Source: an optimization exercise on an open RTL-to-GDS flow (aim: small area, a short achievable clock period and few clock cycles per item). Production flows keep margins and buffers that such runs may drop. At most, simulation tests tie the RTL to the original design; equivalence was not proved. Not every run is shown, and edits may drop behaviour that the tests do not exercise. For runs 6 and 7, only the layout was checked, not whether the RTL still works.

==> flow/design.v <==
module cc_block (
	input					i_clk, i_rstn,
	input					i_start,
	input			[255:0]	i_key,
	input			[95:0]	i_non,
	input			[31:0]	i_cnt,
	output	wire	[511:0]	o_stream,
	output	wire			o_done
);
	parameter CONSTANT0 = 32'h61707865;
	parameter CONSTANT1 = 32'h3320646e;
	parameter CONSTANT2 = 32'h79622d32;
	parameter CONSTANT3 = 32'h6b206574;
	parameter IDLE	= 2'b00;
	parameter RND	= 2'b01;
	parameter ADD	= 2'b11;
	parameter DONE	= 2'b10;
	reg		[1:0]	r_fsm;
	reg		[4:0]	r_cnt_rnd;
	reg		[3:0]	r_cnt_calc;
	reg		[31:0]	r_block0, r_block1, r_block2, r_block3, r_block4, r_block5, r_block6, r_block7, r_block8, r_block9, r_block10, r_block11, r_block12, r_block13, r_block14, r_block15;
	wire	[31:0]	w_block4, w_block5, w_block6, w_block7, w_block8, w_block9, w_block10, w_block11, w_block13, w_block14, w_block15;
	wire			w_rnd_done;
	assign	w_block4	= i_key[31:0];
	assign	w_block5	= i_key[63:32];
	assign	w_block6	= i_key[95:64];
	assign	w_block7	= i_key[127:96];
	assign	w_block8	= i_key[159:128];
	assign	w_block9	= i_key[191:160];
	assign	w_block10	= i_key[223:192];
	assign	w_block11	= i_key[255:224];
	assign	w_block13	= i_non[31:0];
	assign	w_block14	= i_non[63:32];
	assign	w_block15	= i_non[95:64];
	assign	w_rnd_done	= (r_cnt_rnd == 5'd19 && r_cnt_calc == 4'd11);
	assign	o_stream = {r_block15, r_block14, r_block13, r_block12,
						r_block11, r_block10, r_block9,  r_block8,
						r_block7,  r_block6,  r_block5,  r_block4,
						r_block3,  r_block2,  r_block1,  r_block0};
	assign	o_done = (r_fsm == DONE);
	always @(posedge i_clk, negedge i_rstn) begin
		if (!i_rstn)
			r_fsm <= IDLE;
		else
			case(r_fsm)
				IDLE	: r_fsm <= (i_start) ? RND : IDLE;
				RND		: r_fsm <= (w_rnd_done) ? ADD : RND;
				ADD		: r_fsm <= DONE;
				DONE	: r_fsm <= IDLE;
				default : r_fsm	<= IDLE;
			endcase
	end
	always @(posedge i_clk, negedge i_rstn) begin
		if (!i_rstn)
			r_cnt_rnd <= 5'd0;
		else if (r_fsm == IDLE)
			r_cnt_rnd <= 5'd0;
		else if (r_fsm == RND)
			r_cnt_rnd <= (r_cnt_calc == 4'd11) ? r_cnt_rnd + 1'b1 : r_cnt_rnd;
		else
			r_cnt_rnd <= r_cnt_rnd;
	end
	always @(posedge i_clk, negedge i_rstn) begin
		if (!i_rstn)
			r_cnt_calc <= 4'd0;
		else if (r_fsm == RND)
			r_cnt_calc <= (r_cnt_calc == 4'd11) ? 4'd0 : r_cnt_calc + 1'b1;
		else
			r_cnt_calc <= 4'd0;
	end
	always @(posedge i_clk, negedge i_rstn) begin
		if (!i_rstn) begin
			r_block0	<= 32'd0;
			r_block1	<= 32'd0;
			r_block2	<= 32'd0;
			r_block3	<= 32'd0;
			r_block4	<= 32'd0;
			r_block5	<= 32'd0;
			r_block6	<= 32'd0;
			r_block7	<= 32'd0;
			r_block8	<= 32'd0;
			r_block9	<= 32'd0;
			r_block10	<= 32'd0;
			r_block11	<= 32'd0;
			r_block12	<= 32'd0;
			r_block13	<= 32'd0;
			r_block14	<= 32'd0;
			r_block15	<= 32'd0;
		end
		else if (i_start) begin
			r_block0	<= CONSTANT0;
			r_block1	<= CONSTANT1;
			r_block2	<= CONSTANT2;
			r_block3	<= CONSTANT3;
			r_block4	<= w_block4;
			r_block5	<= w_block5;
			r_block6	<= w_block6;
			r_block7	<= w_block7;
			r_block8	<= w_block8;
			r_block9	<= w_block9;
			r_block10	<= w_block10;
			r_block11	<= w_block11;
			r_block12	<= i_cnt;
			r_block13	<= w_block13;
			r_block14	<= w_block14;
			r_block15	<= w_block15;
		end
		else if(r_fsm==RND) begin
			if (r_cnt_rnd[0]==0)   
				case (r_cnt_calc)
					4'd0: begin   
						r_block0	<= r_block0 + r_block4;
						r_block1	<= r_block1 + r_block5;
						r_block2	<= r_block2 + r_block6;
						r_block3	<= r_block3 + r_block7;
					end
					4'd1: begin   
						r_block12	<= r_block12 ^ r_block0;
						r_block13	<= r_block13 ^ r_block1;
						r_block14	<= r_block14 ^ r_block2;
						r_block15	<= r_block15 ^ r_block3;
					end
					4'd2: begin   
						r_block12	<= {r_block12[15:0],r_block12[31:16]};
						r_block13	<= {r_block13[15:0],r_block13[31:16]};
						r_block14	<= {r_block14[15:0],r_block14[31:16]};
						r_block15	<= {r_block15[15:0],r_block15[31:16]};
					end
					4'd3: begin   
						r_block8	<= r_block8  + r_block12;
						r_block9	<= r_block9  + r_block13;
						r_block10	<= r_block10 + r_block14;
						r_block11	<= r_block11 + r_block15;
					end
					4'd4: begin   
						r_block4	<= r_block4 ^ r_block8;
						r_block5	<= r_block5 ^ r_block9;
						r_block6	<= r_block6 ^ r_block10;
						r_block7	<= r_block7 ^ r_block11;
					end
					4'd5: begin   
						r_block4	<= {r_block4[19:0],r_block4[31:20]};
						r_block5	<= {r_block5[19:0],r_block5[31:20]};
						r_block6	<= {r_block6[19:0],r_block6[31:20]};
						r_block7	<= {r_block7[19:0],r_block7[31:20]};
					end
					4'd6: begin   
						r_block0	<= r_block0 + r_block4;
						r_block1	<= r_block1 + r_block5;
						r_block2	<= r_block2 + r_block6;
						r_block3	<= r_block3 + r_block7;
					end
					4'd7: begin   
						r_block12	<= r_block12 ^ r_block0;
						r_block13	<= r_block13 ^ r_block1;
						r_block14	<= r_block14 ^ r_block2;
						r_block15	<= r_block15 ^ r_block3;
					end
					4'd8: begin   
						r_block12	<= {r_block12[23:0],r_block12[31:24]};
						r_block13	<= {r_block13[23:0],r_block13[31:24]};
						r_block14	<= {r_block14[23:0],r_block14[31:24]};
						r_block15	<= {r_block15[23:0],r_block15[31:24]};
					end
					4'd9: begin   
						r_block8	<= r_block8  + r_block12;
						r_block9	<= r_block9  + r_block13;
						r_block10	<= r_block10 + r_block14;
						r_block11	<= r_block11 + r_block15;
					end
					4'd10: begin   
						r_block4	<= r_block4 ^ r_block8;
						r_block5	<= r_block5 ^ r_block9;
						r_block6	<= r_block6 ^ r_block10;
						r_block7	<= r_block7 ^ r_block11;
					end
					4'd11: begin   
						r_block4	<= {r_block4[24:0],r_block4[31:25]};
						r_block5	<= {r_block5[24:0],r_block5[31:25]};
						r_block6	<= {r_block6[24:0],r_block6[31:25]};
						r_block7	<= {r_block7[24:0],r_block7[31:25]};
					end
					default: begin
						r_block0	<= 32'd0;
						r_block1	<= 32'd0;
						r_block2	<= 32'd0;
						r_block3	<= 32'd0;
						r_block4	<= 32'd0;
						r_block5	<= 32'd0;
						r_block6	<= 32'd0;
						r_block7	<= 32'd0;
						r_block8	<= 32'd0;
						r_block9	<= 32'd0;
						r_block10	<= 32'd0;
						r_block11	<= 32'd0;
						r_block12	<= 32'd0;
						r_block13	<= 32'd0;
						r_block14	<= 32'd0;
						r_block15	<= 32'd0;
					end
				endcase
			else   
				case (r_cnt_calc)
					4'd0: begin   
						r_block0	<= r_block0 + r_block5;
						r_block1	<= r_block1 + r_block6;
						r_block2	<= r_block2 + r_block7;
						r_block3	<= r_block3 + r_block4;
					end
					4'd1: begin   
						r_block15	<= r_block15 ^ r_block0;
						r_block12	<= r_block12 ^ r_block1;
						r_block13	<= r_block13 ^ r_block2;
						r_block14	<= r_block14 ^ r_block3;
					end
					4'd2: begin   
						r_block15	<= {r_block15[15:0],r_block15[31:16]};
						r_block12	<= {r_block12[15:0],r_block12[31:16]};
						r_block13	<= {r_block13[15:0],r_block13[31:16]};
						r_block14	<= {r_block14[15:0],r_block14[31:16]};
					end
					4'd3: begin   
						r_block10	<= r_block10 + r_block15;
						r_block11	<= r_block11 + r_block12;
						r_block8	<= r_block8  + r_block13;
						r_block9	<= r_block9  + r_block14;
					end
					4'd4: begin   
						r_block5	<= r_block5 ^ r_block10;
						r_block6	<= r_block6 ^ r_block11;
						r_block7	<= r_block7 ^ r_block8;
						r_block4	<= r_block4 ^ r_block9;
					end
					4'd5: begin   
						r_block5	<= {r_block5[19:0],r_block5[31:20]};
						r_block6	<= {r_block6[19:0],r_block6[31:20]};
						r_block7	<= {r_block7[19:0],r_block7[31:20]};
						r_block4	<= {r_block4[19:0],r_block4[31:20]};
					end
					4'd6: begin   
						r_block0	<= r_block0 + r_block5;
						r_block1	<= r_block1 + r_block6;
						r_block2	<= r_block2 + r_block7;
						r_block3	<= r_block3 + r_block4;
					end
					4'd7: begin   
						r_block15	<= r_block15 ^ r_block0;
						r_block12	<= r_block12 ^ r_block1;
						r_block13	<= r_block13 ^ r_block2;
						r_block14	<= r_block14 ^ r_block3;
					end
					4'd8: begin   
						r_block15	<= {r_block15[23:0],r_block15[31:24]};
						r_block12	<= {r_block12[23:0],r_block12[31:24]};
						r_block13	<= {r_block13[23:0],r_block13[31:24]};
						r_block14	<= {r_block14[23:0],r_block14[31:24]};
					end
					4'd9: begin   
						r_block10	<= r_block10 + r_block15;
						r_block11	<= r_block11 + r_block12;
						r_block8	<= r_block8  + r_block13;
						r_block9	<= r_block9  + r_block14;
					end
					4'd10: begin   
						r_block5	<= r_block5 ^ r_block10;
						r_block6	<= r_block6 ^ r_block11;
						r_block7	<= r_block7 ^ r_block8;
						r_block4	<= r_block4 ^ r_block9;
					end
					4'd11: begin   
						r_block5	<= {r_block5[24:0],r_block5[31:25]};
						r_block6	<= {r_block6[24:0],r_block6[31:25]};
						r_block7	<= {r_block7[24:0],r_block7[31:25]};
						r_block4	<= {r_block4[24:0],r_block4[31:25]};
					end
					default: begin
						r_block0	<= 32'd0;
						r_block1	<= 32'd0;
						r_block2	<= 32'd0;
						r_block3	<= 32'd0;
						r_block4	<= 32'd0;
						r_block5	<= 32'd0;
						r_block6	<= 32'd0;
						r_block7	<= 32'd0;
						r_block8	<= 32'd0;
						r_block9	<= 32'd0;
						r_block10	<= 32'd0;
						r_block11	<= 32'd0;
						r_block12	<= 32'd0;
						r_block13	<= 32'd0;
						r_block14	<= 32'd0;
						r_block15	<= 32'd0;
					end
				endcase
		end
		else if(r_fsm==ADD) begin
			r_block0	<= r_block0  + CONSTANT0;
			r_block1	<= r_block1  + CONSTANT1;
			r_block2	<= r_block2  + CONSTANT2;
			r_block3	<= r_block3  + CONSTANT3;
			r_block4	<= r_block4  + w_block4;
			r_block5	<= r_block5  + w_block5;
			r_block6	<= r_block6  + w_block6;
			r_block7	<= r_block7  + w_block7;
			r_block8	<= r_block8  + w_block8;
			r_block9	<= r_block9  + w_block9;
			r_block10	<= r_block10 + w_block10;
			r_block11	<= r_block11 + w_block11;
			r_block12	<= r_block12 + i_cnt;
			r_block13	<= r_block13 + w_block13;
			r_block14	<= r_block14 + w_block14;
			r_block15	<= r_block15 + w_block15;
		end
	end
endmodule 
==> flow/run.sh <==
#!/bin/bash
# synth_recipe.tcl (not shown) runs the flow's synth.tcl, then flattens the netlist and writes it again
# the make line also repeats each setting of config.mk as NAME=value (left out here)
make -C /OpenROAD-flow-scripts/flow DESIGN_CONFIG=/design/flow/config.mk WORK_HOME=/design/flow/orfs CLKGATE_MAP_FILE= SYNTH_SCRIPT=/design/flow/synth_recipe.tcl finish
==> flow/config.mk <==
export PLATFORM = sky130hd
export DESIGN_NAME = cc_block
export DESIGN_NICKNAME = cc_block
export VERILOG_FILES = /design/flow/design.v
export SDC_FILE = /design/flow/constraint.sdc
export NUM_CORES = 8
export LEC_CHECK = 0
export CAP_MARGIN = 20
export CORE_MARGIN = 2
export CORE_UTILIZATION = 40
export SLEW_MARGIN = 20
==> flow/constraint.sdc <==
create_clock -name core_clock -period 5.5 [get_ports {i_clk}]
set_input_delay 1.1000 -clock core_clock [delete_from_list [all_inputs] [get_ports {i_clk}]]
set_output_delay 1.1000 -clock core_clock [all_outputs]
set_load 0.01 [all_outputs]
Fig. 1: run 1, track usage over the die
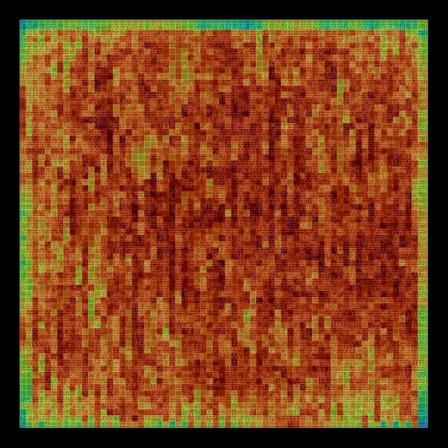
met3 Track Usage GR: 0.146
M2 GR Usage: 0.750
GRT Overall Usage: 0.516
Avg WL per Cell: 39.3 um

Fig. 2: run 1, layout detail
Window x 314 to 364, y 314 to 364 um. Cells in gray, sequential cells in the stronger gray; small squares are vias.
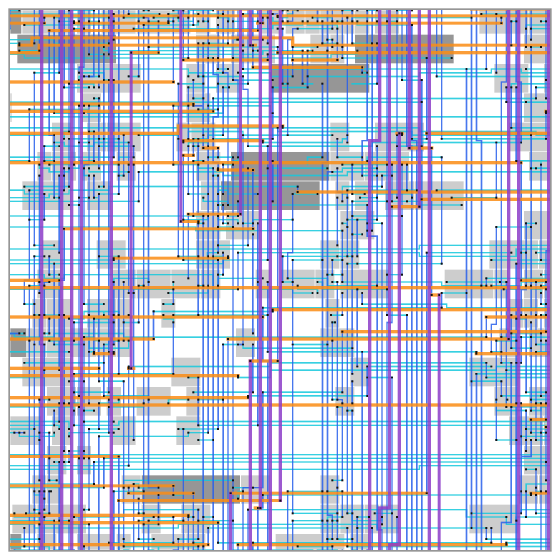
[M4] purple
[M2] blue
[M1] cyan
[M3] orange
cells with their middle in the window: 139
netlist names of flops here include: r_block0 (5), r_block1 (1)
sequential cells in the window: 6
most frequent: o21ai_0 (21), ha_1 (17), a21oi_1 (13)

==> key figures, run 1 <==
Run status
  • Status: complete, no violations

Layout
  • Final Net Count: 12600
  • Layout cell share with drive strength beyond 1: 0.0602
  • Filler cell count: 19500
  • Area growth syn-to-layout: 20.8%

Synthesis
  • Cell Area, Synth: 80400 um2
  • Adder-Cell Fraction of Synth Area: 0.143
  • Synth Register Bits: 523
  • Xor and xnor fraction of the mapped netlist area: 0.104
  • Syn Area/Cell: 7.66 um2
  • Post-synthesis compound-gate area fraction: 0.355
  • Synth unique cells: 98
  • Largest family of logic cells by synthesized area: compound AO/OA/AOI/OAI gates
  • Post-synthesis simple-gate area fraction: 0.149
  • Mapped Cells: 10500
  • Number of synthesized flops with an enable pin: 0
  • Seq/Total Area, Yosys: 0.163
  • Post-Syn Nets: 11800
  • Post-synthesis mux area share: 0.0480
  • Synth Flop Type: dfrtp_1
  • Async SR Flop Fraction: 1.00
  • Ys Warns: 1

STA
  • Final hold slack: 0.320 ns
  • Worst Skew: 0.0474 ns
  • Post-layout worst setup margin: 0.722 ns
  • RSZ-0062 raised after global routing: false
  • Fmax: 209 MHz
  • Period utilization: 0.869
  • Endpoints failing setup: 0
  • Fin Setup TNS: 0 ns
  • Final Hold Fails: 0
  • Final Critical Period: 4.78 ns
  • Final Max Slew Viols: 0
  • Worst Max-Slew Pin Slew: 1.25 ns
  • Headroom to the max-slew limit: 0.169

Drt
  • # DRC: 0
  • Drt via density: 7.08
  • DR pass1 iterations: 15
  • DRT antenna net count: 0
  • DRC marker count from the first detailed-route iteration: 15600
  • Vias: 99600
  • WL final: 553 mm

Critical path
  • Slowest CP cell: dfrtp_1
  • Reg2reg start: r_block13[1]
  • Critical path's largest stage delay: 1.04 ns
  • Worst Path Buf+Inv: 0
  • Maximum fanout along the worst path: 10
  • Worst Setup Path Type: register to register
  • FF-to-FF path depth: 12
  • Flop2flop setup slack: 0.72 ns
  • Critical Path AT: 5.42 ns
  • Worst r2r dst: r_block13[27]
  • Crit-path cells: ha_1 > a211oi_1 > o211ai_1 > a311oi_1 > a21oi_1 > a221oi_1 > o21ai_0 > o41ai_2 > nor2_1 > nor2_1 > xor2_1 > a21oi_1
  • Req. time, crit path: 6.14 ns
  • Startpoint Class: register
  • Crit. End Element: register
  • Crit path max-delay family: compound AO/OA/AOI/OAI gates

Placement
  • RePlAce Congestion: 1.12
  • Port-buffer cells: 899
  • Final HPWL DP: 432 mm
  • Pre-CTS WS: 0.438 ns

Clocking
  • Clock-pin slew on the worst setup and hold paths: 0.06 ns
  • Root Driver: clkbuf_16
  • Setup Fix Bufs, Post-CTS: 0
  • CTS tree: yes
  • Sink Count: 523
  • H-Tree Depth: 3
  • Clock buffer depth: 3
  • Clock latency on the worst-skew pair: 0.78 ns
  • Hold Buf Count CTS: 0
  • TritonCTS buffer count: 80
  • CTS resizes: 0

Die
  • Core footprint: 200000 um2
  • Rows: 164
  • IO Count: 900
  • Initial core utilization: 0.403
  • Die Y: 452 um
  • Die width: 452 um
  • Die ar.: 205000 um2

GRT
  • Vias in the first global route: 92400
  • Global route total overflow: 0
  • First-pass GRT wire length: 744 mm
  • Initial antenna violation count: 50
  • Largest net degree at the start of global routing: 113

Worst hold path
  • Min-delay worst type: primary input to asynchronous set/reset pin

Flow run
  • Maxcap violations: 0
Testbench counts for the RTL of run 1, summed over its fixed seeds: cycles 46,464, blocks 192.
Fig. 3: run 1, wiring by layer
Scale: 1 px per um. Two of the layers only.
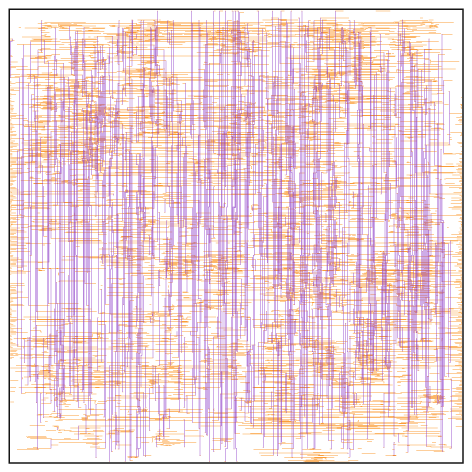
[M4] purple | wire length: 69.3 mm
[M3] orange | wire length: 69.4 mm

Fig. 4: run 1, I/O pins on the die edge
Scale: 1 px per um. Pins as bars across the die edge, other pins in gray.
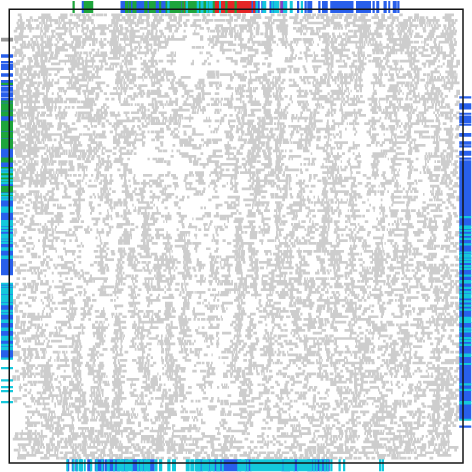
[o_stream] blue | pins: 512 | direction: output | edge: 171 right, 127 top, 111 left, 103 bottom
[i_start] purple | pins: 1 | direction: input | edge: top
[i_non] green | pins: 96 | direction: input | edge: 54 top, 42 left
[i_key] cyan | pins: 256 | direction: input | edge: 135 bottom, 57 left, 42 right, 22 top
[i_cnt] red | pins: 32 | direction: input | edge: top

-- run 1: cell usage after synthesis, drive strengths merged (110+ instances only) --
master | count | area, um2
a211oi | 165 | 1260
a21o | 435 | 3270
a21oi | 1010 | 5060
a221oi | 110 | 982
a222oi | 253 | 2530
clkbuf | 461 | 1730
dfrtp | 523 | 13100
ha | 877 | 11000
inv | 238 | 893
mux2i | 355 | 3550
nand2 | 891 | 3340
nand2b | 123 | 769
nand3 | 173 | 866
nor2 | 724 | 2720
nor3 | 162 | 811
o211ai | 120 | 901
o21ai | 1142 | 5720
o22ai | 139 | 870
xnor2 | 675 | 5910
xor2 | 281 | 2460
-- run 1: layout by cell type, fill, tap and decap left out, types with 38 or more instances in the layout --
| master | instances |
|---|---|
| o22ai_1 | 139 |
| a221oi_1 | 106 |
| nor3_1 | 162 |
| nor2_1 | 708 |
| a22oi_1 | 57 |
| a221o_1 | 42 |
| a222oi_1 | 253 |
| nand2_1 | 885 |
| ha_1 | 877 |
| o21ai_0 | 1118 |
| o221ai_1 | 107 |
| or3_1 | 60 |
| xnor2_1 | 675 |
| o21bai_1 | 97 |
| mux2i_1 | 355 |
| a21oi_1 | 1007 |
| buf_4 | 364 |
| a21o_1 | 435 |
| o31ai_1 | 69 |
| nand4_1 | 80 |
| xor2_1 | 281 |
| nor2b_1 | 109 |
| inv_1 | 236 |
| clkbuf_16 | 81 |
| and2_1 | 38 |
| nand2b_1 | 122 |
| and3_1 | 91 |
| a31oi_1 | 106 |
| clkdlybuf4s50_1 | 897 |
| o211ai_1 | 120 |
| nand3_1 | 173 |
| a211oi_1 | 161 |
| dfrtp_1 | 521 |
| o21a_1 | 109 |
-- run 1: worst reg2reg max path: cells and delay by family, from the launching register on --
| family | cells | cell delay [ns] |
|---|---|---|
| flops | 1 | 1.04 |
| xor+xnor | 1 | 0.20 |
| simple gates | 2 | 0.28 |
| compound gates | 8 | 2.73 |
| fa+ha+maj | 1 | 0.41 |
-- run 1: registers in the layout, indices dropped and copies added, names as in the netlist --
register,count
r_cnt_rnd,5
r_cnt_calc,4
r_block10,32
r_block15,32
r_block3,32
r_block8,32
r_block2,32
r_block6,32
r_block11,32
r_block12,32
r_block7,32
r_fsm,2
r_block0,32
r_block5,32
r_block4,32
r_block9,32
r_block13,32
r_block1,32
r_block14,32
-- run 1: metal layers --
metal / share of wire / up-vias / routed length, um / GRT usage
met5: 0.00030 / - / 168 / 0
met4: 0.13 / 26 / 69300 / 0.517
met3: 0.13 / 2084 / 69400 / 0.146
met2: 0.40 / 7854 / 223000 / 0.750
met1: 0.35 / 47700 / 191000 / 0.596
li1: - / 41900 / - / -
-- run 1: worst max path at each step --
stage                                to          from  slack (ns)  depth (start not counted)
after floorplan           r_block10[26]    i_key[192]        1.59                         14
after global placement    r_block11[31]    i_key[225]        0.51                         15
after detailed placement  r_block13[31]      i_non[0]        0.44                         13
after CTS                 r_block13[31]  r_block13[1]        0.97                         12
after global routing       r_block3[28]   r_block3[1]        0.59                         13
final                     r_block13[27]  r_block13[1]        0.72                         12
-- run 1: cell type report --
| type | count | area, um2 | area share |
|---|---|---|---|
| diodes | 36 | 90.1 | 0.000928 |
| clock buffers | 109 | 2280 | 0.0235 |
| clock inverters | 35 | 598 | 0.00616 |
| inverters | 240 | 908 | 0.00935 |
| multi-input cells | 9174 | 64500 | 0.664 |
| flip-flops and latches | 523 | 13100 | 0.135 |
| well taps | 2656 | 3320 | 0.0342 |
| repair buffers | 1292 | 12300 | 0.127 |
-- run 1: stage by stage --
step	cells	cell area, um2	utilization
final	14100	97100	0.486
after global routing	14000	97100	0.486
after floorplan	10500	80400	-
after detailed placement	13900	94100	0.471
after CTS	14000	97000	0.486
after global placement	13900	94100	0.471
-- run 1: kinds of logic after synthesis --
kind of cell,after synthesis
AOI/OAI and AO/OA,4329
xor gates and xnor gates,956
adders and majority gates,905
buffers and inverters,794
DFF,523
muxes,382
and+or+nand+nor,2602
==> inputs of run 2 (changes only) <==
==> flow/design.v (replaced) <==
module cc_block (
	input					i_clk, i_rstn,
	input					i_start,
	input			[255:0]	i_key,
	input			[95:0]	i_non,
	input			[31:0]	i_cnt,
	output	wire	[511:0]	o_stream,
	output	wire			o_done
);
	localparam [127:0] SIGMA = {32'h6b206574, 32'h79622d32, 32'h3320646e, 32'h61707865};
	wire	[511:0]	w_init = {i_non, i_cnt, i_key, SIGMA};
	reg		[511:0]	r_x;		 
	reg				r_busy;
	reg		[5:0]	r_step;
	reg				r_done;
	wire			w_h = r_step[0];	 
	function automatic integer perm;
		input integer r, j;
		case (r)
			0: perm = (4 - j) % 4;
			1: perm = (5 - j) % 4;
			2: perm = (6 - j) % 4;
			default: perm = (7 - j) % 4;
		endcase
	endfunction
	wire	[511:0]	w_nx;
	genvar gj, gr;
	generate
		for (gj = 0; gj < 4; gj = gj + 1) begin : g_col
			wire [31:0] a = r_x[32*gj +: 32];
			wire [31:0] b = r_x[32*(4+gj) +: 32];
			wire [31:0] c = r_x[32*(8+gj) +: 32];
			wire [31:0] d = r_x[32*(12+gj) +: 32];
			wire [31:0] a1 = a + b;
			wire [31:0] t  = d ^ a1;
			wire [31:0] t16 = {t[15:0], t[31:16]};
			wire [31:0] t8  = {t[23:0], t[31:24]};
			wire [31:0] d1 = w_h ? t8 : t16;
			wire [31:0] c1 = c + d1;
			wire [31:0] u  = b ^ c1;
			wire [31:0] u12 = {u[19:0], u[31:20]};
			wire [31:0] u7  = {u[24:0], u[31:25]};
		end
		for (gr = 0; gr < 4; gr = gr + 1) begin : g_row
			for (gj = 0; gj < 4; gj = gj + 1) begin : g_pos
				localparam integer K = (gr == 0) ? (4 - gj) % 4 : (gr == 1) ? (5 - gj) % 4 :
									   (gr == 2) ? (6 - gj) % 4 : (7 - gj) % 4;
				wire [31:0] s0, s1;
				if (gr == 0) begin : g_a
					assign s0 = g_col[gj].a1; assign s1 = g_col[K].a1;
				end else if (gr == 1) begin : g_b
					assign s0 = g_col[gj].u12; assign s1 = g_col[K].u7;
				end else if (gr == 2) begin : g_c
					assign s0 = g_col[gj].c1; assign s1 = g_col[K].c1;
				end else begin : g_d
					assign s0 = g_col[gj].t16; assign s1 = g_col[K].t8;
				end
				assign w_nx[32*(4*gr+gj) +: 32] = w_h ? s1 : s0;
			end
		end
	endgenerate
	always @(posedge i_clk) begin
		if (i_start)
			r_x <= w_init;
		else
			r_x <= w_nx;
	end
	always @(posedge i_clk, negedge i_rstn) begin
		if (!i_rstn) begin
			r_busy	<= 1'b0;
			r_step	<= 6'd0;
			r_done	<= 1'b0;
		end
		else begin
			r_done	<= r_busy && (r_step == 6'd39);
			if (i_start) begin
				r_busy	<= 1'b1;
				r_step	<= 6'd0;
			end
			else if (r_busy) begin
				r_busy	<= (r_step != 6'd39);
				r_step	<= r_step + 6'd1;
			end
		end
	end
	genvar gw;
	generate
		for (gw = 0; gw < 16; gw = gw + 1) begin : g_out
			assign o_stream[32*gw +: 32] = r_x[32*gw +: 32] + w_init[32*gw +: 32];
		end
	endgenerate
	assign o_done = r_done;
endmodule
Fig. 5: run 2, I/O pins on the die edge
Scale: 1 px per um. Pins as bars across the die edge, other pins in gray.
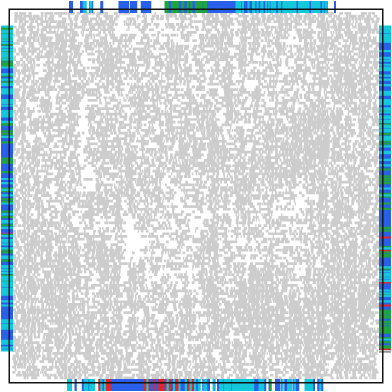
[o_stream] blue | pins: 512 | direction: output | edge: 134 right, 133 top, 123 left, 122 bottom
[i_non] green | pins: 96 | direction: input | edge: 38 right, 35 left, 22 top, 1 bottom
[i_key] cyan | pins: 256 | direction: input | edge: 80 left, 66 bottom, 61 right, 49 top
[i_start] purple | pins: 1 | direction: input | edge: left
[i_cnt] red | pins: 32 | direction: input | edge: 27 bottom, 5 right

Fig. 6: run 2, register map, names as in the netlist
Scale: 2 px per um. Other sequential cells in the stronger gray, the rest of the logic in the fainter gray.
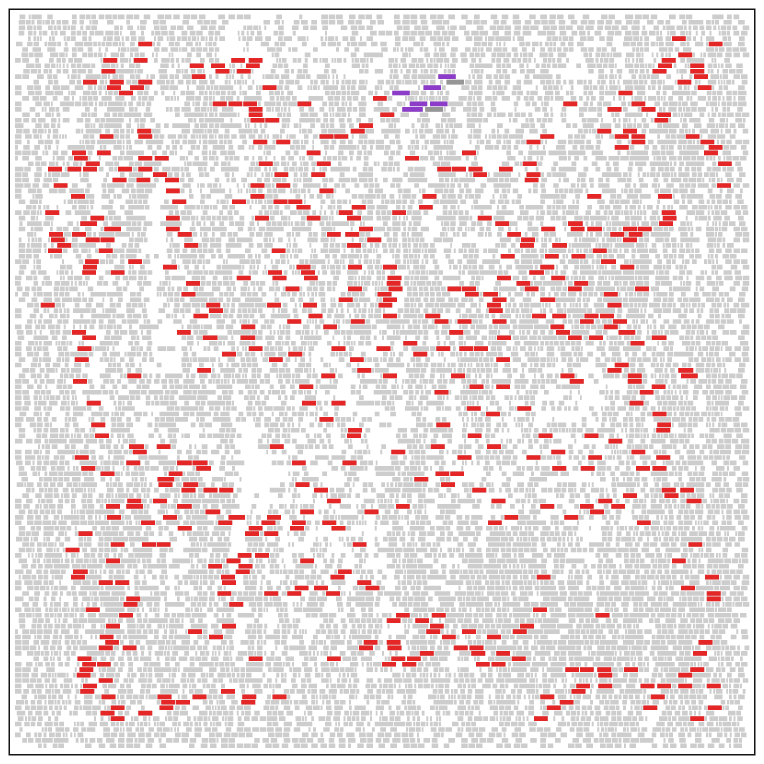
[r_step] purple | sequential cells: 6 | where: top center
[r_x] red | sequential cells: 512 | where: all over the die

==> run 2 against run 1 <==
Now fails the layout checks on setup timing. Synthesized cell count is 33% lower. Die area is 32% lower. Final cell count is 13% lower. Global-route usage is 3.6 points lower. Count of clock-buffer cells in the layout is 8 lower. Maximum frequency is 23% lower. Wire length is 36% lower.
==> key figures, run 2 <==
STA
  • Post-layout worst setup margin: -0.705 ns
  • Final Critical Period: 6.20 ns
  • Worst Max-Slew Pin Slew: 1.22 ns
  • Headroom to the max-slew limit: 0.187
  • Fmax: 161 MHz
  • Worst Skew: 0.0366 ns
  • Fin Setup TNS: -62.72 ns
  • Final hold slack: 0.562 ns
  • Endpoints failing setup: 171
  • Final Hold Fails: 0

Layout
  • Most common cell after layout, fill and taps aside: buf_4
  • Area growth syn-to-layout: 74.0%
  • Max reg flops: 512
  • Layout cell share with drive strength beyond 1: 0.363
  • Final Net Count: 11300
  • Most frequent cells in the layout: buf_4 (2335), nand2_1 (698), clkdlybuf4s50_1 (694), nor2_1 (636), ha_1 (530)
  • Largest reg by FF count: r_x

Synthesis
  • Largest family of logic cells by synthesized area: compound AO/OA/AOI/OAI gates
  • Synth Register Bits: 520
  • Synth top area cells: dfxtp_1 (19%), ha_1 (15%), xnor2_1 (8.9%), xor2_1 (5.6%), a21oi_1 (5.1%)
  • Xor and xnor fraction of the mapped netlist area: 0.156
  • Cell taking the most area after synthesis: dfxtp_1
  • Cell Area, Synth: 54200 um2
  • Synth Flop Type: dfxtp_1
  • Post-synthesis simple-gate area fraction: 0.177
  • Yosys top cell area share: 0.189
  • Synth unique cells: 108
  • Number of synthesized flops with an enable pin: 0
  • Post-synthesis mux area share: 0.0283
  • Top-count cell post-synth: nand2_1
  • Seq/Total Area, Yosys: 0.193
  • Syn Area/Cell: 7.72 um2
  • Adder-Cell Fraction of Synth Area: 0.153

GRT
  • First-pass GRT wire length: 475 mm
  • Global route total overflow: 0
  • Initial antenna violation count: 67
  • GRT Overall Usage: 0.480
  • Vias in the first global route: 67700

Run status
  • Status: finished with violations
  • SO Faults: setup timing

Clocking
  • Root Driver: clkbuf_16
  • CTS tree: yes
  • Sink Count: 520
  • TritonCTS buffer count: 72
  • Clock buffer depth: 3
  • H-Tree Depth: 3

Drt
  • Top sig layer: met5
  • Avg WL per Cell: 28.9 um
  • Drt via density: 5.87
  • # DRC: 0
  • Metal-1 WL: 134 mm
  • DR pass1 iterations: 8

Critical path
  • Req. time, crit path: 6.11 ns
  • Slowest CP cell: a2111oi_4
  • Startpoint Class: register
  • Crit. End Element: register
  • Critical Path AT: 6.82 ns
  • Worst Path Buf+Inv: 6

Die
  • Core footprint: 135000 um2
  • Die width: 372 um
  • Die ar.: 138000 um2
  • Initial core utilization: 0.401
  • IO Count: 900
  • Die Y: 372 um

Placement
  • Port-buffer cells: 899
  • RePlAce Congestion: 1.12

Flow run
  • Maxcap violations: 0
Testbench counts for the RTL of run 2, summed over its fixed seeds: cycles 7,872, blocks 192.
==> run 2: cell types whose count changed in the layout (fill, tap and decap cells not counted), moves of 151 or more <==
| cell | change |
|---|---|
| a21o_1 | -151 |
| a21oi_1 | -595 |
| a222oi_1 | -251 |
| buf_4 | +1971 |
| buf_6 | +163 |
| clkdlybuf4s50_1 | -203 |
| dfrtp_1 | -514 |
| dfxtp_1 | +483 |
| ha_1 | -347 |
| mux2i_1 | -264 |
| nand2_1 | -187 |
| o21ai_0 | -843 |
| xnor2_1 | -224 |
==> run 2: repair_timing <==
item | in CTS | in global routing
gates resized for setup | 1365 | 655
cloned | 0 | 0
hold buffers | 0 | 0
setup buffers | 255 | 126
endpoints found under the setup margin | 393 | 344
pin swaps | 479 | 471
==> run 2: logic make-up (layout without fill, tap and decap cells) <==
kind of cell | after synthesis | in the layout
xor+xnor | 924 | 924
other cells | 0 | 43
compound gates | 2153 | 2153
mux | 151 | 151
flops | 520 | 520
buf+inv | 486 | 3823
fa+ha+maj | 649 | 649
simple gates | 2129 | 2129
==> run 2: final timing paths <==
path                       startpoint         to  slack [ns]  cells after the start
min reg2reg                 r_step[5]     r_done        0.56                      1
max                          r_x[128]   r_x[134]       -0.70                     32
min                         r_step[5]     r_done        0.56                      1
max reg2reg                  r_x[128]   r_x[134]       -0.70                     32
max in group asynchronous      i_rstn  r_step[0]        4.48                      1
min in group asynchronous      i_rstn     r_busy        0.72                      1
==> run 2: worst reg2reg max path: cells and delay by family (launching register included) <==
| family | cells | cell delay (ns) |
|---|---|---|
| buffers and inverters | 6 | 0.90 |
| XOR/XNOR | 2 | 0.49 |
| adder cells (fa/ha/maj) | 4 | 1.09 |
| flip-flops | 1 | 0.34 |
| AO/OA/AOI/OAI | 17 | 2.85 |
| AND/OR/NAND/NOR | 3 | 0.51 |
==> run 2: through the flow <==
stage | instances
2_1_floorplan | 7012
3_3_place_gp | 11700
3_5_place_dp | 11700
4_1_cts | 12100
5_1_grt | 12100
6_report | 12200
==> run 2: metal layers <==
layer  up-vias  global-route usage
met2      4581               0.710
met4        38               0.380
met5         -                   0
li1      31700                   -
met3      1188               0.121
met1     34000               0.591
==> run 2: cell type report <==
cell class	count	area, um2
fill	10900	40700
tap	1781	2230
timing repair buffer	3420	28700
clock inverter	27	327
antenna	43	108
multi-input combinational	6006	49200
sequential	520	10500
clock buffer	101	2090
inverter	275	1040
Fig. 7: run 2, wiring by layer
Scale: 1.5 px per um. Two of the layers only.
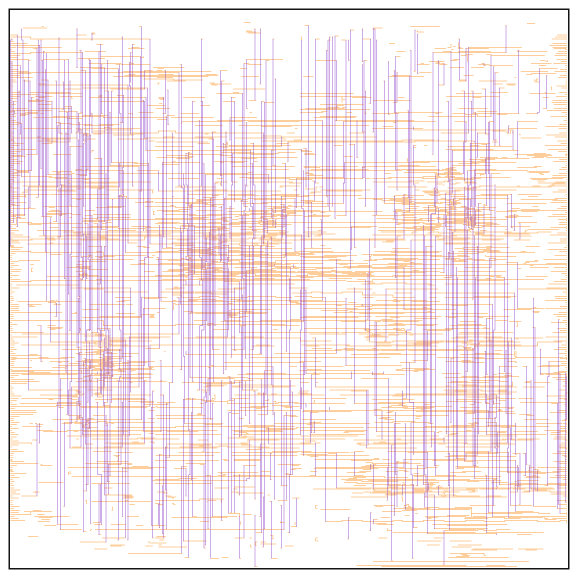

==> inputs of run 3 (changes only) <==
--- a/flow/config.mk
+++ b/flow/config.mk
@@ -5,6 +5,7 @@
 export SDC_FILE = /design/flow/constraint.sdc
 export NUM_CORES = 8
 export LEC_CHECK = 0
+export ABC_AREA = 1
 export CAP_MARGIN = 20
 export CORE_MARGIN = 2
 export CORE_UTILIZATION = 40
Fig. 8: run 3, wiring by layer
Scale: 1.5 px per um. Two of the layers only.
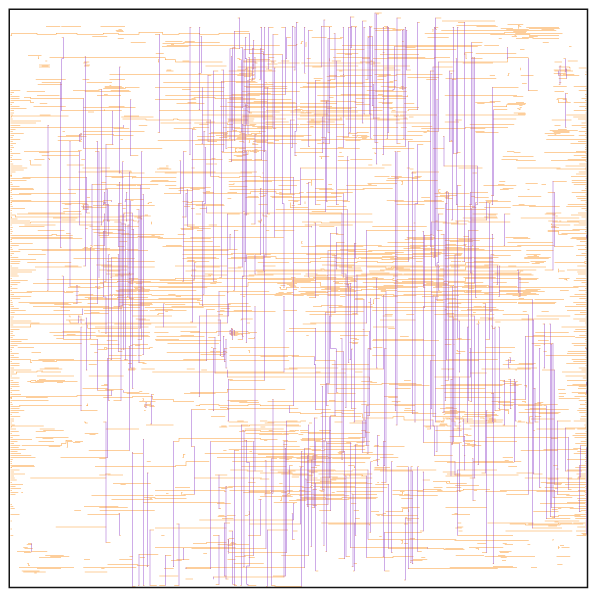
[M4] purple | wire length: 23.4 mm
[M3] orange | wire length: 32.5 mm

Fig. 9: run 3, track usage over the die
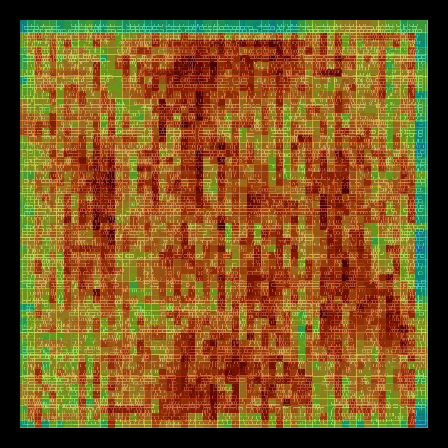
Avg WL per Cell: 27.0 um
met3 Track Usage GR: 0.0837
GR Util met1: 0.553
Finished Core Util: 0.524
GRT Overall Usage: 0.429

==> run 3 against run 2 <==
The run now finishes clean. Die area is 6.8% higher. Global-route usage is 5.1 points lower. Critical path depth is 17 lower. Non-clock buffer count is 2075 lower. Worst hold slack worse by 0.013 ns. Flip-flop and latch count stayed put. Highest routed layer unchanged.
==> key figures, run 3 <==
Run status
  • Status: complete, no violations

GRT
  • Vias in the first global route: 66700
  • Global route total overflow: 0
  • First-pass GRT wire length: 461 mm
  • Largest net degree at the start of global routing: 174

Synthesis
  • Cell taking the most area after synthesis: dfxtp_1
  • Synth Register Bits: 520
  • Mapped Cells: 9098
  • Synth top area cells: dfxtp_1 (18%), nand2_1 (16%), ha_1 (14%), xor2_1 (6.8%), inv_1 (6.7%)
  • Synth unique cells: 67
  • Seq/Total Area, Yosys: 0.180
  • Top-count cell post-synth: nand2_1
  • Yosys top cell area share: 0.177
  • Syn Area/Cell: 6.36 um2
  • Cell Area, Synth: 57900 um2
  • Async SR Flop Fraction: 0.0154
  • Number of synthesized flops with an enable pin: 0
  • Ys Warns: 1
  • Post-Syn Nets: 10100
  • Most frequent cells after synthesis: nand2_1 (2415), inv_1 (1040), nand3_1 (758), a21oi_1 (706), nor2_1 (675)

Layout
  • Most common cell after layout, fill and taps aside: nand2_1
  • Filler cell count: 14600
  • Largest reg by FF count: r_x
  • Area growth syn-to-layout: 29.9%
  • Layout cell share with drive strength beyond 1: 0.0829
  • Final Net Count: 11400
  • Biggest regs: r_x x512, r_step x6
  • Max reg flops: 512
  • Design area: 75200 um2

Die
  • Rows: 139
  • IO Count: 900
  • Die Y: 384 um
  • Core footprint: 144000 um2
  • Die ar.: 148000 um2
  • Initial core utilization: 0.403

Worst hold path
  • Min-delay worst type: register to register

Critical path
  • Startpoint Class: primary input
  • Crit-path cells: clkdlybuf4s50_1 > ha_1 > inv_1 > fa_1 > o21ai_1 > a21oi_1 > inv_1 > nand3_1 > nand3_1 > nand2_1 > o211ai_1 > nand2_1 > nand3_1 > xor2_1 > clkdlybuf4s50_1
  • Flop2flop setup slack: 0.18 ns
  • Crit path max-delay family: buffers and inverters
  • Critical path's largest stage delay: 0.61 ns
  • Maximum fanout along the worst path: 3
  • Critical Path AT: 4.29 ns
  • Crit. End Element: primary output
  • Worst Setup Path Type: primary input to primary output
  • Req. time, crit path: 4.40 ns
  • Slowest CP cell: clkdlybuf4s50_1

STA
  • Period utilization: 0.980
  • Headroom to the max-slew limit: 0.280
  • Fmax: 185 MHz
  • Final hold slack: 0.549 ns
  • Final Hold Fails: 0
  • Final Max Slew Viols: 0
  • Worst Skew: 0.0451 ns
  • Final Critical Period: 5.39 ns

Placement
  • Final HPWL DP: 287 mm
  • Port-buffer cells: 899
  • RePlAce Congestion: 1.13

Drt
  • DRT antenna net count: 0
  • DR pass1 iterations: 28
  • Drt via density: 5.80
  • DRC marker count from the first detailed-route iteration: 8454
  • WL final: 332 mm
  • Vias: 71500
  • # DRC: 0

Clocking
  • H-Tree Depth: 3
  • Root Driver: clkbuf_16
  • CTS tree: yes
  • Clock latency on the worst-skew pair: 0.71 ns
  • TritonCTS buffer count: 70

Flow run
  • Maxcap violations: 0
-- run 3: cell types whose count changed after synthesis, moves of 97 or more --
cell,delta
nand2_1,+1699
inv_1,+765
nand3_1,+639
xnor2_1,-289
a21o_1,-198
a21oi_1,+151
mux2i_1,-136
o21ai_0,-110
xor2_1,+107
o31ai_1,-97
-- run 3: through the flow --
step                worst slack (ns)   TNS, ns  cells
floorplan                       1.25         0   9098
global placement             0.00336         0  12200
detailed placement           -0.0404   -0.0755  12200
CTS                          0.00837         0  12300
global route                -0.00913  -0.00913  12300
finish                         0.107         0  12300
-- run 3: worst paths after layout --
check                      startpoint       endpoint  cells past startpoint
setup / recovery            i_non[64]  o_stream[510]                     15
hold / removal              r_step[3]      r_step[3]                      1
setup reg to reg             r_x[137]       r_x[185]                     28
hold reg to reg             r_step[3]      r_step[3]                      1
max in group asynchronous      i_rstn      r_step[0]                      1
min in group asynchronous      i_rstn      r_step[2]                      1
-- run 3: layout make-up --
type,instances,area (um2),share of cell area
Multi-Input combinational cell,7362,43400,0.576
Timing Repair Buffer,1345,12500,0.166
Sequential cell,520,10500,0.139
Inverter,1052,3960,0.0527
Tap cell,1903,2380,0.0317
Clock buffer,94,1990,0.0265
Clock inverter,32,498,0.00662
Antenna cell,18,45.0,0.000599
-- run 3: logic make-up (layout without fill, tap and decap cells) --
logic type | Yosys count | in the layout | share of synthesized area
buffers and inverters | 1216 | 2523 | 0.0797
other | 0 | 18 | 0
DFF | 520 | 520 | 0.180
adders and majority gates | 649 | 649 | 0.143
AOI/OAI and AO/OA | 1748 | 1748 | 0.178
xor gates and xnor gates | 722 | 722 | 0.110
and+or+nand+nor | 4243 | 4243 | 0.309
-- run 3: layer usage --
layer,part of all wire,vias up,GRT usage
met4,0.070,22,0.256
met5,0.00039,-,0
met3,0.098,886,0.0837
met1,0.40,33400,0.553
li1,-,33000,-
met2,0.43,4243,0.660
-- run 3: repair_timing --
action                                 CTS  global route
setup buffers                            0             4
setup endpoints to repair                3           138
gates resized for setup                  1           143
endpoints found under the hold margin    0             0
hold buffers                             0             0
pin swaps                                0             8
==> inputs of run 4 (changes only) <==
--- a/flow/config.mk
+++ b/flow/config.mk
@@ -5,8 +5,8 @@
 export SDC_FILE = /design/flow/constraint.sdc
 export NUM_CORES = 8
 export LEC_CHECK = 0
-export ABC_AREA = 1
 export CAP_MARGIN = 20
 export CORE_MARGIN = 2
-export CORE_UTILIZATION = 40
+export CORE_UTILIZATION = 60
+export GPL_TIMING_DRIVEN = 0
 export SLEW_MARGIN = 20
==> run 4 against run 3 <==
The run now fails in 5_1_grt. Synthesized cell count shrank 23%. Area after synthesis shrank 6.5%.
==> key figures, run 4 <==
Run status
  • Status: aborted with a tool error
  • Halt Stage: 5_1_grt
  • Error: [ERROR GRT-0116] Global routing finished with congestion. Check the congestion regions in the DRC Viewer.

Die
  • Die Y: 304 um
  • IO Count: 900
  • Die width: 304 um
  • Rows: 110
  • Initial core utilization: 0.604

Placement
  • Placed cell area: 64800 um2
  • RePlAce Congestion: 1.36
  • Final HPWL DP: 251 mm
  • Port-buffer cells: 898

GRT
  • Global route total overflow: 12
  • Vias in the first global route: 74900
  • GRT Overall Usage: 0.776
  • Largest net degree at the start of global routing: 16
  • First-pass GRT wire length: 530 mm

Synthesis
  • Seq/Total Area, Yosys: 0.193
  • Synth Register Bits: 520
  • Ys Warns: 1
  • Async SR Flop Fraction: 0.0154
  • Top-count cell post-synth: nand2_1
  • Synth unique cells: 108
  • Mapped Cells: 7012
  • Synth Flop Type: dfxtp_1
  • Cell Area, Synth: 54200 um2
  • Syn Area/Cell: 7.72 um2
  • Post-Syn Nets: 8048
  • Most frequent cells after synthesis: nand2_1 (716), nor2_1 (708), ha_1 (629), a21oi_1 (555), xnor2_1 (552)
  • Cell taking the most area after synthesis: dfxtp_1
  • Number of synthesized flops with an enable pin: 0
  • Yosys top cell area share: 0.189
  • Synth top area cells: dfxtp_1 (19%), ha_1 (15%), xnor2_1 (8.9%), xor2_1 (5.6%), a21oi_1 (5.1%)

Clocking
  • Sink Count: 520
  • Root Driver: clkbuf_16
  • Clock buffer depth: 3
  • Hold Buf Count CTS: 0
  • H-Tree Depth: 2
  • TritonCTS buffer count: 60
-- run 4: changes by cell type after synthesis, sizes merged, moves of 136 or more --
cell	previous run	this run
nand2	2435	716
xnor2	265	554
mux2i	0	136
inv	1050	275
a21o	87	285
nand3	771	120
a21oi	723	558
-- run 4: per-stage QoR --
step / instances / setup slack, ns
after global placement: 9086 / -2.26
after detailed placement: 9090 / -2.04
after CTS: 9548 / -0.402
after floorplan: 7012 / 0.0298
-- run 4: worst min path at each step --
| stage | start | end | slack (ns) | cells after the start |
|---|---|---|---|---|
| global placement | r_step[1] | r_step[1] | 0.54 | 2 |
| detailed placement | r_step[1] | r_step[1] | 0.55 | 2 |
| floorplan | r_x[187] | r_x[130] | 0.50 | 2 |
| CTS | r_step[1] | r_step[1] | 0.57 | 2 |
-- run 4: cells by family after synthesis --
| kind of cell | share of synthesized area |
|---|---|
| xor+xnor | 0.156 |
| buf+inv | 0.0342 |
| simple gates | 0.177 |
| mux | 0.0283 |
| compound gates | 0.258 |
| flops | 0.193 |
| fa+ha+maj | 0.153 |
-- run 4: timing repair --
action                                  in CTS
endpoints found under the setup margin     414
pin swaps                                  463
setup buffers                              376
gates resized for setup                   1545
-- run 4: per-layer routing --
metal | global-route usage | overflow
met3 | 0.631 | 1
met1 | 0.744 | 0
met5 | 0.382 | 0
met2 | 0.948 | 7
met4 | 0.815 | 4
==> inputs of run 5 (changes only) <==
--- a/flow/config.mk
+++ b/flow/config.mk
@@ -8,5 +8,4 @@
 export CAP_MARGIN = 20
 export CORE_MARGIN = 2
 export CORE_UTILIZATION = 60
-export GPL_TIMING_DRIVEN = 0
 export SLEW_MARGIN = 20
==> run 5 against run 4 <==
The run again fails in 5_1_grt. Area after synthesis is the same. Synthesized cell count is the same.
==> key figures, run 5 <==
Run status
  • Status: aborted with a tool error
  • Halt Stage: 5_1_grt
  • Error: [ERROR GRT-0116] Global routing finished with congestion. Check the congestion regions in the DRC Viewer.

Synthesis
  • Mapped Cells: 7012
  • Synth Register Bits: 520
  • Top-count cell post-synth: nand2_1
  • Async SR Flop Fraction: 0.0154
  • Cell Area, Synth: 54200 um2
  • Syn Area/Cell: 7.72 um2
  • Cell taking the most area after synthesis: dfxtp_1
  • Yosys top cell area share: 0.189
  • Most frequent cells after synthesis: nand2_1 (716), nor2_1 (708), ha_1 (629), a21oi_1 (555), xnor2_1 (552)
  • Seq/Total Area, Yosys: 0.193
  • Synth Flop Type: dfxtp_1
  • Synth top area cells: dfxtp_1 (19%), ha_1 (15%), xnor2_1 (8.9%), xor2_1 (5.6%), a21oi_1 (5.1%)
  • Number of synthesized flops with an enable pin: 0
  • Post-Syn Nets: 8048
  • Ys Warns: 1
  • Synth unique cells: 108

Die
  • IO Count: 900
  • Die width: 304 um
  • Initial core utilization: 0.604
  • Die Y: 304 um
  • Rows: 110

Clocking
  • H-Tree Depth: 2
  • Sink Count: 520
  • Clock buffer depth: 3
  • TritonCTS buffer count: 59
  • Root Driver: clkbuf_16
  • Hold Buf Count CTS: 0

GRT
  • Largest net degree at the start of global routing: 203
  • First-pass GRT wire length: 735 mm
  • Vias in the first global route: 103000
  • Global route total overflow: 5596
  • GRT Overall Usage: 1.01

Placement
  • RePlAce Congestion: 1.30
  • Final HPWL DP: 244 mm
  • Inst Count DP: 10800
  • Port-buffer cells: 899
run 5: through the flow:
step / instance area (um2) / hold WS [ns] / util / worst slack [ns]
2_1_floorplan: 54200 / 0.498 / - / 0.0298
3_3_place_gp: 78100 / 0.532 / 0.870 / -0.957
3_5_place_dp: 78100 / 0.559 / 0.870 / -1.11
4_1_cts: 86800 / 0.602 / 0.967 / -0.346
run 5: routing by layer:
| metal | GRT usage | GRT overflow |
|---|---|---|
| met5 | 0.701 | 24 |
| met4 | 1.09 | 1365 |
| met3 | 0.884 | 180 |
| met2 | 1.20 | 3900 |
| met1 | 0.924 | 127 |
run 5: worst max path at each step:
stage / from / to / slack, ns / cells after the start
after floorplan: r_x[0] / r_x[166] / 0.03 / 25
after global placement: r_x[224] / r_x[196] / -0.96 / 27
after detailed placement: r_x[224] / r_x[196] / -1.11 / 27
after CTS: r_x[224] / r_x[196] / -0.35 / 26
run 5: timing repair:
action,4_1_cts
endpoints found under the setup margin,375
buffers inserted,327
cloned,0
pin swaps,508
resized for setup,1175
run 5: logic make-up after synthesis:
family,share of synthesized area
xor gates and xnor gates,0.156
muxes,0.0283
DFF,0.193
adders and majority gates,0.153
buffers and inverters,0.0342
AOI/OAI and AO/OA,0.258
and+or+nand+nor,0.177
==> inputs of run 6 (changes only) <==
--- a/flow/design.v
+++ b/flow/design.v
@@ -83,10 +83,29 @@
 			end
 		end
 	end
+	function automatic [31:0] add_bk;
+		input [31:0] x, y;
+		reg [31:0] p, g, gg, pp;
+		integer i, k;
+		begin
+			p = x ^ y; g = x & y; gg = g; pp = p;
+			for (k = 1; k < 32; k = k * 2)
+				for (i = 2*k - 1; i < 32; i = i + 2*k) begin
+					gg[i] = gg[i] | (pp[i] & gg[i-k]);
+					pp[i] = pp[i] & pp[i-k];
+				end
+			for (k = 8; k >= 1; k = k / 2)
+				for (i = 3*k - 1; i < 32; i = i + 2*k) begin
+					gg[i] = gg[i] | (pp[i] & gg[i-k]);
+					pp[i] = pp[i] & pp[i-k];
+				end
+			add_bk = p ^ {gg[30:0], 1'b0};
+		end
+	endfunction
 	genvar gw;
 	generate
 		for (gw = 0; gw < 16; gw = gw + 1) begin : g_out
-			assign o_stream[32*gw +: 32] = r_x[32*gw +: 32] + w_init[32*gw +: 32];
+			assign o_stream[32*gw +: 32] = add_bk(r_x[32*gw +: 32], w_init[32*gw +: 32]);
 		end
 	endgenerate
 	assign o_done = r_done;
==> flow/flow/run.sh (new file) <==
#!/bin/bash
# Layout flow: the standard flow (standard.sh) with the input and output
# port buffers made from the library's smallest buffer instead of the delay
# cell the placer picks by default. Every port still gets its own buffer.
set -uo pipefail
cd "$(dirname "${BASH_SOURCE[0]}")/.."
bash standard.sh 'BUFFER_PORTS_ARGS=-buffer_cell sky130_fd_sc_hd__buf_1' finish > flow_standard.log 2>&1
==> flow/standard.sh (new file) <==
#!/bin/bash
# synth_recipe.tcl (not shown) runs the flow's synth.tcl, then flattens the netlist and writes it again
# the make line also repeats each setting of config.mk as NAME=value (left out here)
make -C /OpenROAD-flow-scripts/flow DESIGN_CONFIG=/design/flow/config.mk WORK_HOME=/design/flow/orfs CLKGATE_MAP_FILE= SYNTH_SCRIPT=/design/flow/synth_recipe.tcl "${@:-finish}"
--- a/flow/config.mk
+++ b/flow/config.mk
@@ -5,7 +5,9 @@
 export SDC_FILE = /design/flow/constraint.sdc
 export NUM_CORES = 8
 export LEC_CHECK = 0
+export ABC_AREA = 1
 export CAP_MARGIN = 20
 export CORE_MARGIN = 2
-export CORE_UTILIZATION = 60
+export CORE_UTILIZATION = 40
+export SETUP_SLACK_MARGIN = 0.3
 export SLEW_MARGIN = 20
removed: flow/run.sh
Fig. 10: run 6, wiring by layer
Scale: 1.5 px per um. Two of the layers only.
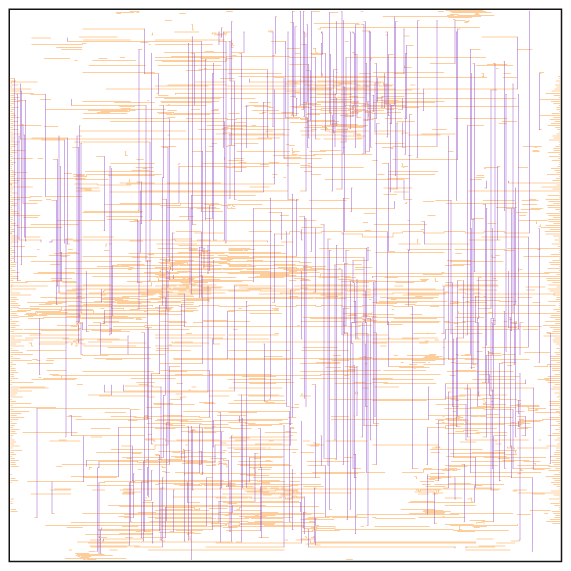
[M4] purple | wire length: 21.9 mm
[M3] orange | wire length: 32.8 mm

==> run 6 against run 5 <==
Now clean on timing, DRC and antenna. Synthesized cell count rose by 6.7%. Area after synthesis fell by 2.6%.
==> key figures, run 6 <==
Placement
  • Placed cell area: 63600 um2
  • Final HPWL DP: 269 mm
  • Port-buffer cells: 899
  • Inst Count DP: 10700
  • RePlAce Congestion: 1.07

GRT
  • Global route total overflow: 0
  • Vias in the first global route: 58300
  • Initial antenna violation count: 40
  • First-pass GRT wire length: 421 mm
  • GRT Overall Usage: 0.439
  • Largest net degree at the start of global routing: 146

STA
  • Fmax: 194 MHz
  • Worst Skew: 0.0408 ns
  • Final Max Slew Viols: 0
  • Period utilization: 0.939
  • Worst Max-Slew Pin Slew: 1.01 ns
  • Final Hold Fails: 0
  • RSZ-0062 raised after global routing: true
  • Final hold slack: 0.338 ns
  • Final Critical Period: 5.16 ns
  • Headroom to the max-slew limit: 0.330
  • Endpoints failing setup: 0

Layout
  • Layout cell share with drive strength beyond 1: 0.153
  • Area of the multi-input gates: 39900 um2
  • Filler cell count: 13500
  • Biggest regs: r_x x512, r_step x6
  • Area growth syn-to-layout: 28.9%
  • Fin cells: 10900
  • Largest reg by FF count: r_x
  • Final Net Count: 10300
  • Most common cell after layout, fill and taps aside: nand2_1
  • Max reg flops: 512
  • Most frequent cells in the layout: nand2_1 (1971), buf_1 (878), inv_1 (793), buf_4 (748), nand3_1 (685)
  • Design area: 68000 um2
  • Reg area: 10500 um2

Synthesis
  • Seq/Total Area, Yosys: 0.198
  • Synth Register Bits: 520
  • Yosys top cell area share: 0.194
  • Ys Warns: 1
  • Synth Flop Type: dfxtp_1
  • Top-count cell post-synth: nand2_1
  • Cell taking the most area after synthesis: dfxtp_1
  • Cell Area, Synth: 52800 um2
  • Async SR Flop Fraction: 0.0154
  • Post-Syn Nets: 8728
  • Syn Area/Cell: 7.06 um2
  • Most frequent cells after synthesis: nand2_1 (2094), inv_1 (811), nand3_1 (724), ha_1 (662), dfxtp_1 (512)
  • Synth unique cells: 63
  • Number of synthesized flops with an enable pin: 0
  • Synth top area cells: dfxtp_1 (19%), ha_1 (16%), nand2_1 (15%), fa_1 (7.6%), nand3_1 (6.9%)
  • Mapped Cells: 7479

Die
  • Initial core utilization: 0.402
  • IO Count: 900
  • Core footprint: 131000 um2
  • Die width: 367 um
  • Die ar.: 135000 um2
  • Die Y: 367 um
  • Rows: 133

Critical path
  • Crit. End Element: register
  • Flop2flop setup slack: 0.34 ns
  • Maximum fanout along the worst path: 4
  • Req. time, crit path: 6.11 ns
  • Worst Setup Path Type: register to register
  • Critical path's largest stage delay: 0.40 ns
  • Slowest CP cell: dfxtp_1
  • Critical Path AT: 5.78 ns
  • Crit path top cell by count: nand2_1
  • Startpoint Class: register

Clocking
  • TritonCTS buffer count: 73
  • CTS tree: yes
  • Clock latency on the worst-skew pair: 0.69 ns
  • H-Tree Depth: 3
  • Root Driver: clkbuf_16
  • Hold Buf Count CTS: 0
  • Clock buffer depth: 3
  • Sink Count: 520
  • Clock-pin slew on the worst setup and hold paths: 0.06 ns

Worst hold path
  • Min-delay worst type: primary input to asynchronous set/reset pin

Drt
  • Avg WL per Cell: 28.4 um
  • Drt via density: 5.69
  • WL final: 309 mm
  • DRT antenna net count: 0
  • # DRC: 0
  • Vias: 62100
  • DRC marker count from the first detailed-route iteration: 7714
  • DR pass1 iterations: 8

Run status
  • Status: complete, no violations

Flow run
  • Maxcap violations: 0
Fig. 11: run 6, I/O pins on the die edge
Scale: 1 px per um. Pins as bars across the die edge, other pins in gray.
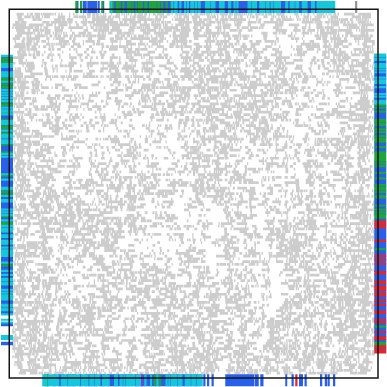
[i_cnt] red | pins: 32 | direction: input | edge: 31 right, 1 bottom
[i_key] cyan | pins: 256 | direction: input | edge: 83 bottom, 79 left, 75 top, 19 right
[o_stream] blue | pins: 512 | direction: output | edge: 155 top, 130 bottom, 129 right, 98 left
[i_start] purple | pins: 1 | direction: input | edge: bottom
[i_non] green | pins: 96 | direction: input | edge: 41 right, 28 top, 23 left, 4 bottom
all pins by edge: 261 top, 220 right, 219 bottom, 200 left

run 6: cells by family after synthesis:
family | count (synthesis) | share of synthesized area
fa+ha+maj | 862 | 0.233
flops | 520 | 0.198
compound gates | 1073 | 0.126
simple gates | 3516 | 0.282
xor+xnor | 528 | 0.0903
buf+inv | 980 | 0.0706
run 6: through the flow:
stage          TNS, ns   util  setup slack [ns]
2_1_floorplan        0      -             0.967
3_3_place_gp    -0.448  0.485            -0.255
3_5_place_dp    -0.350  0.485            -0.220
4_1_cts              0  0.506             0.300
5_1_grt              0  0.518             0.196
6_report             0  0.519             0.337
run 6: worst paths after layout:
path,startpoint,end,depth (start not counted)
setup / recovery,r_x[208],r_x[250],34
hold / removal,i_rstn,r_done,1
setup reg to reg,r_x[208],r_x[250],34
hold reg to reg,r_step[3],r_step[3],1
max in group asynchronous,i_rstn,r_step[0],1
min in group core_clock,r_step[3],r_step[3],1
run 6: layout make-up:
cell class	count	share of cell area
Timing Repair Buffer	1686	0.144
Clock buffer	98	0.0306
Inverter	816	0.0452
Multi-Input combinational cell	5979	0.586
Clock inverter	34	0.00688
Antenna cell	16	0.000589
Tap cell	1755	0.0323
Sequential cell	520	0.154
run 6: layer usage:
metal	routed length (um)	track usage	up-vias
li1	-	-	28100
met2	129000	0.654	3637
met1	126000	0.576	29500
met4	21900	0.260	32
met3	32800	0.100	779
met5	192	0	-
run 6: critical path: cells and delay by family (launching register included):
family	cells	cell delay [ns]
AOI/OAI and AO/OA	1	0.20
xor gates and xnor gates	1	0.20
and+or+nand+nor	26	3.01
DFF	1	0.40
buffers and inverters	4	0.59
adders and majority gates	2	0.67
run 6: what timing repair did:
item                                   CTS  global route
endpoints found under the hold margin    0             0
setup endpoints to repair               83           298
pin swaps                                7            52
buffers inserted                        11            53
gates resized for setup                 57           327
Fig. 12: run 6, register map, names as in the netlist
Scale: 2 px per um. Other sequential cells in the stronger gray, the rest of the logic in the fainter gray.
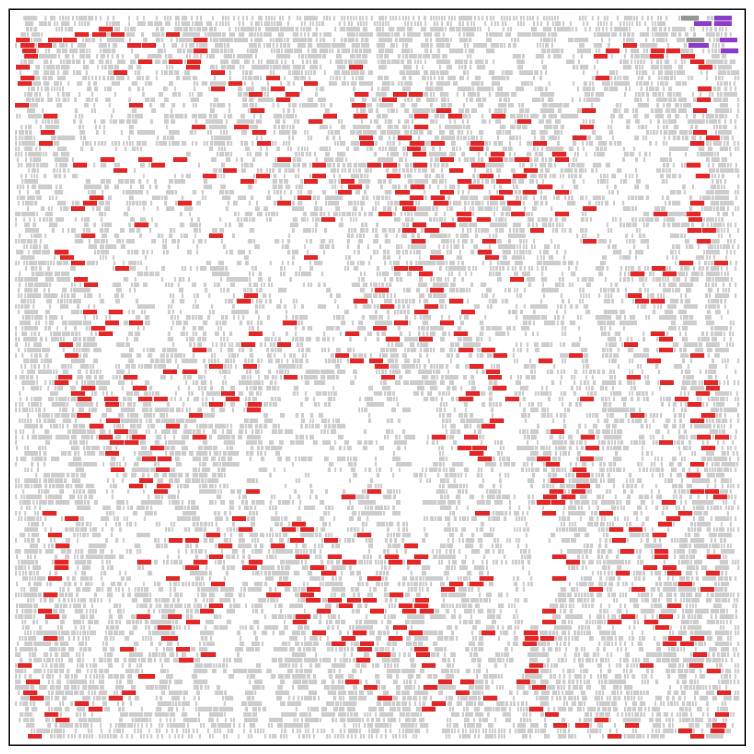

==> inputs of run 7 (changes only) <==
--- a/flow/config.mk
+++ b/flow/config.mk
@@ -8,6 +8,7 @@
 export ABC_AREA = 1
 export CAP_MARGIN = 20
 export CORE_MARGIN = 2
-export CORE_UTILIZATION = 40
-export SETUP_SLACK_MARGIN = 0.3
+export CORE_UTILIZATION = 48
+export PLACE_DENSITY = 0.7
+export SETUP_SLACK_MARGIN = 0.5
 export SLEW_MARGIN = 20
Fig. 13: run 7, register map, names as in the netlist
Scale: 2 px per um. Other sequential cells in the stronger gray, the rest of the logic in the fainter gray.
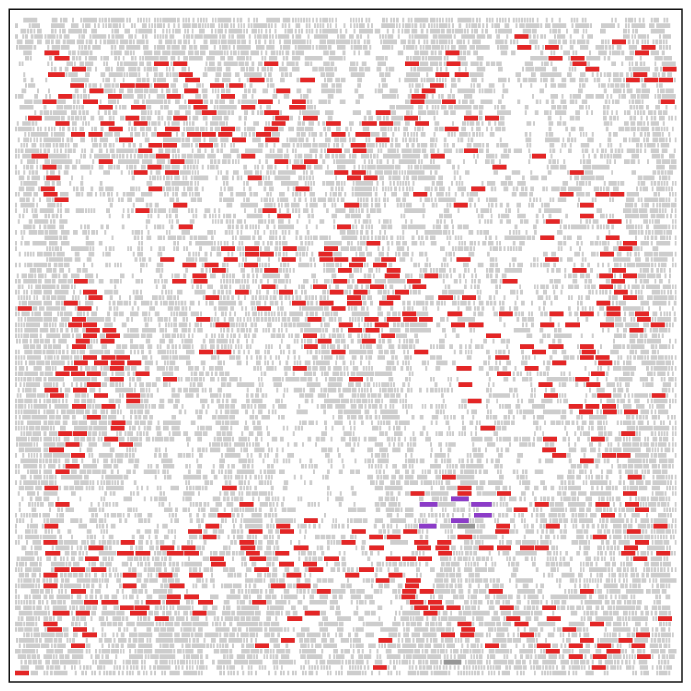
[r_step] purple | sequential cells: 6
[r_x] red | sequential cells: 512 | where: all over the die
not colored: 2

Fig. 14: run 7, track usage over the die
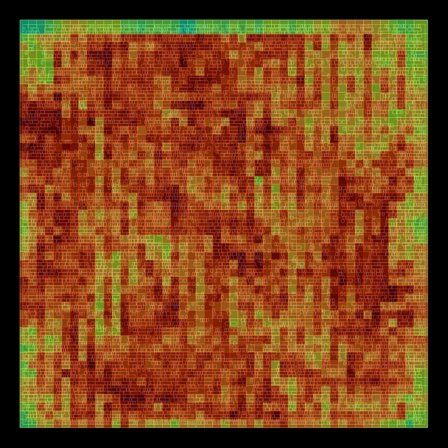
met3 Track Usage GR: 0.204
M2 GR Usage: 0.724
gr busiest metal: met2
Avg WL per Cell: 29.6 um

==> run 7 against run 6 <==
Flip-flop and latch count stayed put. Largest cell class unchanged. First-iteration DRC count is 20% higher. Still clean on timing, DRC and antenna. Critical path type is now register to primary output. Final area is 0.22% higher.
==> key figures, run 7 <==
Die
  • Die Y: 336 um
  • Initial core utilization: 0.484
  • Die width: 336 um
  • IO Count: 900
  • Core footprint: 109000 um2
  • Die ar.: 113000 um2
  • Rows: 121

Critical path
  • Crit path top cell by count: nand2_2
  • Critical Path AT: 3.99 ns
  • Slowest CP cell: dfxtp_2
  • Worst Setup Path Type: register to primary output
  • Req. time, crit path: 4.40 ns
  • Crit. End Element: primary output
  • Startpoint Class: register
  • Critical path's largest stage delay: 0.46 ns
  • Maximum fanout along the worst path: 3
  • Crit-path cells: buf_4 > inv_1 > fa_2 > inv_2 > nand3_2 > nand2_4 > nand3_2 > nand2_2 > nand3_2 > nand2_2 > nand4_1 > nand2_2 > nand2_1 > o211ai_1 > nand2_1 > nand2_2 > nand2_2 > nand2_2 > nand2_1 > nand2_2 > fa_2 > buf_2

Layout
  • Most common cell after layout, fill and taps aside: nand2_1
  • Most frequent cells in the layout: nand2_1 (1884), buf_1 (848), inv_1 (786), buf_4 (648), nand3_1 (619)
  • Area growth syn-to-layout: 29.1%
  • Finished Core Util: 0.625
  • Max reg flops: 512
  • Layout cell share with drive strength beyond 1: 0.182
  • Biggest regs: r_x x512, r_step x6
  • Final Net Count: 10200
  • Fin cells: 10500
  • Design area: 68200 um2
  • Largest reg by FF count: r_x

Synthesis
  • Cell taking the most area after synthesis: dfxtp_1
  • Number of synthesized flops with an enable pin: 0
  • Post-synthesis compound-gate area fraction: 0.126
  • Synth Register Bits: 520
  • Post-Syn Nets: 8728
  • Seq/Total Area, Yosys: 0.198
  • Post-synthesis mux area share: 0
  • Synth unique cells: 63
  • Most frequent cells after synthesis: nand2_1 (2094), inv_1 (811), nand3_1 (724), ha_1 (662), dfxtp_1 (512)
  • Synth Flop Type: dfxtp_1
  • Adder-Cell Fraction of Synth Area: 0.233
  • Synth top area cells: dfxtp_1 (19%), ha_1 (16%), nand2_1 (15%), fa_1 (7.6%), nand3_1 (6.9%)
  • Ys Warns: 1
  • Largest family of logic cells by synthesized area: simple AND/OR/NAND/NOR gates
  • Async SR Flop Fraction: 0.0154
  • Top-count cell post-synth: nand2_1
  • Yosys top cell area share: 0.194
  • Cell Area, Synth: 52800 um2
  • Post-synthesis simple-gate area fraction: 0.282
  • Syn Area/Cell: 7.06 um2
  • Xor and xnor fraction of the mapped netlist area: 0.0903
  • Mapped Cells: 7479

Drt
  • Vias: 64900
  • DRT antenna net count: 0
  • WL final: 310 mm
  • DR pass1 iterations: 9
  • DRC marker count from the first detailed-route iteration: 9246
  • # DRC: 0
  • Drt via density: 6.20

Placement
  • Placed cell area: 61700 um2
  • Final HPWL DP: 263 mm
  • Inst Count DP: 10200
  • Port-buffer cells: 899
  • RePlAce Congestion: 1.14

GRT
  • Global route total overflow: 0
  • GRT Overall Usage: 0.522
  • Vias in the first global route: 59700
  • First-pass GRT wire length: 416 mm
  • Largest net degree at the start of global routing: 131
  • Initial antenna violation count: 52

Clocking
  • Clock-pin slew on the worst setup and hold paths: 0.06 ns
  • CTS tree: yes
  • Clock buffer depth: 3
  • H-Tree Depth: 3
  • Clock latency on the worst-skew pair: 0.68 ns
  • TritonCTS buffer count: 67
  • Root Driver: clkbuf_16

STA
  • Headroom to the max-slew limit: 0.313
  • Final Max Slew Viols: 0
  • Period utilization: 0.925
  • Fmax: 197 MHz
  • Endpoints failing setup: 0
  • Fin Setup TNS: 0 ns
  • Worst Skew: 0.0332 ns
  • Final Critical Period: 5.09 ns
  • Worst Max-Slew Pin Slew: 1.03 ns
  • RSZ-0062 raised after global routing: true
  • Final Hold Fails: 0
  • Final hold slack: 0.426 ns

Flow run
  • Maxcap violations: 0

Run status
  • Status: complete, no violations

Worst hold path
  • Min-delay worst type: primary input to asynchronous set/reset pin
## run 7: cell count changes in the layout (fill, tap and decap cells not counted), sizes merged
| cell | previous run | this run |
|---|---|---|
| clkbuf | 111 | 103 |
| diode | 16 | 30 |
| inv | 820 | 822 |
| buf | 1673 | 1560 |
| bufinv | 9 | 12 |
| clkinvlp | 5 | 3 |
| clkinv | 16 | 13 |
## run 7: cell type report
class / instances / area [um2]
clock buffers: 87 / 1860
repair buffers: 1576 / 8870
well taps: 1414 / 1770
clock inverters: 34 / 527
flip-flops and latches: 520 / 10600
multi-input cells: 5979 / 41400
diodes: 30 / 75.1
fillers: 10100 / 40900
inverters: 816 / 3070
## run 7: worst paths after layout
path                                 from  slack [ns]  cells after the start            end
worst max-delay path             r_x[161]        0.41                     22  o_stream[190]
worst min-delay path               i_rstn        0.43                      1         r_done
worst max register to register   r_x[160]        0.52                     28       r_x[156]
worst min register to register  r_step[3]        0.56                      1      r_step[3]
max in group asynchronous          i_rstn        4.62                      1      r_step[0]
min in group core_clock         r_step[3]        0.56                      1      r_step[3]
## run 7: per-layer routing
layer	vias to the layer above	track usage	wire, um
met2	5065	0.724	122000
li1	27900	-	-
met5	-	0	202
met4	30	0.403	29600
met3	1370	0.204	46000
met1	30500	0.643	112000
## run 7: cell families (layout without fill, tap and decap cells)
kind of cell             Yosys count  in the layout
AND/OR/NAND/NOR                 3516           3516
other                              0             30
flip-flops                       520            520
adder cells (fa/ha/maj)          862            862
AO/OA/AOI/OAI                   1073           1073
XOR/XNOR                         528            528
buffers and inverters            980           2513
## run 7: worst max-delay path: cells and delay by family, from the launching register on
family,cells,cell delay (ns)
fa+ha+maj,2,0.78
compound gates,1,0.29
flops,1,0.46
buf+inv,4,0.48
simple gates,15,1.29
## run 7: timing repair
action | 4_1_cts | 5_1_grt
hold buffers | 0 | 0
hold endpoints to repair | 0 | 0
pin swaps | 37 | 147
buffers inserted | 51 | 72
resized for setup | 175 | 678
endpoints found under the setup margin | 228 | 321
## run 7: stage by stage
stage	worst slack (ns)
2_1_floorplan	0.967
3_3_place_gp	0.105
3_5_place_dp	0.0562
4_1_cts	0.470
5_1_grt	0.362
6_report	0.414
Fig. 15: run 7, I/O pins on the die edge
Scale: 1.5 px per um. Pins as bars across the die edge, other pins in gray.
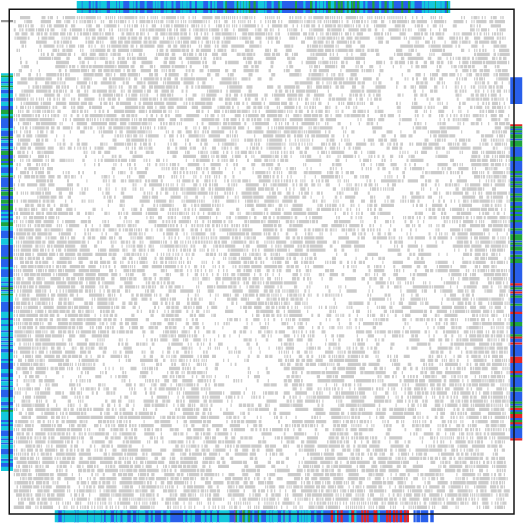

==> inputs of run 8 (changes only) <==
--- a/flow/design.v
+++ b/flow/design.v
@@ -23,6 +23,23 @@
 			default: perm = (7 - j) % 4;
 		endcase
 	endfunction
+	function automatic [31:0] add_ks;
+		input [31:0] x, y;
+		reg [31:0] p, g, gg, pp, gn, pn;
+		integer i, k;
+		begin
+			p = x ^ y; g = x & y; gg = g; pp = p;
+			for (k = 1; k < 32; k = k * 2) begin
+				gn = gg; pn = pp;
+				for (i = k; i < 32; i = i + 1) begin
+					gn[i] = gg[i] | (pp[i] & gg[i-k]);
+					pn[i] = pp[i] & pp[i-k];
+				end
+				gg = gn; pp = pn;
+			end
+			add_ks = p ^ {gg[30:0], 1'b0};
+		end
+	endfunction
 	wire	[511:0]	w_nx;
 	genvar gj, gr;
 	generate
@@ -31,12 +48,12 @@
 			wire [31:0] b = r_x[32*(4+gj) +: 32];
 			wire [31:0] c = r_x[32*(8+gj) +: 32];
 			wire [31:0] d = r_x[32*(12+gj) +: 32];
-			wire [31:0] a1 = a + b;
+			wire [31:0] a1 = add_ks(a, b);
 			wire [31:0] t  = d ^ a1;
 			wire [31:0] t16 = {t[15:0], t[31:16]};
 			wire [31:0] t8  = {t[23:0], t[31:24]};
 			wire [31:0] d1 = w_h ? t8 : t16;
-			wire [31:0] c1 = c + d1;
+			wire [31:0] c1 = add_ks(c, d1);
 			wire [31:0] u  = b ^ c1;
 			wire [31:0] u12 = {u[19:0], u[31:20]};
 			wire [31:0] u7  = {u[24:0], u[31:25]};
--- a/flow/config.mk
+++ b/flow/config.mk
@@ -8,7 +8,6 @@
 export ABC_AREA = 1
 export CAP_MARGIN = 20
 export CORE_MARGIN = 2
-export CORE_UTILIZATION = 48
-export PLACE_DENSITY = 0.7
-export SETUP_SLACK_MARGIN = 0.5
+export CORE_UTILIZATION = 40
+export GPL_TIMING_DRIVEN = 0
 export SLEW_MARGIN = 20
Fig. 16: run 8, I/O pins on the die edge
Scale: 1 px per um. Pins as bars across the die edge, other pins in gray.
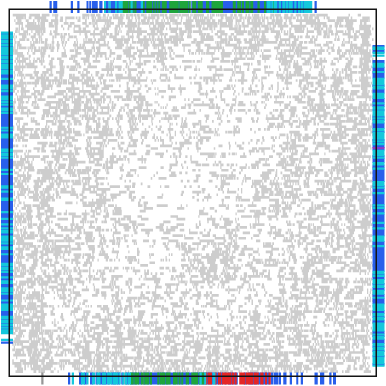
[i_cnt] red | pins: 32 | direction: input | edge: bottom
[i_non] green | pins: 96 | direction: input | edge: 64 top, 32 bottom
[o_stream] blue | pins: 512 | direction: output | edge: 138 top, 129 left, 127 right, 118 bottom
[i_key] cyan | pins: 256 | direction: input | edge: 104 right, 95 left, 31 top, 26 bottom
[i_start] purple | pins: 1 | direction: input | edge: right

Fig. 17: run 8, register map, names as in the netlist
Scale: 2 px per um. Other sequential cells in the stronger gray, the rest of the logic in the fainter gray.
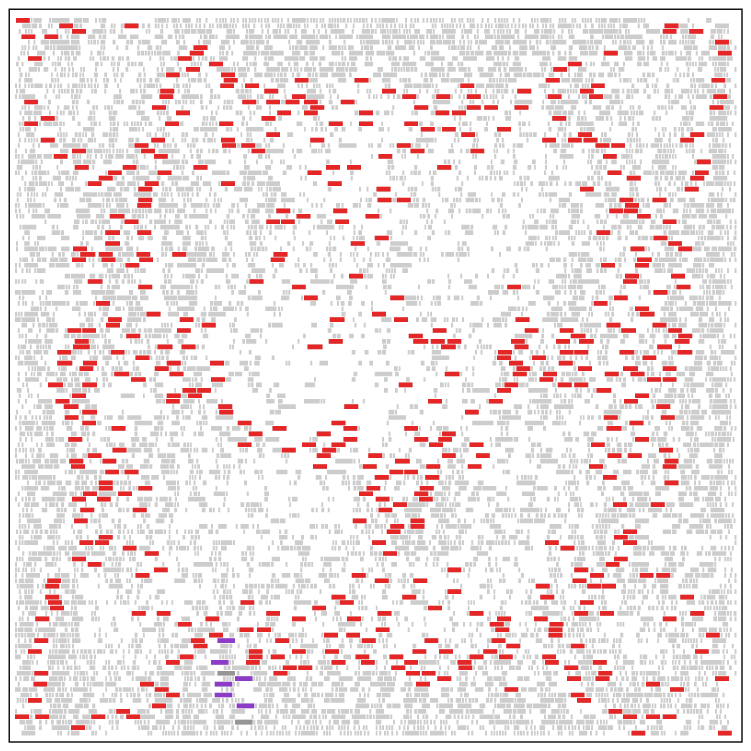
[r_step] purple | sequential cells: 6
[r_x] red | sequential cells: 512 | where: all over the die
not colored: 2

==> run 8 against run 7 <==
Now fails the layout checks on setup timing. Highest routed layer unchanged. Via count fell by 4.5%. Non-clock buffer count down 461. Final cell count decreased by 2.1%. Sequential share of layout area increased by 1.2 points. Flip-flop and latch count unchanged.
==> key figures, run 8 <==
Layout
  • Final Net Count: 9659
  • Design area: 62600 um2
  • Finished Core Util: 0.483
  • Fin cells: 10200
  • Filler cell count: 13600
  • Most frequent cells in the layout: nand2_1 (1896), buf_1 (885), inv_1 (769), nand3_1 (662), ha_1 (649)
  • Area growth syn-to-layout: 19.6%
  • Max reg flops: 512
  • Biggest regs: r_x x512, r_step x6
  • Most common cell after layout, fill and taps aside: nand2_1
  • Largest reg by FF count: r_x
  • Layout cell share with drive strength beyond 1: 0.0810

GRT
  • First-pass GRT wire length: 447 mm
  • Largest net degree at the start of global routing: 12
  • Initial antenna violation count: 67
  • Vias in the first global route: 56800
  • Global route total overflow: 0
  • GRT Overall Usage: 0.490

STA
  • Fmax: 175 MHz
  • Final Hold Fails: 0
  • Final Critical Period: 5.71 ns
  • Endpoints failing setup: 7
  • Final hold slack: 0.337 ns
  • Final Max Slew Viols: 0
  • RSZ-0062 raised after global routing: true
  • Period utilization: 1.04
  • Worst Skew: 0.0263 ns
  • Worst Max-Slew Pin Slew: 1.45 ns
  • Post-layout worst setup margin: -0.208 ns
  • Headroom to the max-slew limit: 0.0322

Placement
  • RePlAce Congestion: 1.10
  • Pre-CTS WS: -0.881 ns
  • Port-buffer cells: 899
  • Placed cell area: 58200 um2
  • Inst Count DP: 10000
  • Final HPWL DP: 292 mm

Critical path
  • Startpoint Class: register
  • Req. time, crit path: 6.09 ns
  • Crit. End Element: register
  • Critical Path AT: 6.30 ns
  • Maximum fanout along the worst path: 5
  • Worst Setup Path Type: register to register

Synthesis
  • Synth unique cells: 63
  • Largest family of logic cells by synthesized area: simple AND/OR/NAND/NOR gates
  • Most frequent cells after synthesis: nand2_1 (1971), inv_1 (775), nand3_1 (700), ha_1 (662), dfxtp_1 (512)
  • Post-synthesis mux area share: 0
  • Xor and xnor fraction of the mapped netlist area: 0.0860
  • Post-Syn Nets: 8632
  • Mapped Cells: 7383
  • Yosys top cell area share: 0.196
  • Top-count cell post-synth: nand2_1
  • Async SR Flop Fraction: 0.0154
  • Post-synthesis simple-gate area fraction: 0.279
  • Cell taking the most area after synthesis: dfxtp_1
  • Number of synthesized flops with an enable pin: 0
  • Seq/Total Area, Yosys: 0.200
  • Synth Flop Type: dfxtp_1
  • Syn Area/Cell: 7.08 um2
  • Ys Warns: 1
  • Synth top area cells: dfxtp_1 (20%), ha_1 (16%), nand2_1 (14%), fa_1 (7.7%), nand3_1 (6.7%)
  • Post-synthesis compound-gate area fraction: 0.132
  • Synth Register Bits: 520
  • Cell Area, Synth: 52300 um2
  • Adder-Cell Fraction of Synth Area: 0.235

Die
  • Die ar.: 134000 um2
  • IO Count: 900
  • Rows: 132
  • Initial core utilization: 0.403
  • Die width: 366 um
  • Core footprint: 130000 um2
  • Die Y: 366 um

Clocking
  • CTS tree: yes
  • Root Driver: clkbuf_16
  • Clock latency on the worst-skew pair: 0.69 ns
  • Clock buffer depth: 3
  • Clock-pin slew on the worst setup and hold paths: 0.07 ns
  • H-Tree Depth: 3
  • Sink Count: 520
  • Hold Buf Count CTS: 0
  • TritonCTS buffer count: 72

Drt
  • DRT antenna net count: 0
  • DRC marker count from the first detailed-route iteration: 8115
  • Drt via density: 6.05
  • Vias: 61900
  • WL final: 339 mm
  • DR pass1 iterations: 6
  • Avg WL per Cell: 33.2 um
  • # DRC: 0

Run status
  • SO Faults: setup timing
  • Status: finished with violations

Flow run
  • Maxcap violations: 0

Worst hold path
  • Min-delay worst type: primary input to asynchronous set/reset pin
Testbench counts for the RTL of run 8, summed over its fixed seeds: cycles 7,872, blocks 192.
==> run 8: final timing paths <==
check / to / slack (ns) / cells after the start / start
max in group asynchronous: r_busy / 4.84 / 1 / i_rstn
min in group core_clock: r_step[3] / 0.56 / 1 / r_step[3]
hold / removal: r_step[3] / 0.34 / 1 / i_rstn
hold reg to reg: r_step[3] / 0.56 / 1 / r_step[3]
setup reg to reg: r_x[197] / -0.21 / 22 / r_x[224]
setup / recovery: r_x[197] / -0.21 / 22 / r_x[224]
==> run 8: cells by family (layout without fill, tap and decap cells) <==
| kind of cell | Yosys count | in the layout |
|---|---|---|
| AO/OA/AOI/OAI | 1111 | 1111 |
| XOR/XNOR | 509 | 509 |
| adder cells (fa/ha/maj) | 862 | 862 |
| buffers and inverters | 942 | 2018 |
| flip-flops | 520 | 520 |
| other | 0 | 31 |
| AND/OR/NAND/NOR | 3439 | 3439 |
==> run 8: area by class of cell <==
| class | count | area (um2) | share of cell area |
|---|---|---|---|
| multi-input combinational | 5921 | 39900 | 0.637 |
| sequential | 520 | 10500 | 0.168 |
| timing repair buffer | 953 | 3920 | 0.0626 |
| inverter | 780 | 2930 | 0.0468 |
| tap | 1742 | 2180 | 0.0348 |
| clock buffer | 98 | 2020 | 0.0323 |
| buffer | 162 | 761 | 0.0122 |
| clock inverter | 25 | 310 | 0.00496 |
| antenna | 31 | 77.6 | 0.00124 |
==> run 8: through the flow <==
step / setup TNS [ns]
after global placement: -155.55
after detailed placement: -47.54
final: -0.466
after CTS: -0.171
after floorplan: 0
after global routing: -0.585
==> run 8: repair_timing <==
| item | CTS | global route |
|---|---|---|
| pin swaps | 7 | 34 |
| endpoints found under the setup margin | 184 | 223 |
| gates cloned | 0 | 0 |
| setup buffers | 8 | 39 |
| resized for setup | 103 | 262 |
==> run 8: metal layers <==
metal	GRT usage	part of all wire	up-vias
met5	0.00545	0.0010	-
met4	0.364	0.090	40
met3	0.158	0.12	1073
met2	0.711	0.41	4271
met1	0.603	0.38	29700
li1	-	-	26800
==> run 8: critical path, stage by stage (launching register included) <==
cell and delay, ns:
dfxtp_1 0.50, ha_1 0.25, fa_1 0.26, nand2_1 0.07
nand2_1 0.08, a21oi_2 0.08, o21ai_2 0.29, a21oi_4 0.13
xnor2_1 0.91, xor2_1 0.21, nand2_1 0.24, nand2_1 0.26
ha_1 0.43, nand2_1 0.14, nor4_2 0.35, nand2_1 0.14
o211ai_4 0.25, a21oi_1 0.13, nand2_1 0.10, nand2_1 0.10
nand2_1 0.09, nand3_1 0.36, nand3_1 0.24
Fig. 18: run 8, wiring by layer
Scale: 1.5 px per um. Two of the layers only.
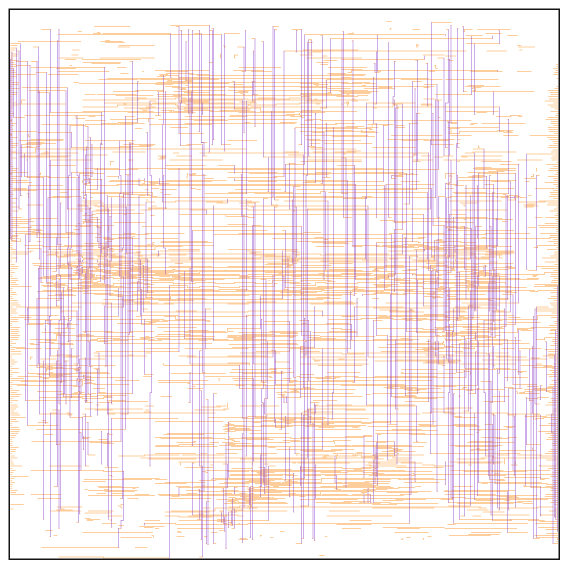

==> inputs of run 9 (changes only) <==
--- a/flow/config.mk
+++ b/flow/config.mk
@@ -9,5 +9,4 @@
 export CAP_MARGIN = 20
 export CORE_MARGIN = 2
 export CORE_UTILIZATION = 40
-export GPL_TIMING_DRIVEN = 0
 export SLEW_MARGIN = 20
Fig. 19: run 9, wiring by layer
Scale: 1.5 px per um. Two of the layers only.
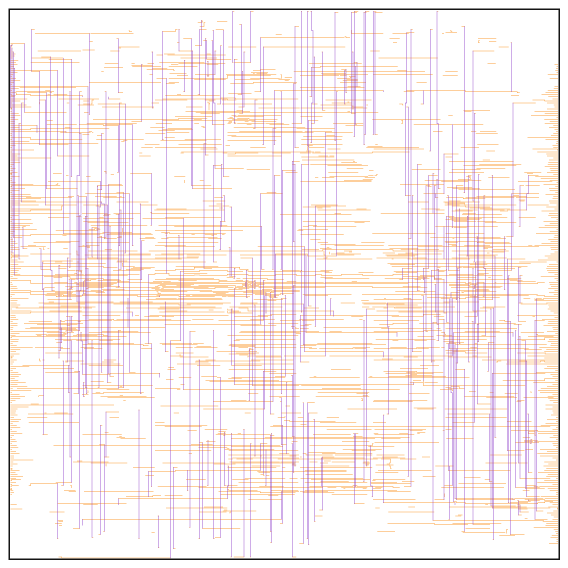
[M3] orange | wire length: 29.0 mm
[M4] purple | wire length: 19800 um

Fig. 20: run 9, register map, names as in the netlist
Scale: 2 px per um. Other sequential cells in the stronger gray, the rest of the logic in the fainter gray.
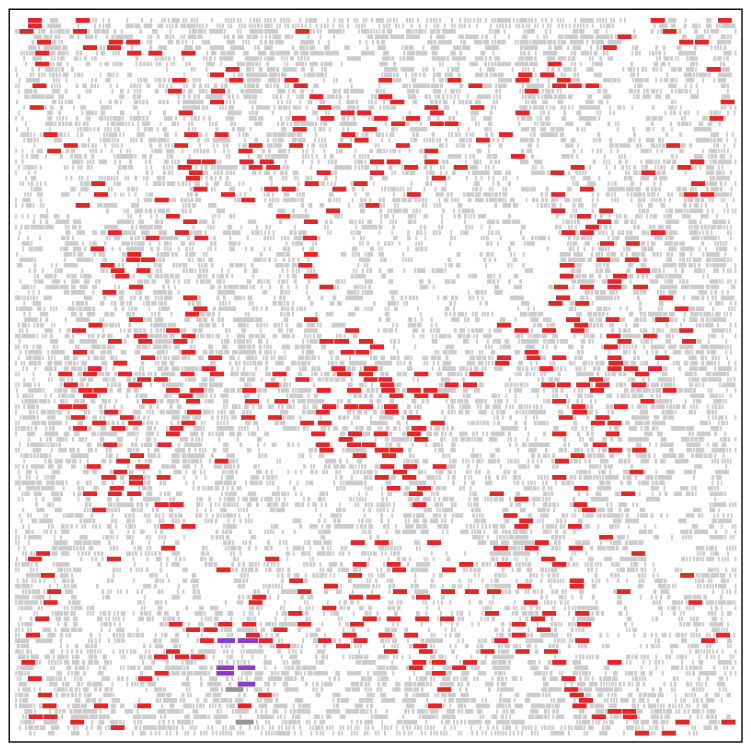
[r_step] purple | sequential cells: 6
[r_x] red | sequential cells: 512 | where: all over the die
not colored: 2

==> run 9 against run 8 <==
The run now finishes clean. Highest routed layer unchanged. Critical path type unchanged. Flip-flop and latch count is the same. Global-route usage fell by 6.2 points. Largest cell class unchanged. Critical endpoint is now r_x[247]. Die area is the same.
==> key figures, run 9 <==
STA
  • Fin Setup TNS: 0 ns
  • Endpoints failing setup: 0
  • Fmax: 188 MHz
  • Final Hold Fails: 0
  • Headroom to the max-slew limit: 0.244
  • Period utilization: 0.966
  • Worst Max-Slew Pin Slew: 1.13 ns
  • Final Max Slew Viols: 0
  • Final Critical Period: 5.31 ns
  • Worst Skew: 0.0430 ns

GRT
  • GRT Overall Usage: 0.428
  • Largest net degree at the start of global routing: 137
  • First-pass GRT wire length: 404 mm
  • Initial antenna violation count: 51
  • Vias in the first global route: 55700
  • Global route total overflow: 0

Layout
  • Layout cell share with drive strength beyond 1: 0.0811
  • Area of the multi-input gates: 38400 um2
  • Most frequent cells in the layout: nand2_1 (1961), buf_1 (895), inv_1 (773), nand3_1 (697), ha_1 (660)
  • Fin cells: 10400
  • Biggest regs: r_x x512, r_step x6
  • Most common cell after layout, fill and taps aside: nand2_1
  • Final Net Count: 9837
  • Filler cell count: 13600
  • Largest reg by FF count: r_x
  • Reg area: 10500 um2
  • Max reg flops: 512
  • Area growth syn-to-layout: 20.6%

Synthesis
  • Synth Register Bits: 520
  • Synth top area cells: dfxtp_1 (20%), ha_1 (16%), nand2_1 (14%), fa_1 (7.7%), nand3_1 (6.7%)
  • Post-synthesis simple-gate area fraction: 0.279
  • Post-synthesis mux area share: 0
  • Adder-Cell Fraction of Synth Area: 0.235
  • Most frequent cells after synthesis: nand2_1 (1971), inv_1 (775), nand3_1 (700), ha_1 (662), dfxtp_1 (512)
  • Synth Flop Type: dfxtp_1
  • Yosys top cell area share: 0.196
  • Mapped Cells: 7383
  • Largest family of logic cells by synthesized area: simple AND/OR/NAND/NOR gates
  • Cell taking the most area after synthesis: dfxtp_1
  • Post-synthesis compound-gate area fraction: 0.132
  • Xor and xnor fraction of the mapped netlist area: 0.0860
  • Synth unique cells: 63
  • Syn Area/Cell: 7.08 um2
  • Async SR Flop Fraction: 0.0154
  • Number of synthesized flops with an enable pin: 0
  • Seq/Total Area, Yosys: 0.200
  • Top-count cell post-synth: nand2_1
  • Post-Syn Nets: 8632
  • Ys Warns: 1
  • Cell Area, Synth: 52300 um2

Clocking
  • Clock-pin slew on the worst setup and hold paths: 0.06 ns
  • Hold Buf Count CTS: 0
  • CTS tree: yes
  • TritonCTS buffer count: 72
  • Clock buffer depth: 3
  • Root Driver: clkbuf_16
  • Clock latency on the worst-skew pair: 0.69 ns
  • Sink Count: 520
  • H-Tree Depth: 3

Worst hold path
  • Min-delay worst type: primary input to asynchronous set/reset pin

Critical path
  • Startpoint Class: register
  • Crit. End Element: register
  • Critical Path AT: 5.87 ns
  • FF-to-FF path depth: 27
  • Reg2reg start: r_x[203]
  • Worst Setup Path Type: register to register
  • Worst r2r dst: r_x[247]
  • Flop2flop setup slack: 0.19 ns
  • Maximum fanout along the worst path: 4
  • Req. time, crit path: 6.06 ns

Die
  • Die width: 366 um
  • Rows: 132
  • Initial core utilization: 0.403
  • Core footprint: 130000 um2
  • Die Y: 366 um
  • Die ar.: 134000 um2
  • IO Count: 900

Placement
  • Port-buffer cells: 899
  • RePlAce Congestion: 1.05
  • Inst Count DP: 10200
  • Final HPWL DP: 257 mm

Flow run
  • Maxcap violations: 0

Drt
  • Avg WL per Cell: 28.4 um
  • # DRC: 0
  • DR pass1 iterations: 6
  • Vias: 59600
  • Drt via density: 5.73
  • DRC marker count from the first detailed-route iteration: 7095
  • WL final: 296 mm
  • DRT antenna net count: 0

Run status
  • Status: complete, no violations
run 9: cell counts after synthesis:
No cell type changed its count.
run 9: cell families (layout without fill, tap and decap cells):
logic type | Yosys count | count (layout)
adders and majority gates | 862 | 862
xor gates and xnor gates | 509 | 509
buffers and inverters | 942 | 2201
AOI/OAI and AO/OA | 1111 | 1111
DFF | 520 | 520
and+or+nand+nor | 3439 | 3439
other | 0 | 21
run 9: per-stage QoR:
stage	util	worst slack [ns]	hold WS (ns)	instance area, um2
detailed placement	0.465	0.0463	0.549	60300
global route	0.486	-0.0229	0.376	63100
floorplan	-	0.904	0.496	52300
finish	0.486	0.187	0.354	63100
global placement	0.465	0.0339	0.535	60300
CTS	0.485	0.0194	0.326	62800
run 9: worst max path at each step:
stage | end | cells after the start | startpoint | slack (ns)
after floorplan | o_stream[511] | 23 | i_non[64] | 0.90
after global placement | r_x[192] | 26 | r_x[241] | 0.03
after detailed placement | r_x[192] | 26 | r_x[241] | 0.05
after CTS | r_x[192] | 26 | r_x[241] | 0.02
after global routing | r_x[192] | 28 | r_x[224] | -0.02
final | r_x[247] | 27 | r_x[203] | 0.19
run 9: layout make-up:
| type | count | share of cell area |
|---|---|---|
| repair buffers | 1293 | 0.103 |
| inverters | 780 | 0.0466 |
| flip-flops and latches | 520 | 0.166 |
| diodes | 21 | 0.000833 |
| well taps | 1742 | 0.0346 |
| multi-input cells | 5921 | 0.609 |
| clock inverters | 30 | 0.00762 |
| clock buffers | 98 | 0.0327 |
run 9: repair_timing:
action,in CTS,in global routing
setup endpoints to repair,0,58
setup buffers,0,7
hold endpoints to repair,0,0
gates resized for setup,0,43
run 9: layer usage:
layer  GRT usage  part of all wire
met5           0           0.00088
met4       0.264             0.067
met3      0.0843             0.098
met2       0.659              0.43
met1       0.550              0.40
run 9: critical path, cell delays in order, from the launching register on:
cell	delay [ns]
dfxtp_1	0.51
ha_1	0.36
a21oi_1	0.27
o21a_1	0.19
nand3_1	0.10
nand2_1	0.07
nand2_1	0.07
xnor2_1	0.16
buf_4	0.17
or2_2	0.29
nand3_1	0.10
inv_1	0.07
nor2_2	0.20
buf_4	0.16
ha_1	0.15
inv_1	0.06
fa_1	0.42
nand3b_1	0.17
nand2_1	0.11
a21oi_2	0.10
o21ai_2	0.24
a21oi_2	0.13
o21ai_1	0.21
xnor2_2	0.19
buf_4	0.21
or2_1	0.22
nand3_1	0.16
nand3_1	0.09
Fig. 21: run 9, I/O pins on the die edge
Scale: 1 px per um. Pins as bars across the die edge, other pins in gray.
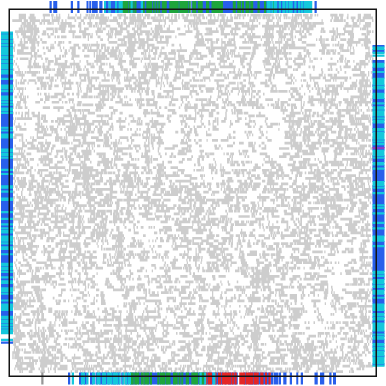

==> inputs of run 10 (changes only) <==
--- a/flow/config.mk
+++ b/flow/config.mk
@@ -8,5 +8,5 @@
 export ABC_AREA = 1
 export CAP_MARGIN = 20
 export CORE_MARGIN = 2
-export CORE_UTILIZATION = 40
+export CORE_UTILIZATION = 48
 export SLEW_MARGIN = 20
Fig. 22: run 10, I/O pins on the die edge
Scale: 1.5 px per um. Pins as bars across the die edge, other pins in gray.
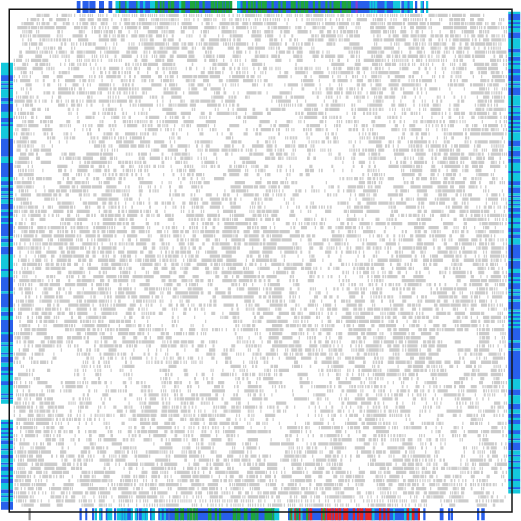
[i_start] purple | pins: 1 | direction: input | edge: top
[i_cnt] red | pins: 32 | direction: input | edge: bottom
[o_stream] blue | pins: 512 | direction: output | edge: 138 top, 129 bottom, 129 right, 116 left
[i_non] green | pins: 96 | direction: input | edge: 64 top, 32 bottom
[i_key] cyan | pins: 256 | direction: input | edge: 107 right, 95 left, 28 bottom, 26 top

Fig. 23: run 10, register map, names as in the netlist
Scale: 2 px per um. Other sequential cells in the stronger gray, the rest of the logic in the fainter gray.
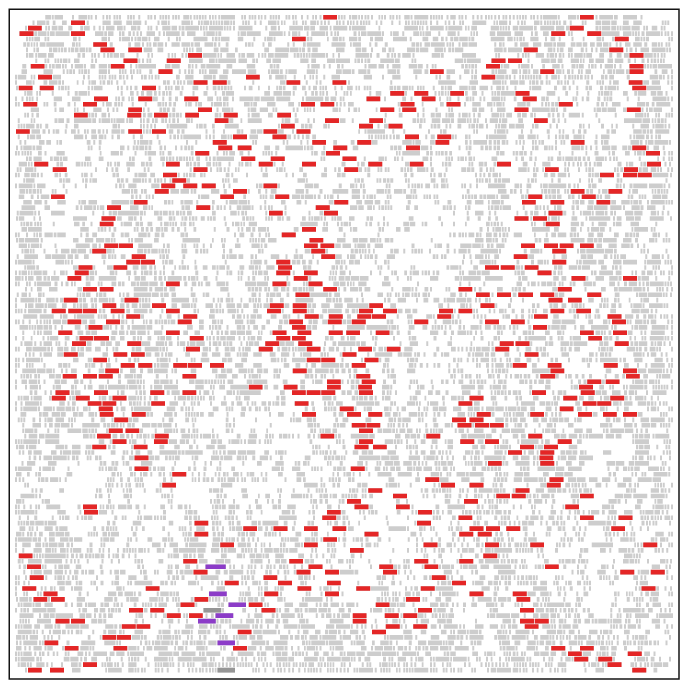
[r_step] purple | sequential cells: 6
[r_x] red | sequential cells: 512 | where: all over the die

==> run 10 against run 9 <==
Still clean. Area after synthesis is the same. Register-to-register slack worse by 0.13 ns. Sequential share of layout area up 0.43 points. Wire length is 7.6% lower. First-iteration DRC count is 3.5% higher. Clock skew down 0.020 ns. Utilization rose by 8.0 points. Final cell count down 4.4%.
==> key figures, run 10 <==
Layout
  • Largest reg by FF count: r_x
  • Max reg flops: 512
  • Filler cell count: 10900
  • Most common cell after layout, fill and taps aside: nand2_1
  • Finished Core Util: 0.567
  • Layout cell share with drive strength beyond 1: 0.0646
  • Area growth syn-to-layout: 17.4%
  • Biggest regs: r_x x512, r_step x6
  • Most frequent cells in the layout: nand2_1 (1962), buf_1 (897), inv_1 (772), nand3_1 (697), ha_1 (662)
  • Final Net Count: 9703

GRT
  • GRT Overall Usage: 0.471
  • Largest net degree at the start of global routing: 163
  • Global route total overflow: 0
  • Initial antenna violation count: 34
  • Vias in the first global route: 55600
  • First-pass GRT wire length: 380 mm

STA
  • Endpoints failing setup: 0
  • Final Hold Fails: 0
  • Post-layout worst setup margin: 0.0526 ns
  • Worst Max-Slew Pin Slew: 0.995 ns
  • Worst Skew: 0.0231 ns
  • Fmax: 184 MHz
  • Final Max Slew Viols: 0
  • Period utilization: 0.990
  • Headroom to the max-slew limit: 0.335
  • Final hold slack: 0.387 ns
  • Final Critical Period: 5.45 ns
  • Fin Setup TNS: 0 ns

Critical path
  • Slowest CP cell: dfxtp_1
  • Critical path depth: 24
  • Critical path's largest stage delay: 0.60 ns
  • Worst r2r dst: r_x[184]
  • Crit path max-delay family: simple AND/OR/NAND/NOR gates
  • Maximum fanout along the worst path: 5
  • Critical path endpoint: r_x[184]
  • Worst setup path startpoint: r_x[166]
  • Critical Path AT: 6.04 ns
  • Crit path top cell by count: nand2_1
  • Crit. End Element: register
  • Crit-path cells: ha_1 > nand2_1 > inv_1 > a21oi_1 > nand2_2 > nand2_1 > nand2_2 > a21oi_1 > xor2_1 > xor2_1 > inv_1 > nand2_1 > nand2_1 > ha_1 > a21oi_1 > nand2_1 > a21oi_2 > o21bai_1 > nand2_1 > nand2_1 > xnor2_1 > xor2_1 > or2_2 > nand3_1
  • Startpoint Class: register
  • Worst Path Buf+Inv: 2
  • Worst Setup Path Type: register to register
  • Req. time, crit path: 6.09 ns
  • Flop2flop setup slack: 0.05 ns
  • Reg2reg start: r_x[166]
  • FF-to-FF path depth: 24

Synthesis
  • Async SR Flop Fraction: 0.0154
  • Synth Flop Type: dfxtp_1
  • Mapped Cells: 7383
  • Seq/Total Area, Yosys: 0.200
  • Top-count cell post-synth: nand2_1
  • Synth top area cells: dfxtp_1 (20%), ha_1 (16%), nand2_1 (14%), fa_1 (7.7%), nand3_1 (6.7%)
  • Synth Register Bits: 520
  • Cell Area, Synth: 52300 um2
  • Syn Area/Cell: 7.08 um2
  • Cell taking the most area after synthesis: dfxtp_1
  • Most frequent cells after synthesis: nand2_1 (1971), inv_1 (775), nand3_1 (700), ha_1 (662), dfxtp_1 (512)
  • Synth unique cells: 63
  • Yosys top cell area share: 0.196
  • Ys Warns: 1
  • Post-Syn Nets: 8632
  • Number of synthesized flops with an enable pin: 0

Die
  • Core footprint: 108000 um2
  • IO Count: 900
  • Initial core utilization: 0.483
  • Rows: 121
  • Die width: 334 um
  • Die ar.: 112000 um2
  • Die Y: 334 um

Clocking
  • CTS tree: yes
  • TritonCTS buffer count: 67
  • Clock latency on the worst-skew pair: 0.66 ns
  • H-Tree Depth: 3
  • Root Driver: clkbuf_16
  • Clock buffer depth: 3
  • Hold Buf Count CTS: 0
  • Clock-pin slew on the worst setup and hold paths: 0.06 ns
  • Sink Count: 520

Run status
  • Status: complete, no violations

Placement
  • Port-buffer cells: 899
  • RePlAce Congestion: 1.08
  • Pre-CTS WS: -0.00476 ns
  • Final HPWL DP: 235 mm

Worst hold path
  • Min-delay worst type: primary input to asynchronous set/reset pin

Flow run
  • Maxcap violations: 0

Drt
  • DRT antenna net count: 0
  • Vias: 59800
  • # DRC: 0
  • Avg WL per Cell: 27.5 um
  • WL final: 273 mm
  • Drt via density: 6.02
  • DRC marker count from the first detailed-route iteration: 7340
  • DR pass1 iterations: 7
run 10: timing repair:
item	4_1_cts	5_1_grt
setup buffers	0	6
setup endpoints to repair	2	52
pin swaps	0	1
resized for setup	2	34
run 10: cell families (layout without fill, tap and decap cells):
| logic type | Yosys count | in the layout | share of synthesized area |
|---|---|---|---|
| AND/OR/NAND/NOR | 3439 | 3439 | 0.279 |
| AO/OA/AOI/OAI | 1111 | 1111 | 0.132 |
| buffers and inverters | 942 | 2063 | 0.0687 |
| adder cells (fa/ha/maj) | 862 | 862 | 0.235 |
| flip-flops | 520 | 520 | 0.200 |
| XOR/XNOR | 509 | 509 | 0.0860 |
| other | 0 | 26 | 0 |
run 10: routing by layer:
| layer | vias to the layer above | part of all wire | GRT usage |
|---|---|---|---|
| met2 | 3768 | 0.43 | 0.733 |
| li1 | 27000 | - | - |
| met5 | - | 0.00038 | 0 |
| met3 | 834 | 0.11 | 0.117 |
| met1 | 28300 | 0.38 | 0.580 |
| met4 | 16 | 0.078 | 0.305 |
run 10: layout make-up:
type                            count  area, um2  share of cell area
Multi-Input combinational cell   5921      38400               0.625
Tap cell                         1414       1770              0.0288
Antenna cell                       26       65.1             0.00106
Timing Repair Buffer             1164       5470              0.0890
Clock inverter                     19        313             0.00509
Inverter                          780       2940              0.0479
Clock buffer                      100       2000              0.0325
Sequential cell                   520      10500               0.170
run 10: worst register-to-register path, delay by kind of cell (launching register included):
family | cells | cell delay [ns]
adder cells (fa/ha/maj) | 2 | 0.76
flip-flops | 1 | 0.60
AND/OR/NAND/NOR | 11 | 1.54
XOR/XNOR | 4 | 1.48
AO/OA/AOI/OAI | 5 | 0.91
buffers and inverters | 2 | 0.12
run 10: worst min-delay path by stage:
stage	start	to	slack (ns)	cells past startpoint
after detailed placement	r_step[3]	r_step[3]	0.53	1
final	i_rstn	r_done	0.39	1
after global routing	i_rstn	r_done	0.42	1
after CTS	i_rstn	r_done	0.37	1
after global placement	r_step[3]	r_step[3]	0.52	1
after floorplan	r_step[3]	r_step[3]	0.50	1
run 10: per-stage QoR:
| step | area [um2] | std cells |
|---|---|---|
| 6_report | 61400 | 9944 |
| 5_1_grt | 61400 | 9935 |
| 4_1_cts | 61200 | 9912 |
| 3_5_place_dp | 58900 | 9793 |
| 3_3_place_gp | 58900 | 9793 |
| 2_1_floorplan | 52300 | 7383 |
Fig. 24: run 10, wiring by layer
Scale: 1.5 px per um. Two of the layers only.
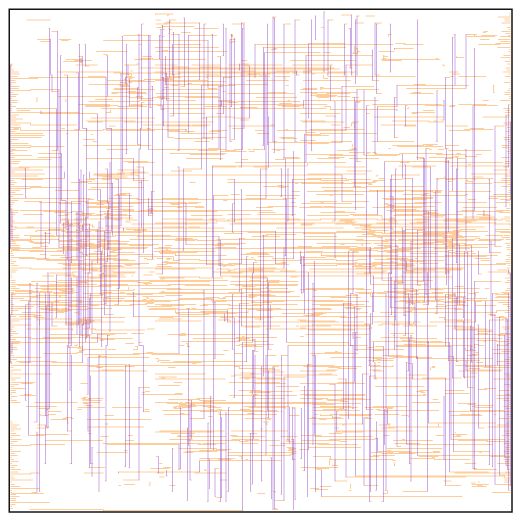

==> inputs of run 11 (changes only) <==
--- a/flow/config.mk
+++ b/flow/config.mk
@@ -9,4 +9,5 @@
 export CAP_MARGIN = 20
 export CORE_MARGIN = 2
 export CORE_UTILIZATION = 48
+export SETUP_SLACK_MARGIN = 0.25
 export SLEW_MARGIN = 20
Fig. 25: run 11, wiring by layer
Scale: 1.5 px per um. Two of the layers only.
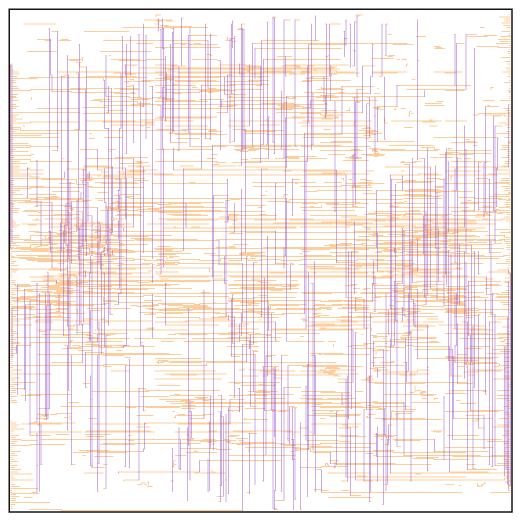
[M3] orange | wire length: 31.9 mm
[M4] purple | wire length: 21.4 mm

Fig. 26: run 11, track usage over the die
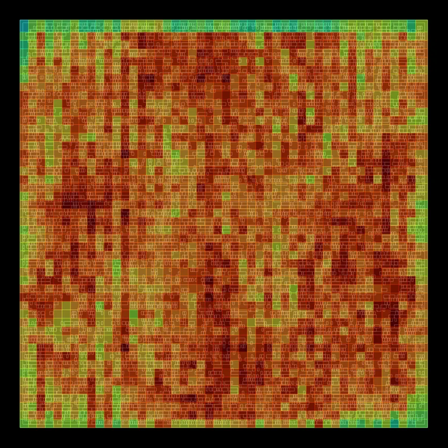
Finished Core Util: 0.576
M2 GR Usage: 0.735
GR Util met1: 0.576
met3 Track Usage GR: 0.123

==> run 11 against run 10 <==
Largest cell class unchanged. Setup slack better by 0.27 ns. Final area grew 1.6%. Wire length is 0.42% higher. Count of clock-buffer cells in the layout stayed put. Flip-flop and latch count did not move. Maximum frequency up 5.2%. Worst hold slack better by 0.0045 ns.
==> key figures, run 11 <==
Run status
  • Status: complete, no violations

Drt
  • WL final: 274 mm
  • DRT antenna net count: 0
  • # DRC: 0
  • DR pass1 iterations: 9
  • DRC marker count from the first detailed-route iteration: 7052
  • Vias: 59900
  • Avg WL per Cell: 27.5 um

Synthesis
  • Synth top area cells: dfxtp_1 (20%), ha_1 (16%), nand2_1 (14%), fa_1 (7.7%), nand3_1 (6.7%)
  • Cell taking the most area after synthesis: dfxtp_1
  • Syn Area/Cell: 7.08 um2
  • Most frequent cells after synthesis: nand2_1 (1971), inv_1 (775), nand3_1 (700), ha_1 (662), dfxtp_1 (512)
  • Top-count cell post-synth: nand2_1
  • Ys Warns: 1
  • Mapped Cells: 7383
  • Synth Register Bits: 520
  • Synth Flop Type: dfxtp_1
  • Number of synthesized flops with an enable pin: 0
  • Seq/Total Area, Yosys: 0.200
  • Yosys top cell area share: 0.196
  • Async SR Flop Fraction: 0.0154

GRT
  • Initial antenna violation count: 32
  • First-pass GRT wire length: 380 mm
  • GRT Overall Usage: 0.471
  • Largest net degree at the start of global routing: 163
  • Global route total overflow: 0
  • Gr busiest metal: met2

STA
  • Post-layout worst setup margin: 0.324 ns
  • Final hold slack: 0.392 ns
  • Final Critical Period: 5.18 ns
  • Worst Skew: 0.0219 ns
  • Period utilization: 0.941
  • Worst Max-Slew Pin Slew: 0.996 ns
  • Final Hold Fails: 0
  • RSZ-0062 raised after global routing: true
  • Final Max Slew Viols: 0
  • Headroom to the max-slew limit: 0.334
  • Endpoints failing setup: 0

Clocking
  • Clock latency on the worst-skew pair: 0.65 ns
  • Clock buffer depth: 3
  • H-Tree Depth: 3
  • CTS tree: yes
  • Sink Count: 520
  • TritonCTS buffer count: 67
  • Hold Buf Count CTS: 0
  • Root Driver: clkbuf_16

Layout
  • Most common cell after layout, fill and taps aside: nand2_1
  • Final Net Count: 9742
  • Max reg flops: 512
  • Most frequent cells in the layout: nand2_1 (1890), buf_1 (886), inv_1 (768), nand3_1 (682), ha_1 (647)
  • Largest reg by FF count: r_x
  • Fin cells: 9979
  • Layout cell share with drive strength beyond 1: 0.0908
  • Area growth syn-to-layout: 19.3%

Placement
  • RePlAce Congestion: 1.08
  • Inst Count DP: 9793
  • Port-buffer cells: 899
  • Placed cell area: 58900 um2

Critical path
  • Worst Path Buf+Inv: 2
  • Crit-path cells: ha_1 > nand2_1 > nor2_1 > inv_1 > o21ai_0 > a21oi_1 > xnor2_1 > xor2_1 > nand2_1 > nand2_1 > ha_1 > nand2_1 > inv_1 > a21oi_1 > o21ai_0 > a21oi_1 > nand2_1 > or2_2 > nand3_1 > nand3_1
  • Critical Path AT: 5.68 ns
  • Maximum fanout along the worst path: 5
  • Crit. End Element: register
  • Slowest CP cell: xnor2_1
  • Worst Setup Path Type: register to register
  • Req. time, crit path: 6.00 ns
  • Crit path top cell by count: nand2_1
  • Startpoint Class: register
  • Critical path's largest stage delay: 0.68 ns

Die
  • Rows: 121
  • IO Count: 900
  • Die width: 334 um
  • Initial core utilization: 0.483
  • Die ar.: 112000 um2
  • Die Y: 334 um

Flow run
  • Maxcap violations: 0

Worst hold path
  • Min-delay worst type: primary input to asynchronous set/reset pin
==> run 11: cell types whose count changed in the layout (fill, tap and decap cells not counted), moves of 9 or more <==
cell	previous run	this run
dfxtp_1	508	482
nand2_2	19	91
dfxtp_2	4	29
nand3_2	11	23
nand2_1	1962	1890
buf_4	257	296
buf_1	897	886
xnor2_1	179	170
nand3_1	697	682
ha_2	0	10
ha_1	662	647
==> run 11: final timing paths <==
path	startpoint	end	slack [ns]	depth (start not counted)
max in group asynchronous	i_rstn	r_step[0]	4.73	1
worst max-delay path	r_x[137]	r_x[346]	0.32	20
worst min-delay path	i_rstn	r_done	0.39	1
worst min register to register	r_step[4]	r_step[4]	0.57	2
min in group core_clock	r_step[4]	r_step[4]	0.57	2
worst max register to register	r_x[137]	r_x[346]	0.32	20
==> run 11: cells by family after synthesis <==
group,after synthesis,synth area share
AOI/OAI and AO/OA,1111,0.132
xor gates and xnor gates,509,0.0860
adders and majority gates,862,0.235
buffers and inverters,942,0.0687
DFF,520,0.200
and+or+nand+nor,3439,0.279
==> run 11: stage by stage <==
step / TNS [ns]
floorplan: 0
global placement: -0.0423
detailed placement: -0.00476
CTS: 0
global route: 0
finish: 0
==> run 11: routing by layer <==
layer	routed length [um]	up-vias	share of wire
met5	120	-	0.00044
met4	21400	18	0.078
met3	31900	848	0.12
met2	119000	3773	0.43
met1	102000	28200	0.37
li1	-	27000	-
==> run 11: what timing repair did <==
action,in CTS,in global routing
setup buffers,3,42
pin swaps,0,40
gates resized for setup,12,238
endpoints found under the setup margin,24,214
==> run 11: final cells by class <==
class | instances | area [um2]
diodes | 22 | 55.1
repair buffers | 1203 | 5780
fillers | 10800 | 46000
clock inverters | 19 | 313
inverters | 780 | 2940
clock buffers | 100 | 2000
multi-input cells | 5921 | 39100
flip-flops and latches | 520 | 10500
well taps | 1414 | 1770
Fig. 27: run 11, register map, names as in the netlist
Scale: 2 px per um. Other sequential cells in the stronger gray, the rest of the logic in the fainter gray.
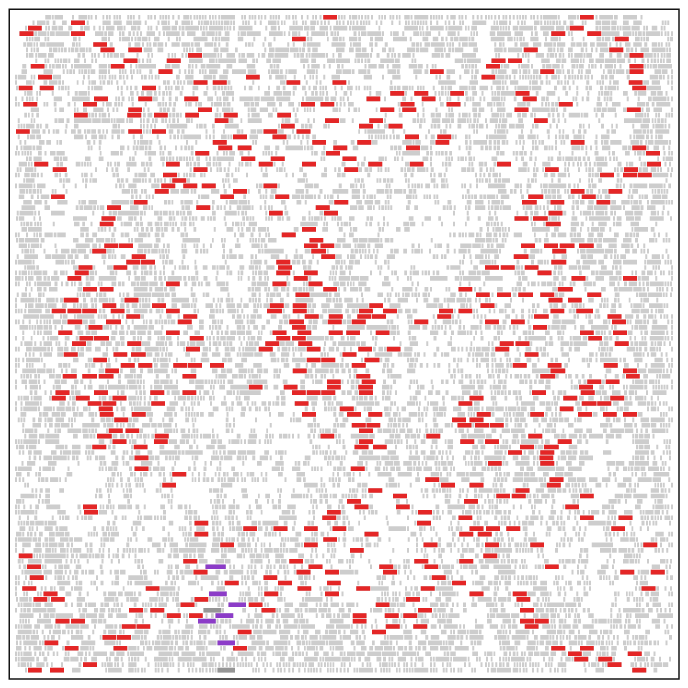

==> inputs of run 12 (changes only) <==
--- a/flow/config.mk
+++ b/flow/config.mk
@@ -9,5 +9,5 @@
 export CAP_MARGIN = 20
 export CORE_MARGIN = 2
 export CORE_UTILIZATION = 48
-export SETUP_SLACK_MARGIN = 0.25
+export SETUP_SLACK_MARGIN = 0.8
 export SLEW_MARGIN = 20
Fig. 28: run 12, register map, names as in the netlist
Scale: 2 px per um. Other sequential cells in the stronger gray, the rest of the logic in the fainter gray.
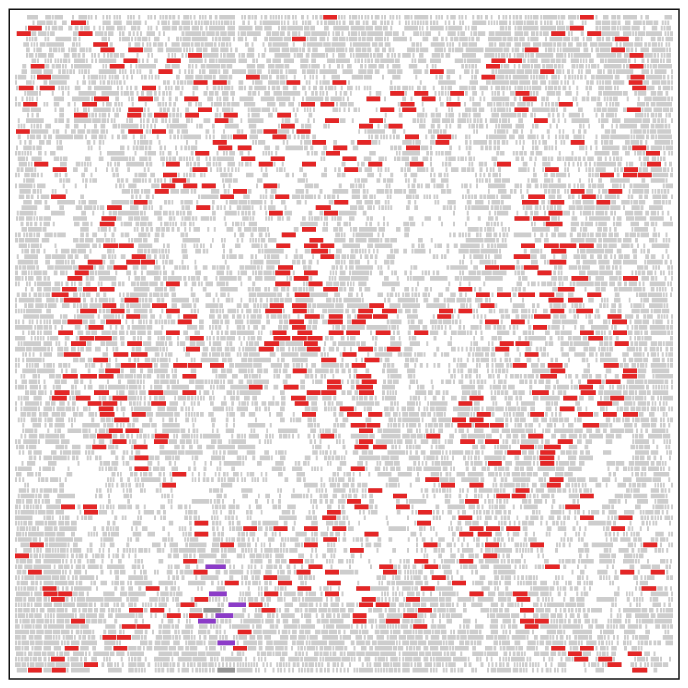
[r_step] purple | sequential cells: 6
[r_x] red | sequential cells: 512 | where: all over the die

Fig. 29: run 12, track usage over the die
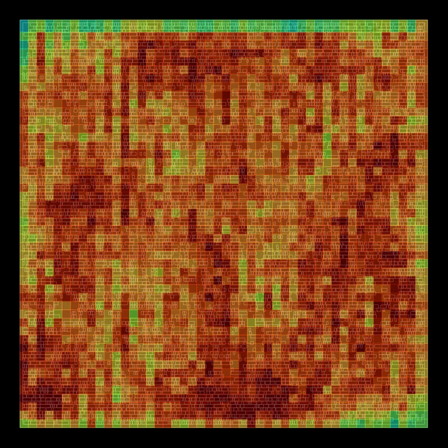
met3 Track Usage GR: 0.118
GR Util met1: 0.588

==> run 12 against run 11 <==
Still clean. Sequential share of layout area is 1.8 points lower. Maximum frequency increased by 0.66%. Utilization grew 8.0 points. Area after synthesis did not move. Clock skew decreased by 0.0045 ns. Die area unchanged. Flip-flop and latch count unchanged. Via count rose by 5.0%. Global-route usage is 1.3 points higher. Highest routed layer unchanged.
==> key figures, run 12 <==
Drt
  • # DRC: 0
  • Drt via density: 6.10
  • DRT antenna net count: 0
  • DR pass1 iterations: 9
  • WL final: 291 mm
  • Vias: 62900
  • DRC marker count from the first detailed-route iteration: 7733
  • Avg WL per Cell: 28.2 um

Synthesis
  • Async SR Flop Fraction: 0.0154
  • Top-count cell post-synth: nand2_1
  • Most frequent cells after synthesis: nand2_1 (1971), inv_1 (775), nand3_1 (700), ha_1 (662), dfxtp_1 (512)
  • Ys Warns: 1
  • Mapped Cells: 7383
  • Synth Flop Type: dfxtp_1
  • Post-Syn Nets: 8632
  • Synth unique cells: 63
  • Cell taking the most area after synthesis: dfxtp_1
  • Synth top area cells: dfxtp_1 (20%), ha_1 (16%), nand2_1 (14%), fa_1 (7.7%), nand3_1 (6.7%)
  • Seq/Total Area, Yosys: 0.200
  • Cell Area, Synth: 52300 um2
  • Number of synthesized flops with an enable pin: 0
  • Syn Area/Cell: 7.08 um2
  • Yosys top cell area share: 0.196
  • Synth Register Bits: 520

Flow run
  • Maxcap violations: 0

Run status
  • Status: complete, no violations

STA
  • Worst Max-Slew Pin Slew: 1.03 ns
  • Final hold slack: 0.389 ns
  • Final Critical Period: 5.14 ns
  • Headroom to the max-slew limit: 0.313
  • Final Max Slew Viols: 0
  • RSZ-0062 raised after global routing: true
  • Worst Skew: 0.0173 ns
  • Period utilization: 0.935
  • Fmax: 194 MHz
  • Endpoints failing setup: 0
  • Final Hold Fails: 0

Layout
  • Max reg flops: 512
  • Reg area: 10700 um2
  • Most common cell after layout, fill and taps aside: nand2_1
  • Most frequent cells in the layout: nand2_1 (1651), inv_1 (727), buf_1 (710), ha_1 (504), nand3_1 (503)
  • Layout cell share with drive strength beyond 1: 0.256
  • Area of the multi-input gates: 44000 um2
  • Filler cell count: 9518
  • Largest reg by FF count: r_x
  • Area growth syn-to-layout: 35.9%
  • Final Net Count: 10100
  • Biggest regs: r_x x512, r_step x6

Placement
  • Final HPWL DP: 235 mm
  • RePlAce Congestion: 1.08
  • Port-buffer cells: 899

GRT
  • Global route total overflow: 0
  • Vias in the first global route: 58300
  • Largest net degree at the start of global routing: 163
  • First-pass GRT wire length: 392 mm
  • GRT Overall Usage: 0.484
  • Initial antenna violation count: 30

Die
  • Die Y: 334 um
  • Core footprint: 108000 um2
  • Initial core utilization: 0.483
  • Die width: 334 um
  • Rows: 121
  • Die ar.: 112000 um2
  • IO Count: 900

Critical path
  • Worst Setup Path Type: register to primary output
  • Crit. End Element: primary output
  • Flop2flop setup slack: 0.74 ns
  • Critical Path AT: 4.04 ns
  • Maximum fanout along the worst path: 2
  • Startpoint Class: register
  • Req. time, crit path: 4.40 ns

Clocking
  • TritonCTS buffer count: 67
  • CTS tree: yes
  • Sink Count: 520
  • Clock latency on the worst-skew pair: 0.65 ns
  • Hold Buf Count CTS: 0
  • Clock-pin slew on the worst setup and hold paths: 0.06 ns
  • Clock buffer depth: 3
  • Root Driver: clkbuf_16
  • H-Tree Depth: 3

Worst hold path
  • Min-delay worst type: primary input to asynchronous set/reset pin
run 12: cell count changes in the layout (fill, tap and decap cells not counted), sizes merged:
cell | before | now
clkbuf | 108 | 137
clkinvlp | 4 | 5
diode | 22 | 21
inv | 779 | 778
buf | 1195 | 1498
run 12: cell type report:
type                       count  share of cell area
multi-input combinational   5921               0.619
sequential                   520               0.151
timing repair buffer        1535               0.131
inverter                     780              0.0415
clock buffer                 100              0.0281
tap                         1414              0.0249
clock inverter                19             0.00440
antenna                       21            0.000739
run 12: layer usage:
metal | part of all wire | track usage | vias up
met1 | 0.36 | 0.588 | 29600
li1 | - | - | 27600
met2 | 0.42 | 0.748 | 4365
met4 | 0.097 | 0.347 | 12
met3 | 0.12 | 0.118 | 1262
met5 | 0.00028 | 0 | -
run 12: final timing paths:
kind / depth (start not counted) / end / from
worst max-delay path: 22 / o_stream[382] / r_x[352]
min in group core_clock: 1 / r_step[3] / r_step[3]
worst min register to register: 1 / r_step[3] / r_step[3]
worst max register to register: 31 / r_x[166] / r_x[160]
max in group asynchronous: 1 / r_step[0] / i_rstn
worst min-delay path: 1 / r_done / i_rstn
run 12: per-stage QoR:
stage	area [um2]	util	instances	setup TNS [ns]	worst slack, ns
after detailed placement	58900	0.543	9793	-0.00476	-0.00476
after global routing	71100	0.656	10300	0	0.265
final	71100	0.656	10300	0	0.358
after CTS	65000	0.600	10200	0	0.591
after floorplan	52300	-	7383	0	0.904
after global placement	58900	0.543	9793	-0.0423	-0.0423
run 12: critical path, cell delays in order (launching register included):
cell	delay, ns
dfxtp_1	0.58
ha_4	0.26
inv_4	0.04
fa_2	0.40
inv_2	0.10
nand3_2	0.07
nand2_2	0.08
nand3_2	0.07
nand2_2	0.10
nand3_2	0.08
nand2_2	0.11
nand2_2	0.09
nand2_4	0.10
nand3_4	0.08
o21ai_4	0.18
nand3_2	0.09
nand2_2	0.12
nand2_2	0.07
nand2_4	0.08
nand2_2	0.06
nand2_2	0.06
fa_2	0.43
buf_6	0.13
run 12: kinds of logic after synthesis:
family                   after synthesis  synth area share
AND/OR/NAND/NOR                     3439             0.279
flip-flops                           520             0.200
AO/OA/AOI/OAI                       1111             0.132
buffers and inverters                942            0.0687
XOR/XNOR                             509            0.0860
adder cells (fa/ha/maj)              862             0.235
run 12: what timing repair did:
action	CTS	global route
buffers inserted	238	139
endpoints found under the setup margin	375	412
hold endpoints to repair	0	0
pin swaps	152	324
gates resized for setup	576	1318

==> port drivers added, routing unchanged <==
The flow's constraints put no driver on any port. The routed layouts listed below were extracted and timed again, unchanged, in two steps. Step 1, drivers: a clkbuf_16 drives i_clk and a buf_2 each remaining input, both assumed. Step 2 also shifts input and output timing later by t, the mid clock arrival at the registers, as if the neighbouring blocks saw the same clock. a / b / c = no drivers / after step 1 / after step 2; a / b = the first two.
| run | t (ns) | setup WS [ns] | latest minus earliest clock arrival (ns) | worst slew at a driven data input, ns |
|---|---|---|---|---|
| run 1 | 0.867 | 0.722 / 0.722 / 0.170 | 0.050 / 0.051 | 0.43 |
| run 2 | 0.752 | -0.705 / -0.705 / -0.705 | 0.036 / 0.037 | 0.31 |
| run 3 | 0.780 | 0.107 / 0.050 / 0.050 | 0.045 / 0.045 | 0.19 |
| run 6 | 0.768 | 0.337 / 0.299 / 0.321 | 0.041 / 0.041 | 0.20 |
| run 7 | 0.756 | 0.414 / 0.323 / 0.376 | 0.034 / 0.033 | 0.28 |
| run 8 | 0.754 | -0.208 / -0.208 / -0.208 | 0.028 / 0.028 | 0.28 |
| run 9 | 0.750 | 0.187 / 0.113 / 0.113 | 0.043 / 0.043 | 0.23 |
| run 10 | 0.722 | 0.053 / 0.053 / 0.053 | 0.023 / 0.023 | 0.22 |
| run 11 | 0.713 | 0.324 / 0.293 / 0.322 | 0.022 / 0.022 | 0.21 |
| run 12 | 0.718 | 0.358 / 0.285 / -0.106 | 0.018 / 0.018 | 0.22 |
With both steps, setup timing fails in run 12, where it was met with ideal ports. For run 1, which loses most, drivers alone change the setup slack by 0.000 ns; drivers and shift together by -0.552 ns.
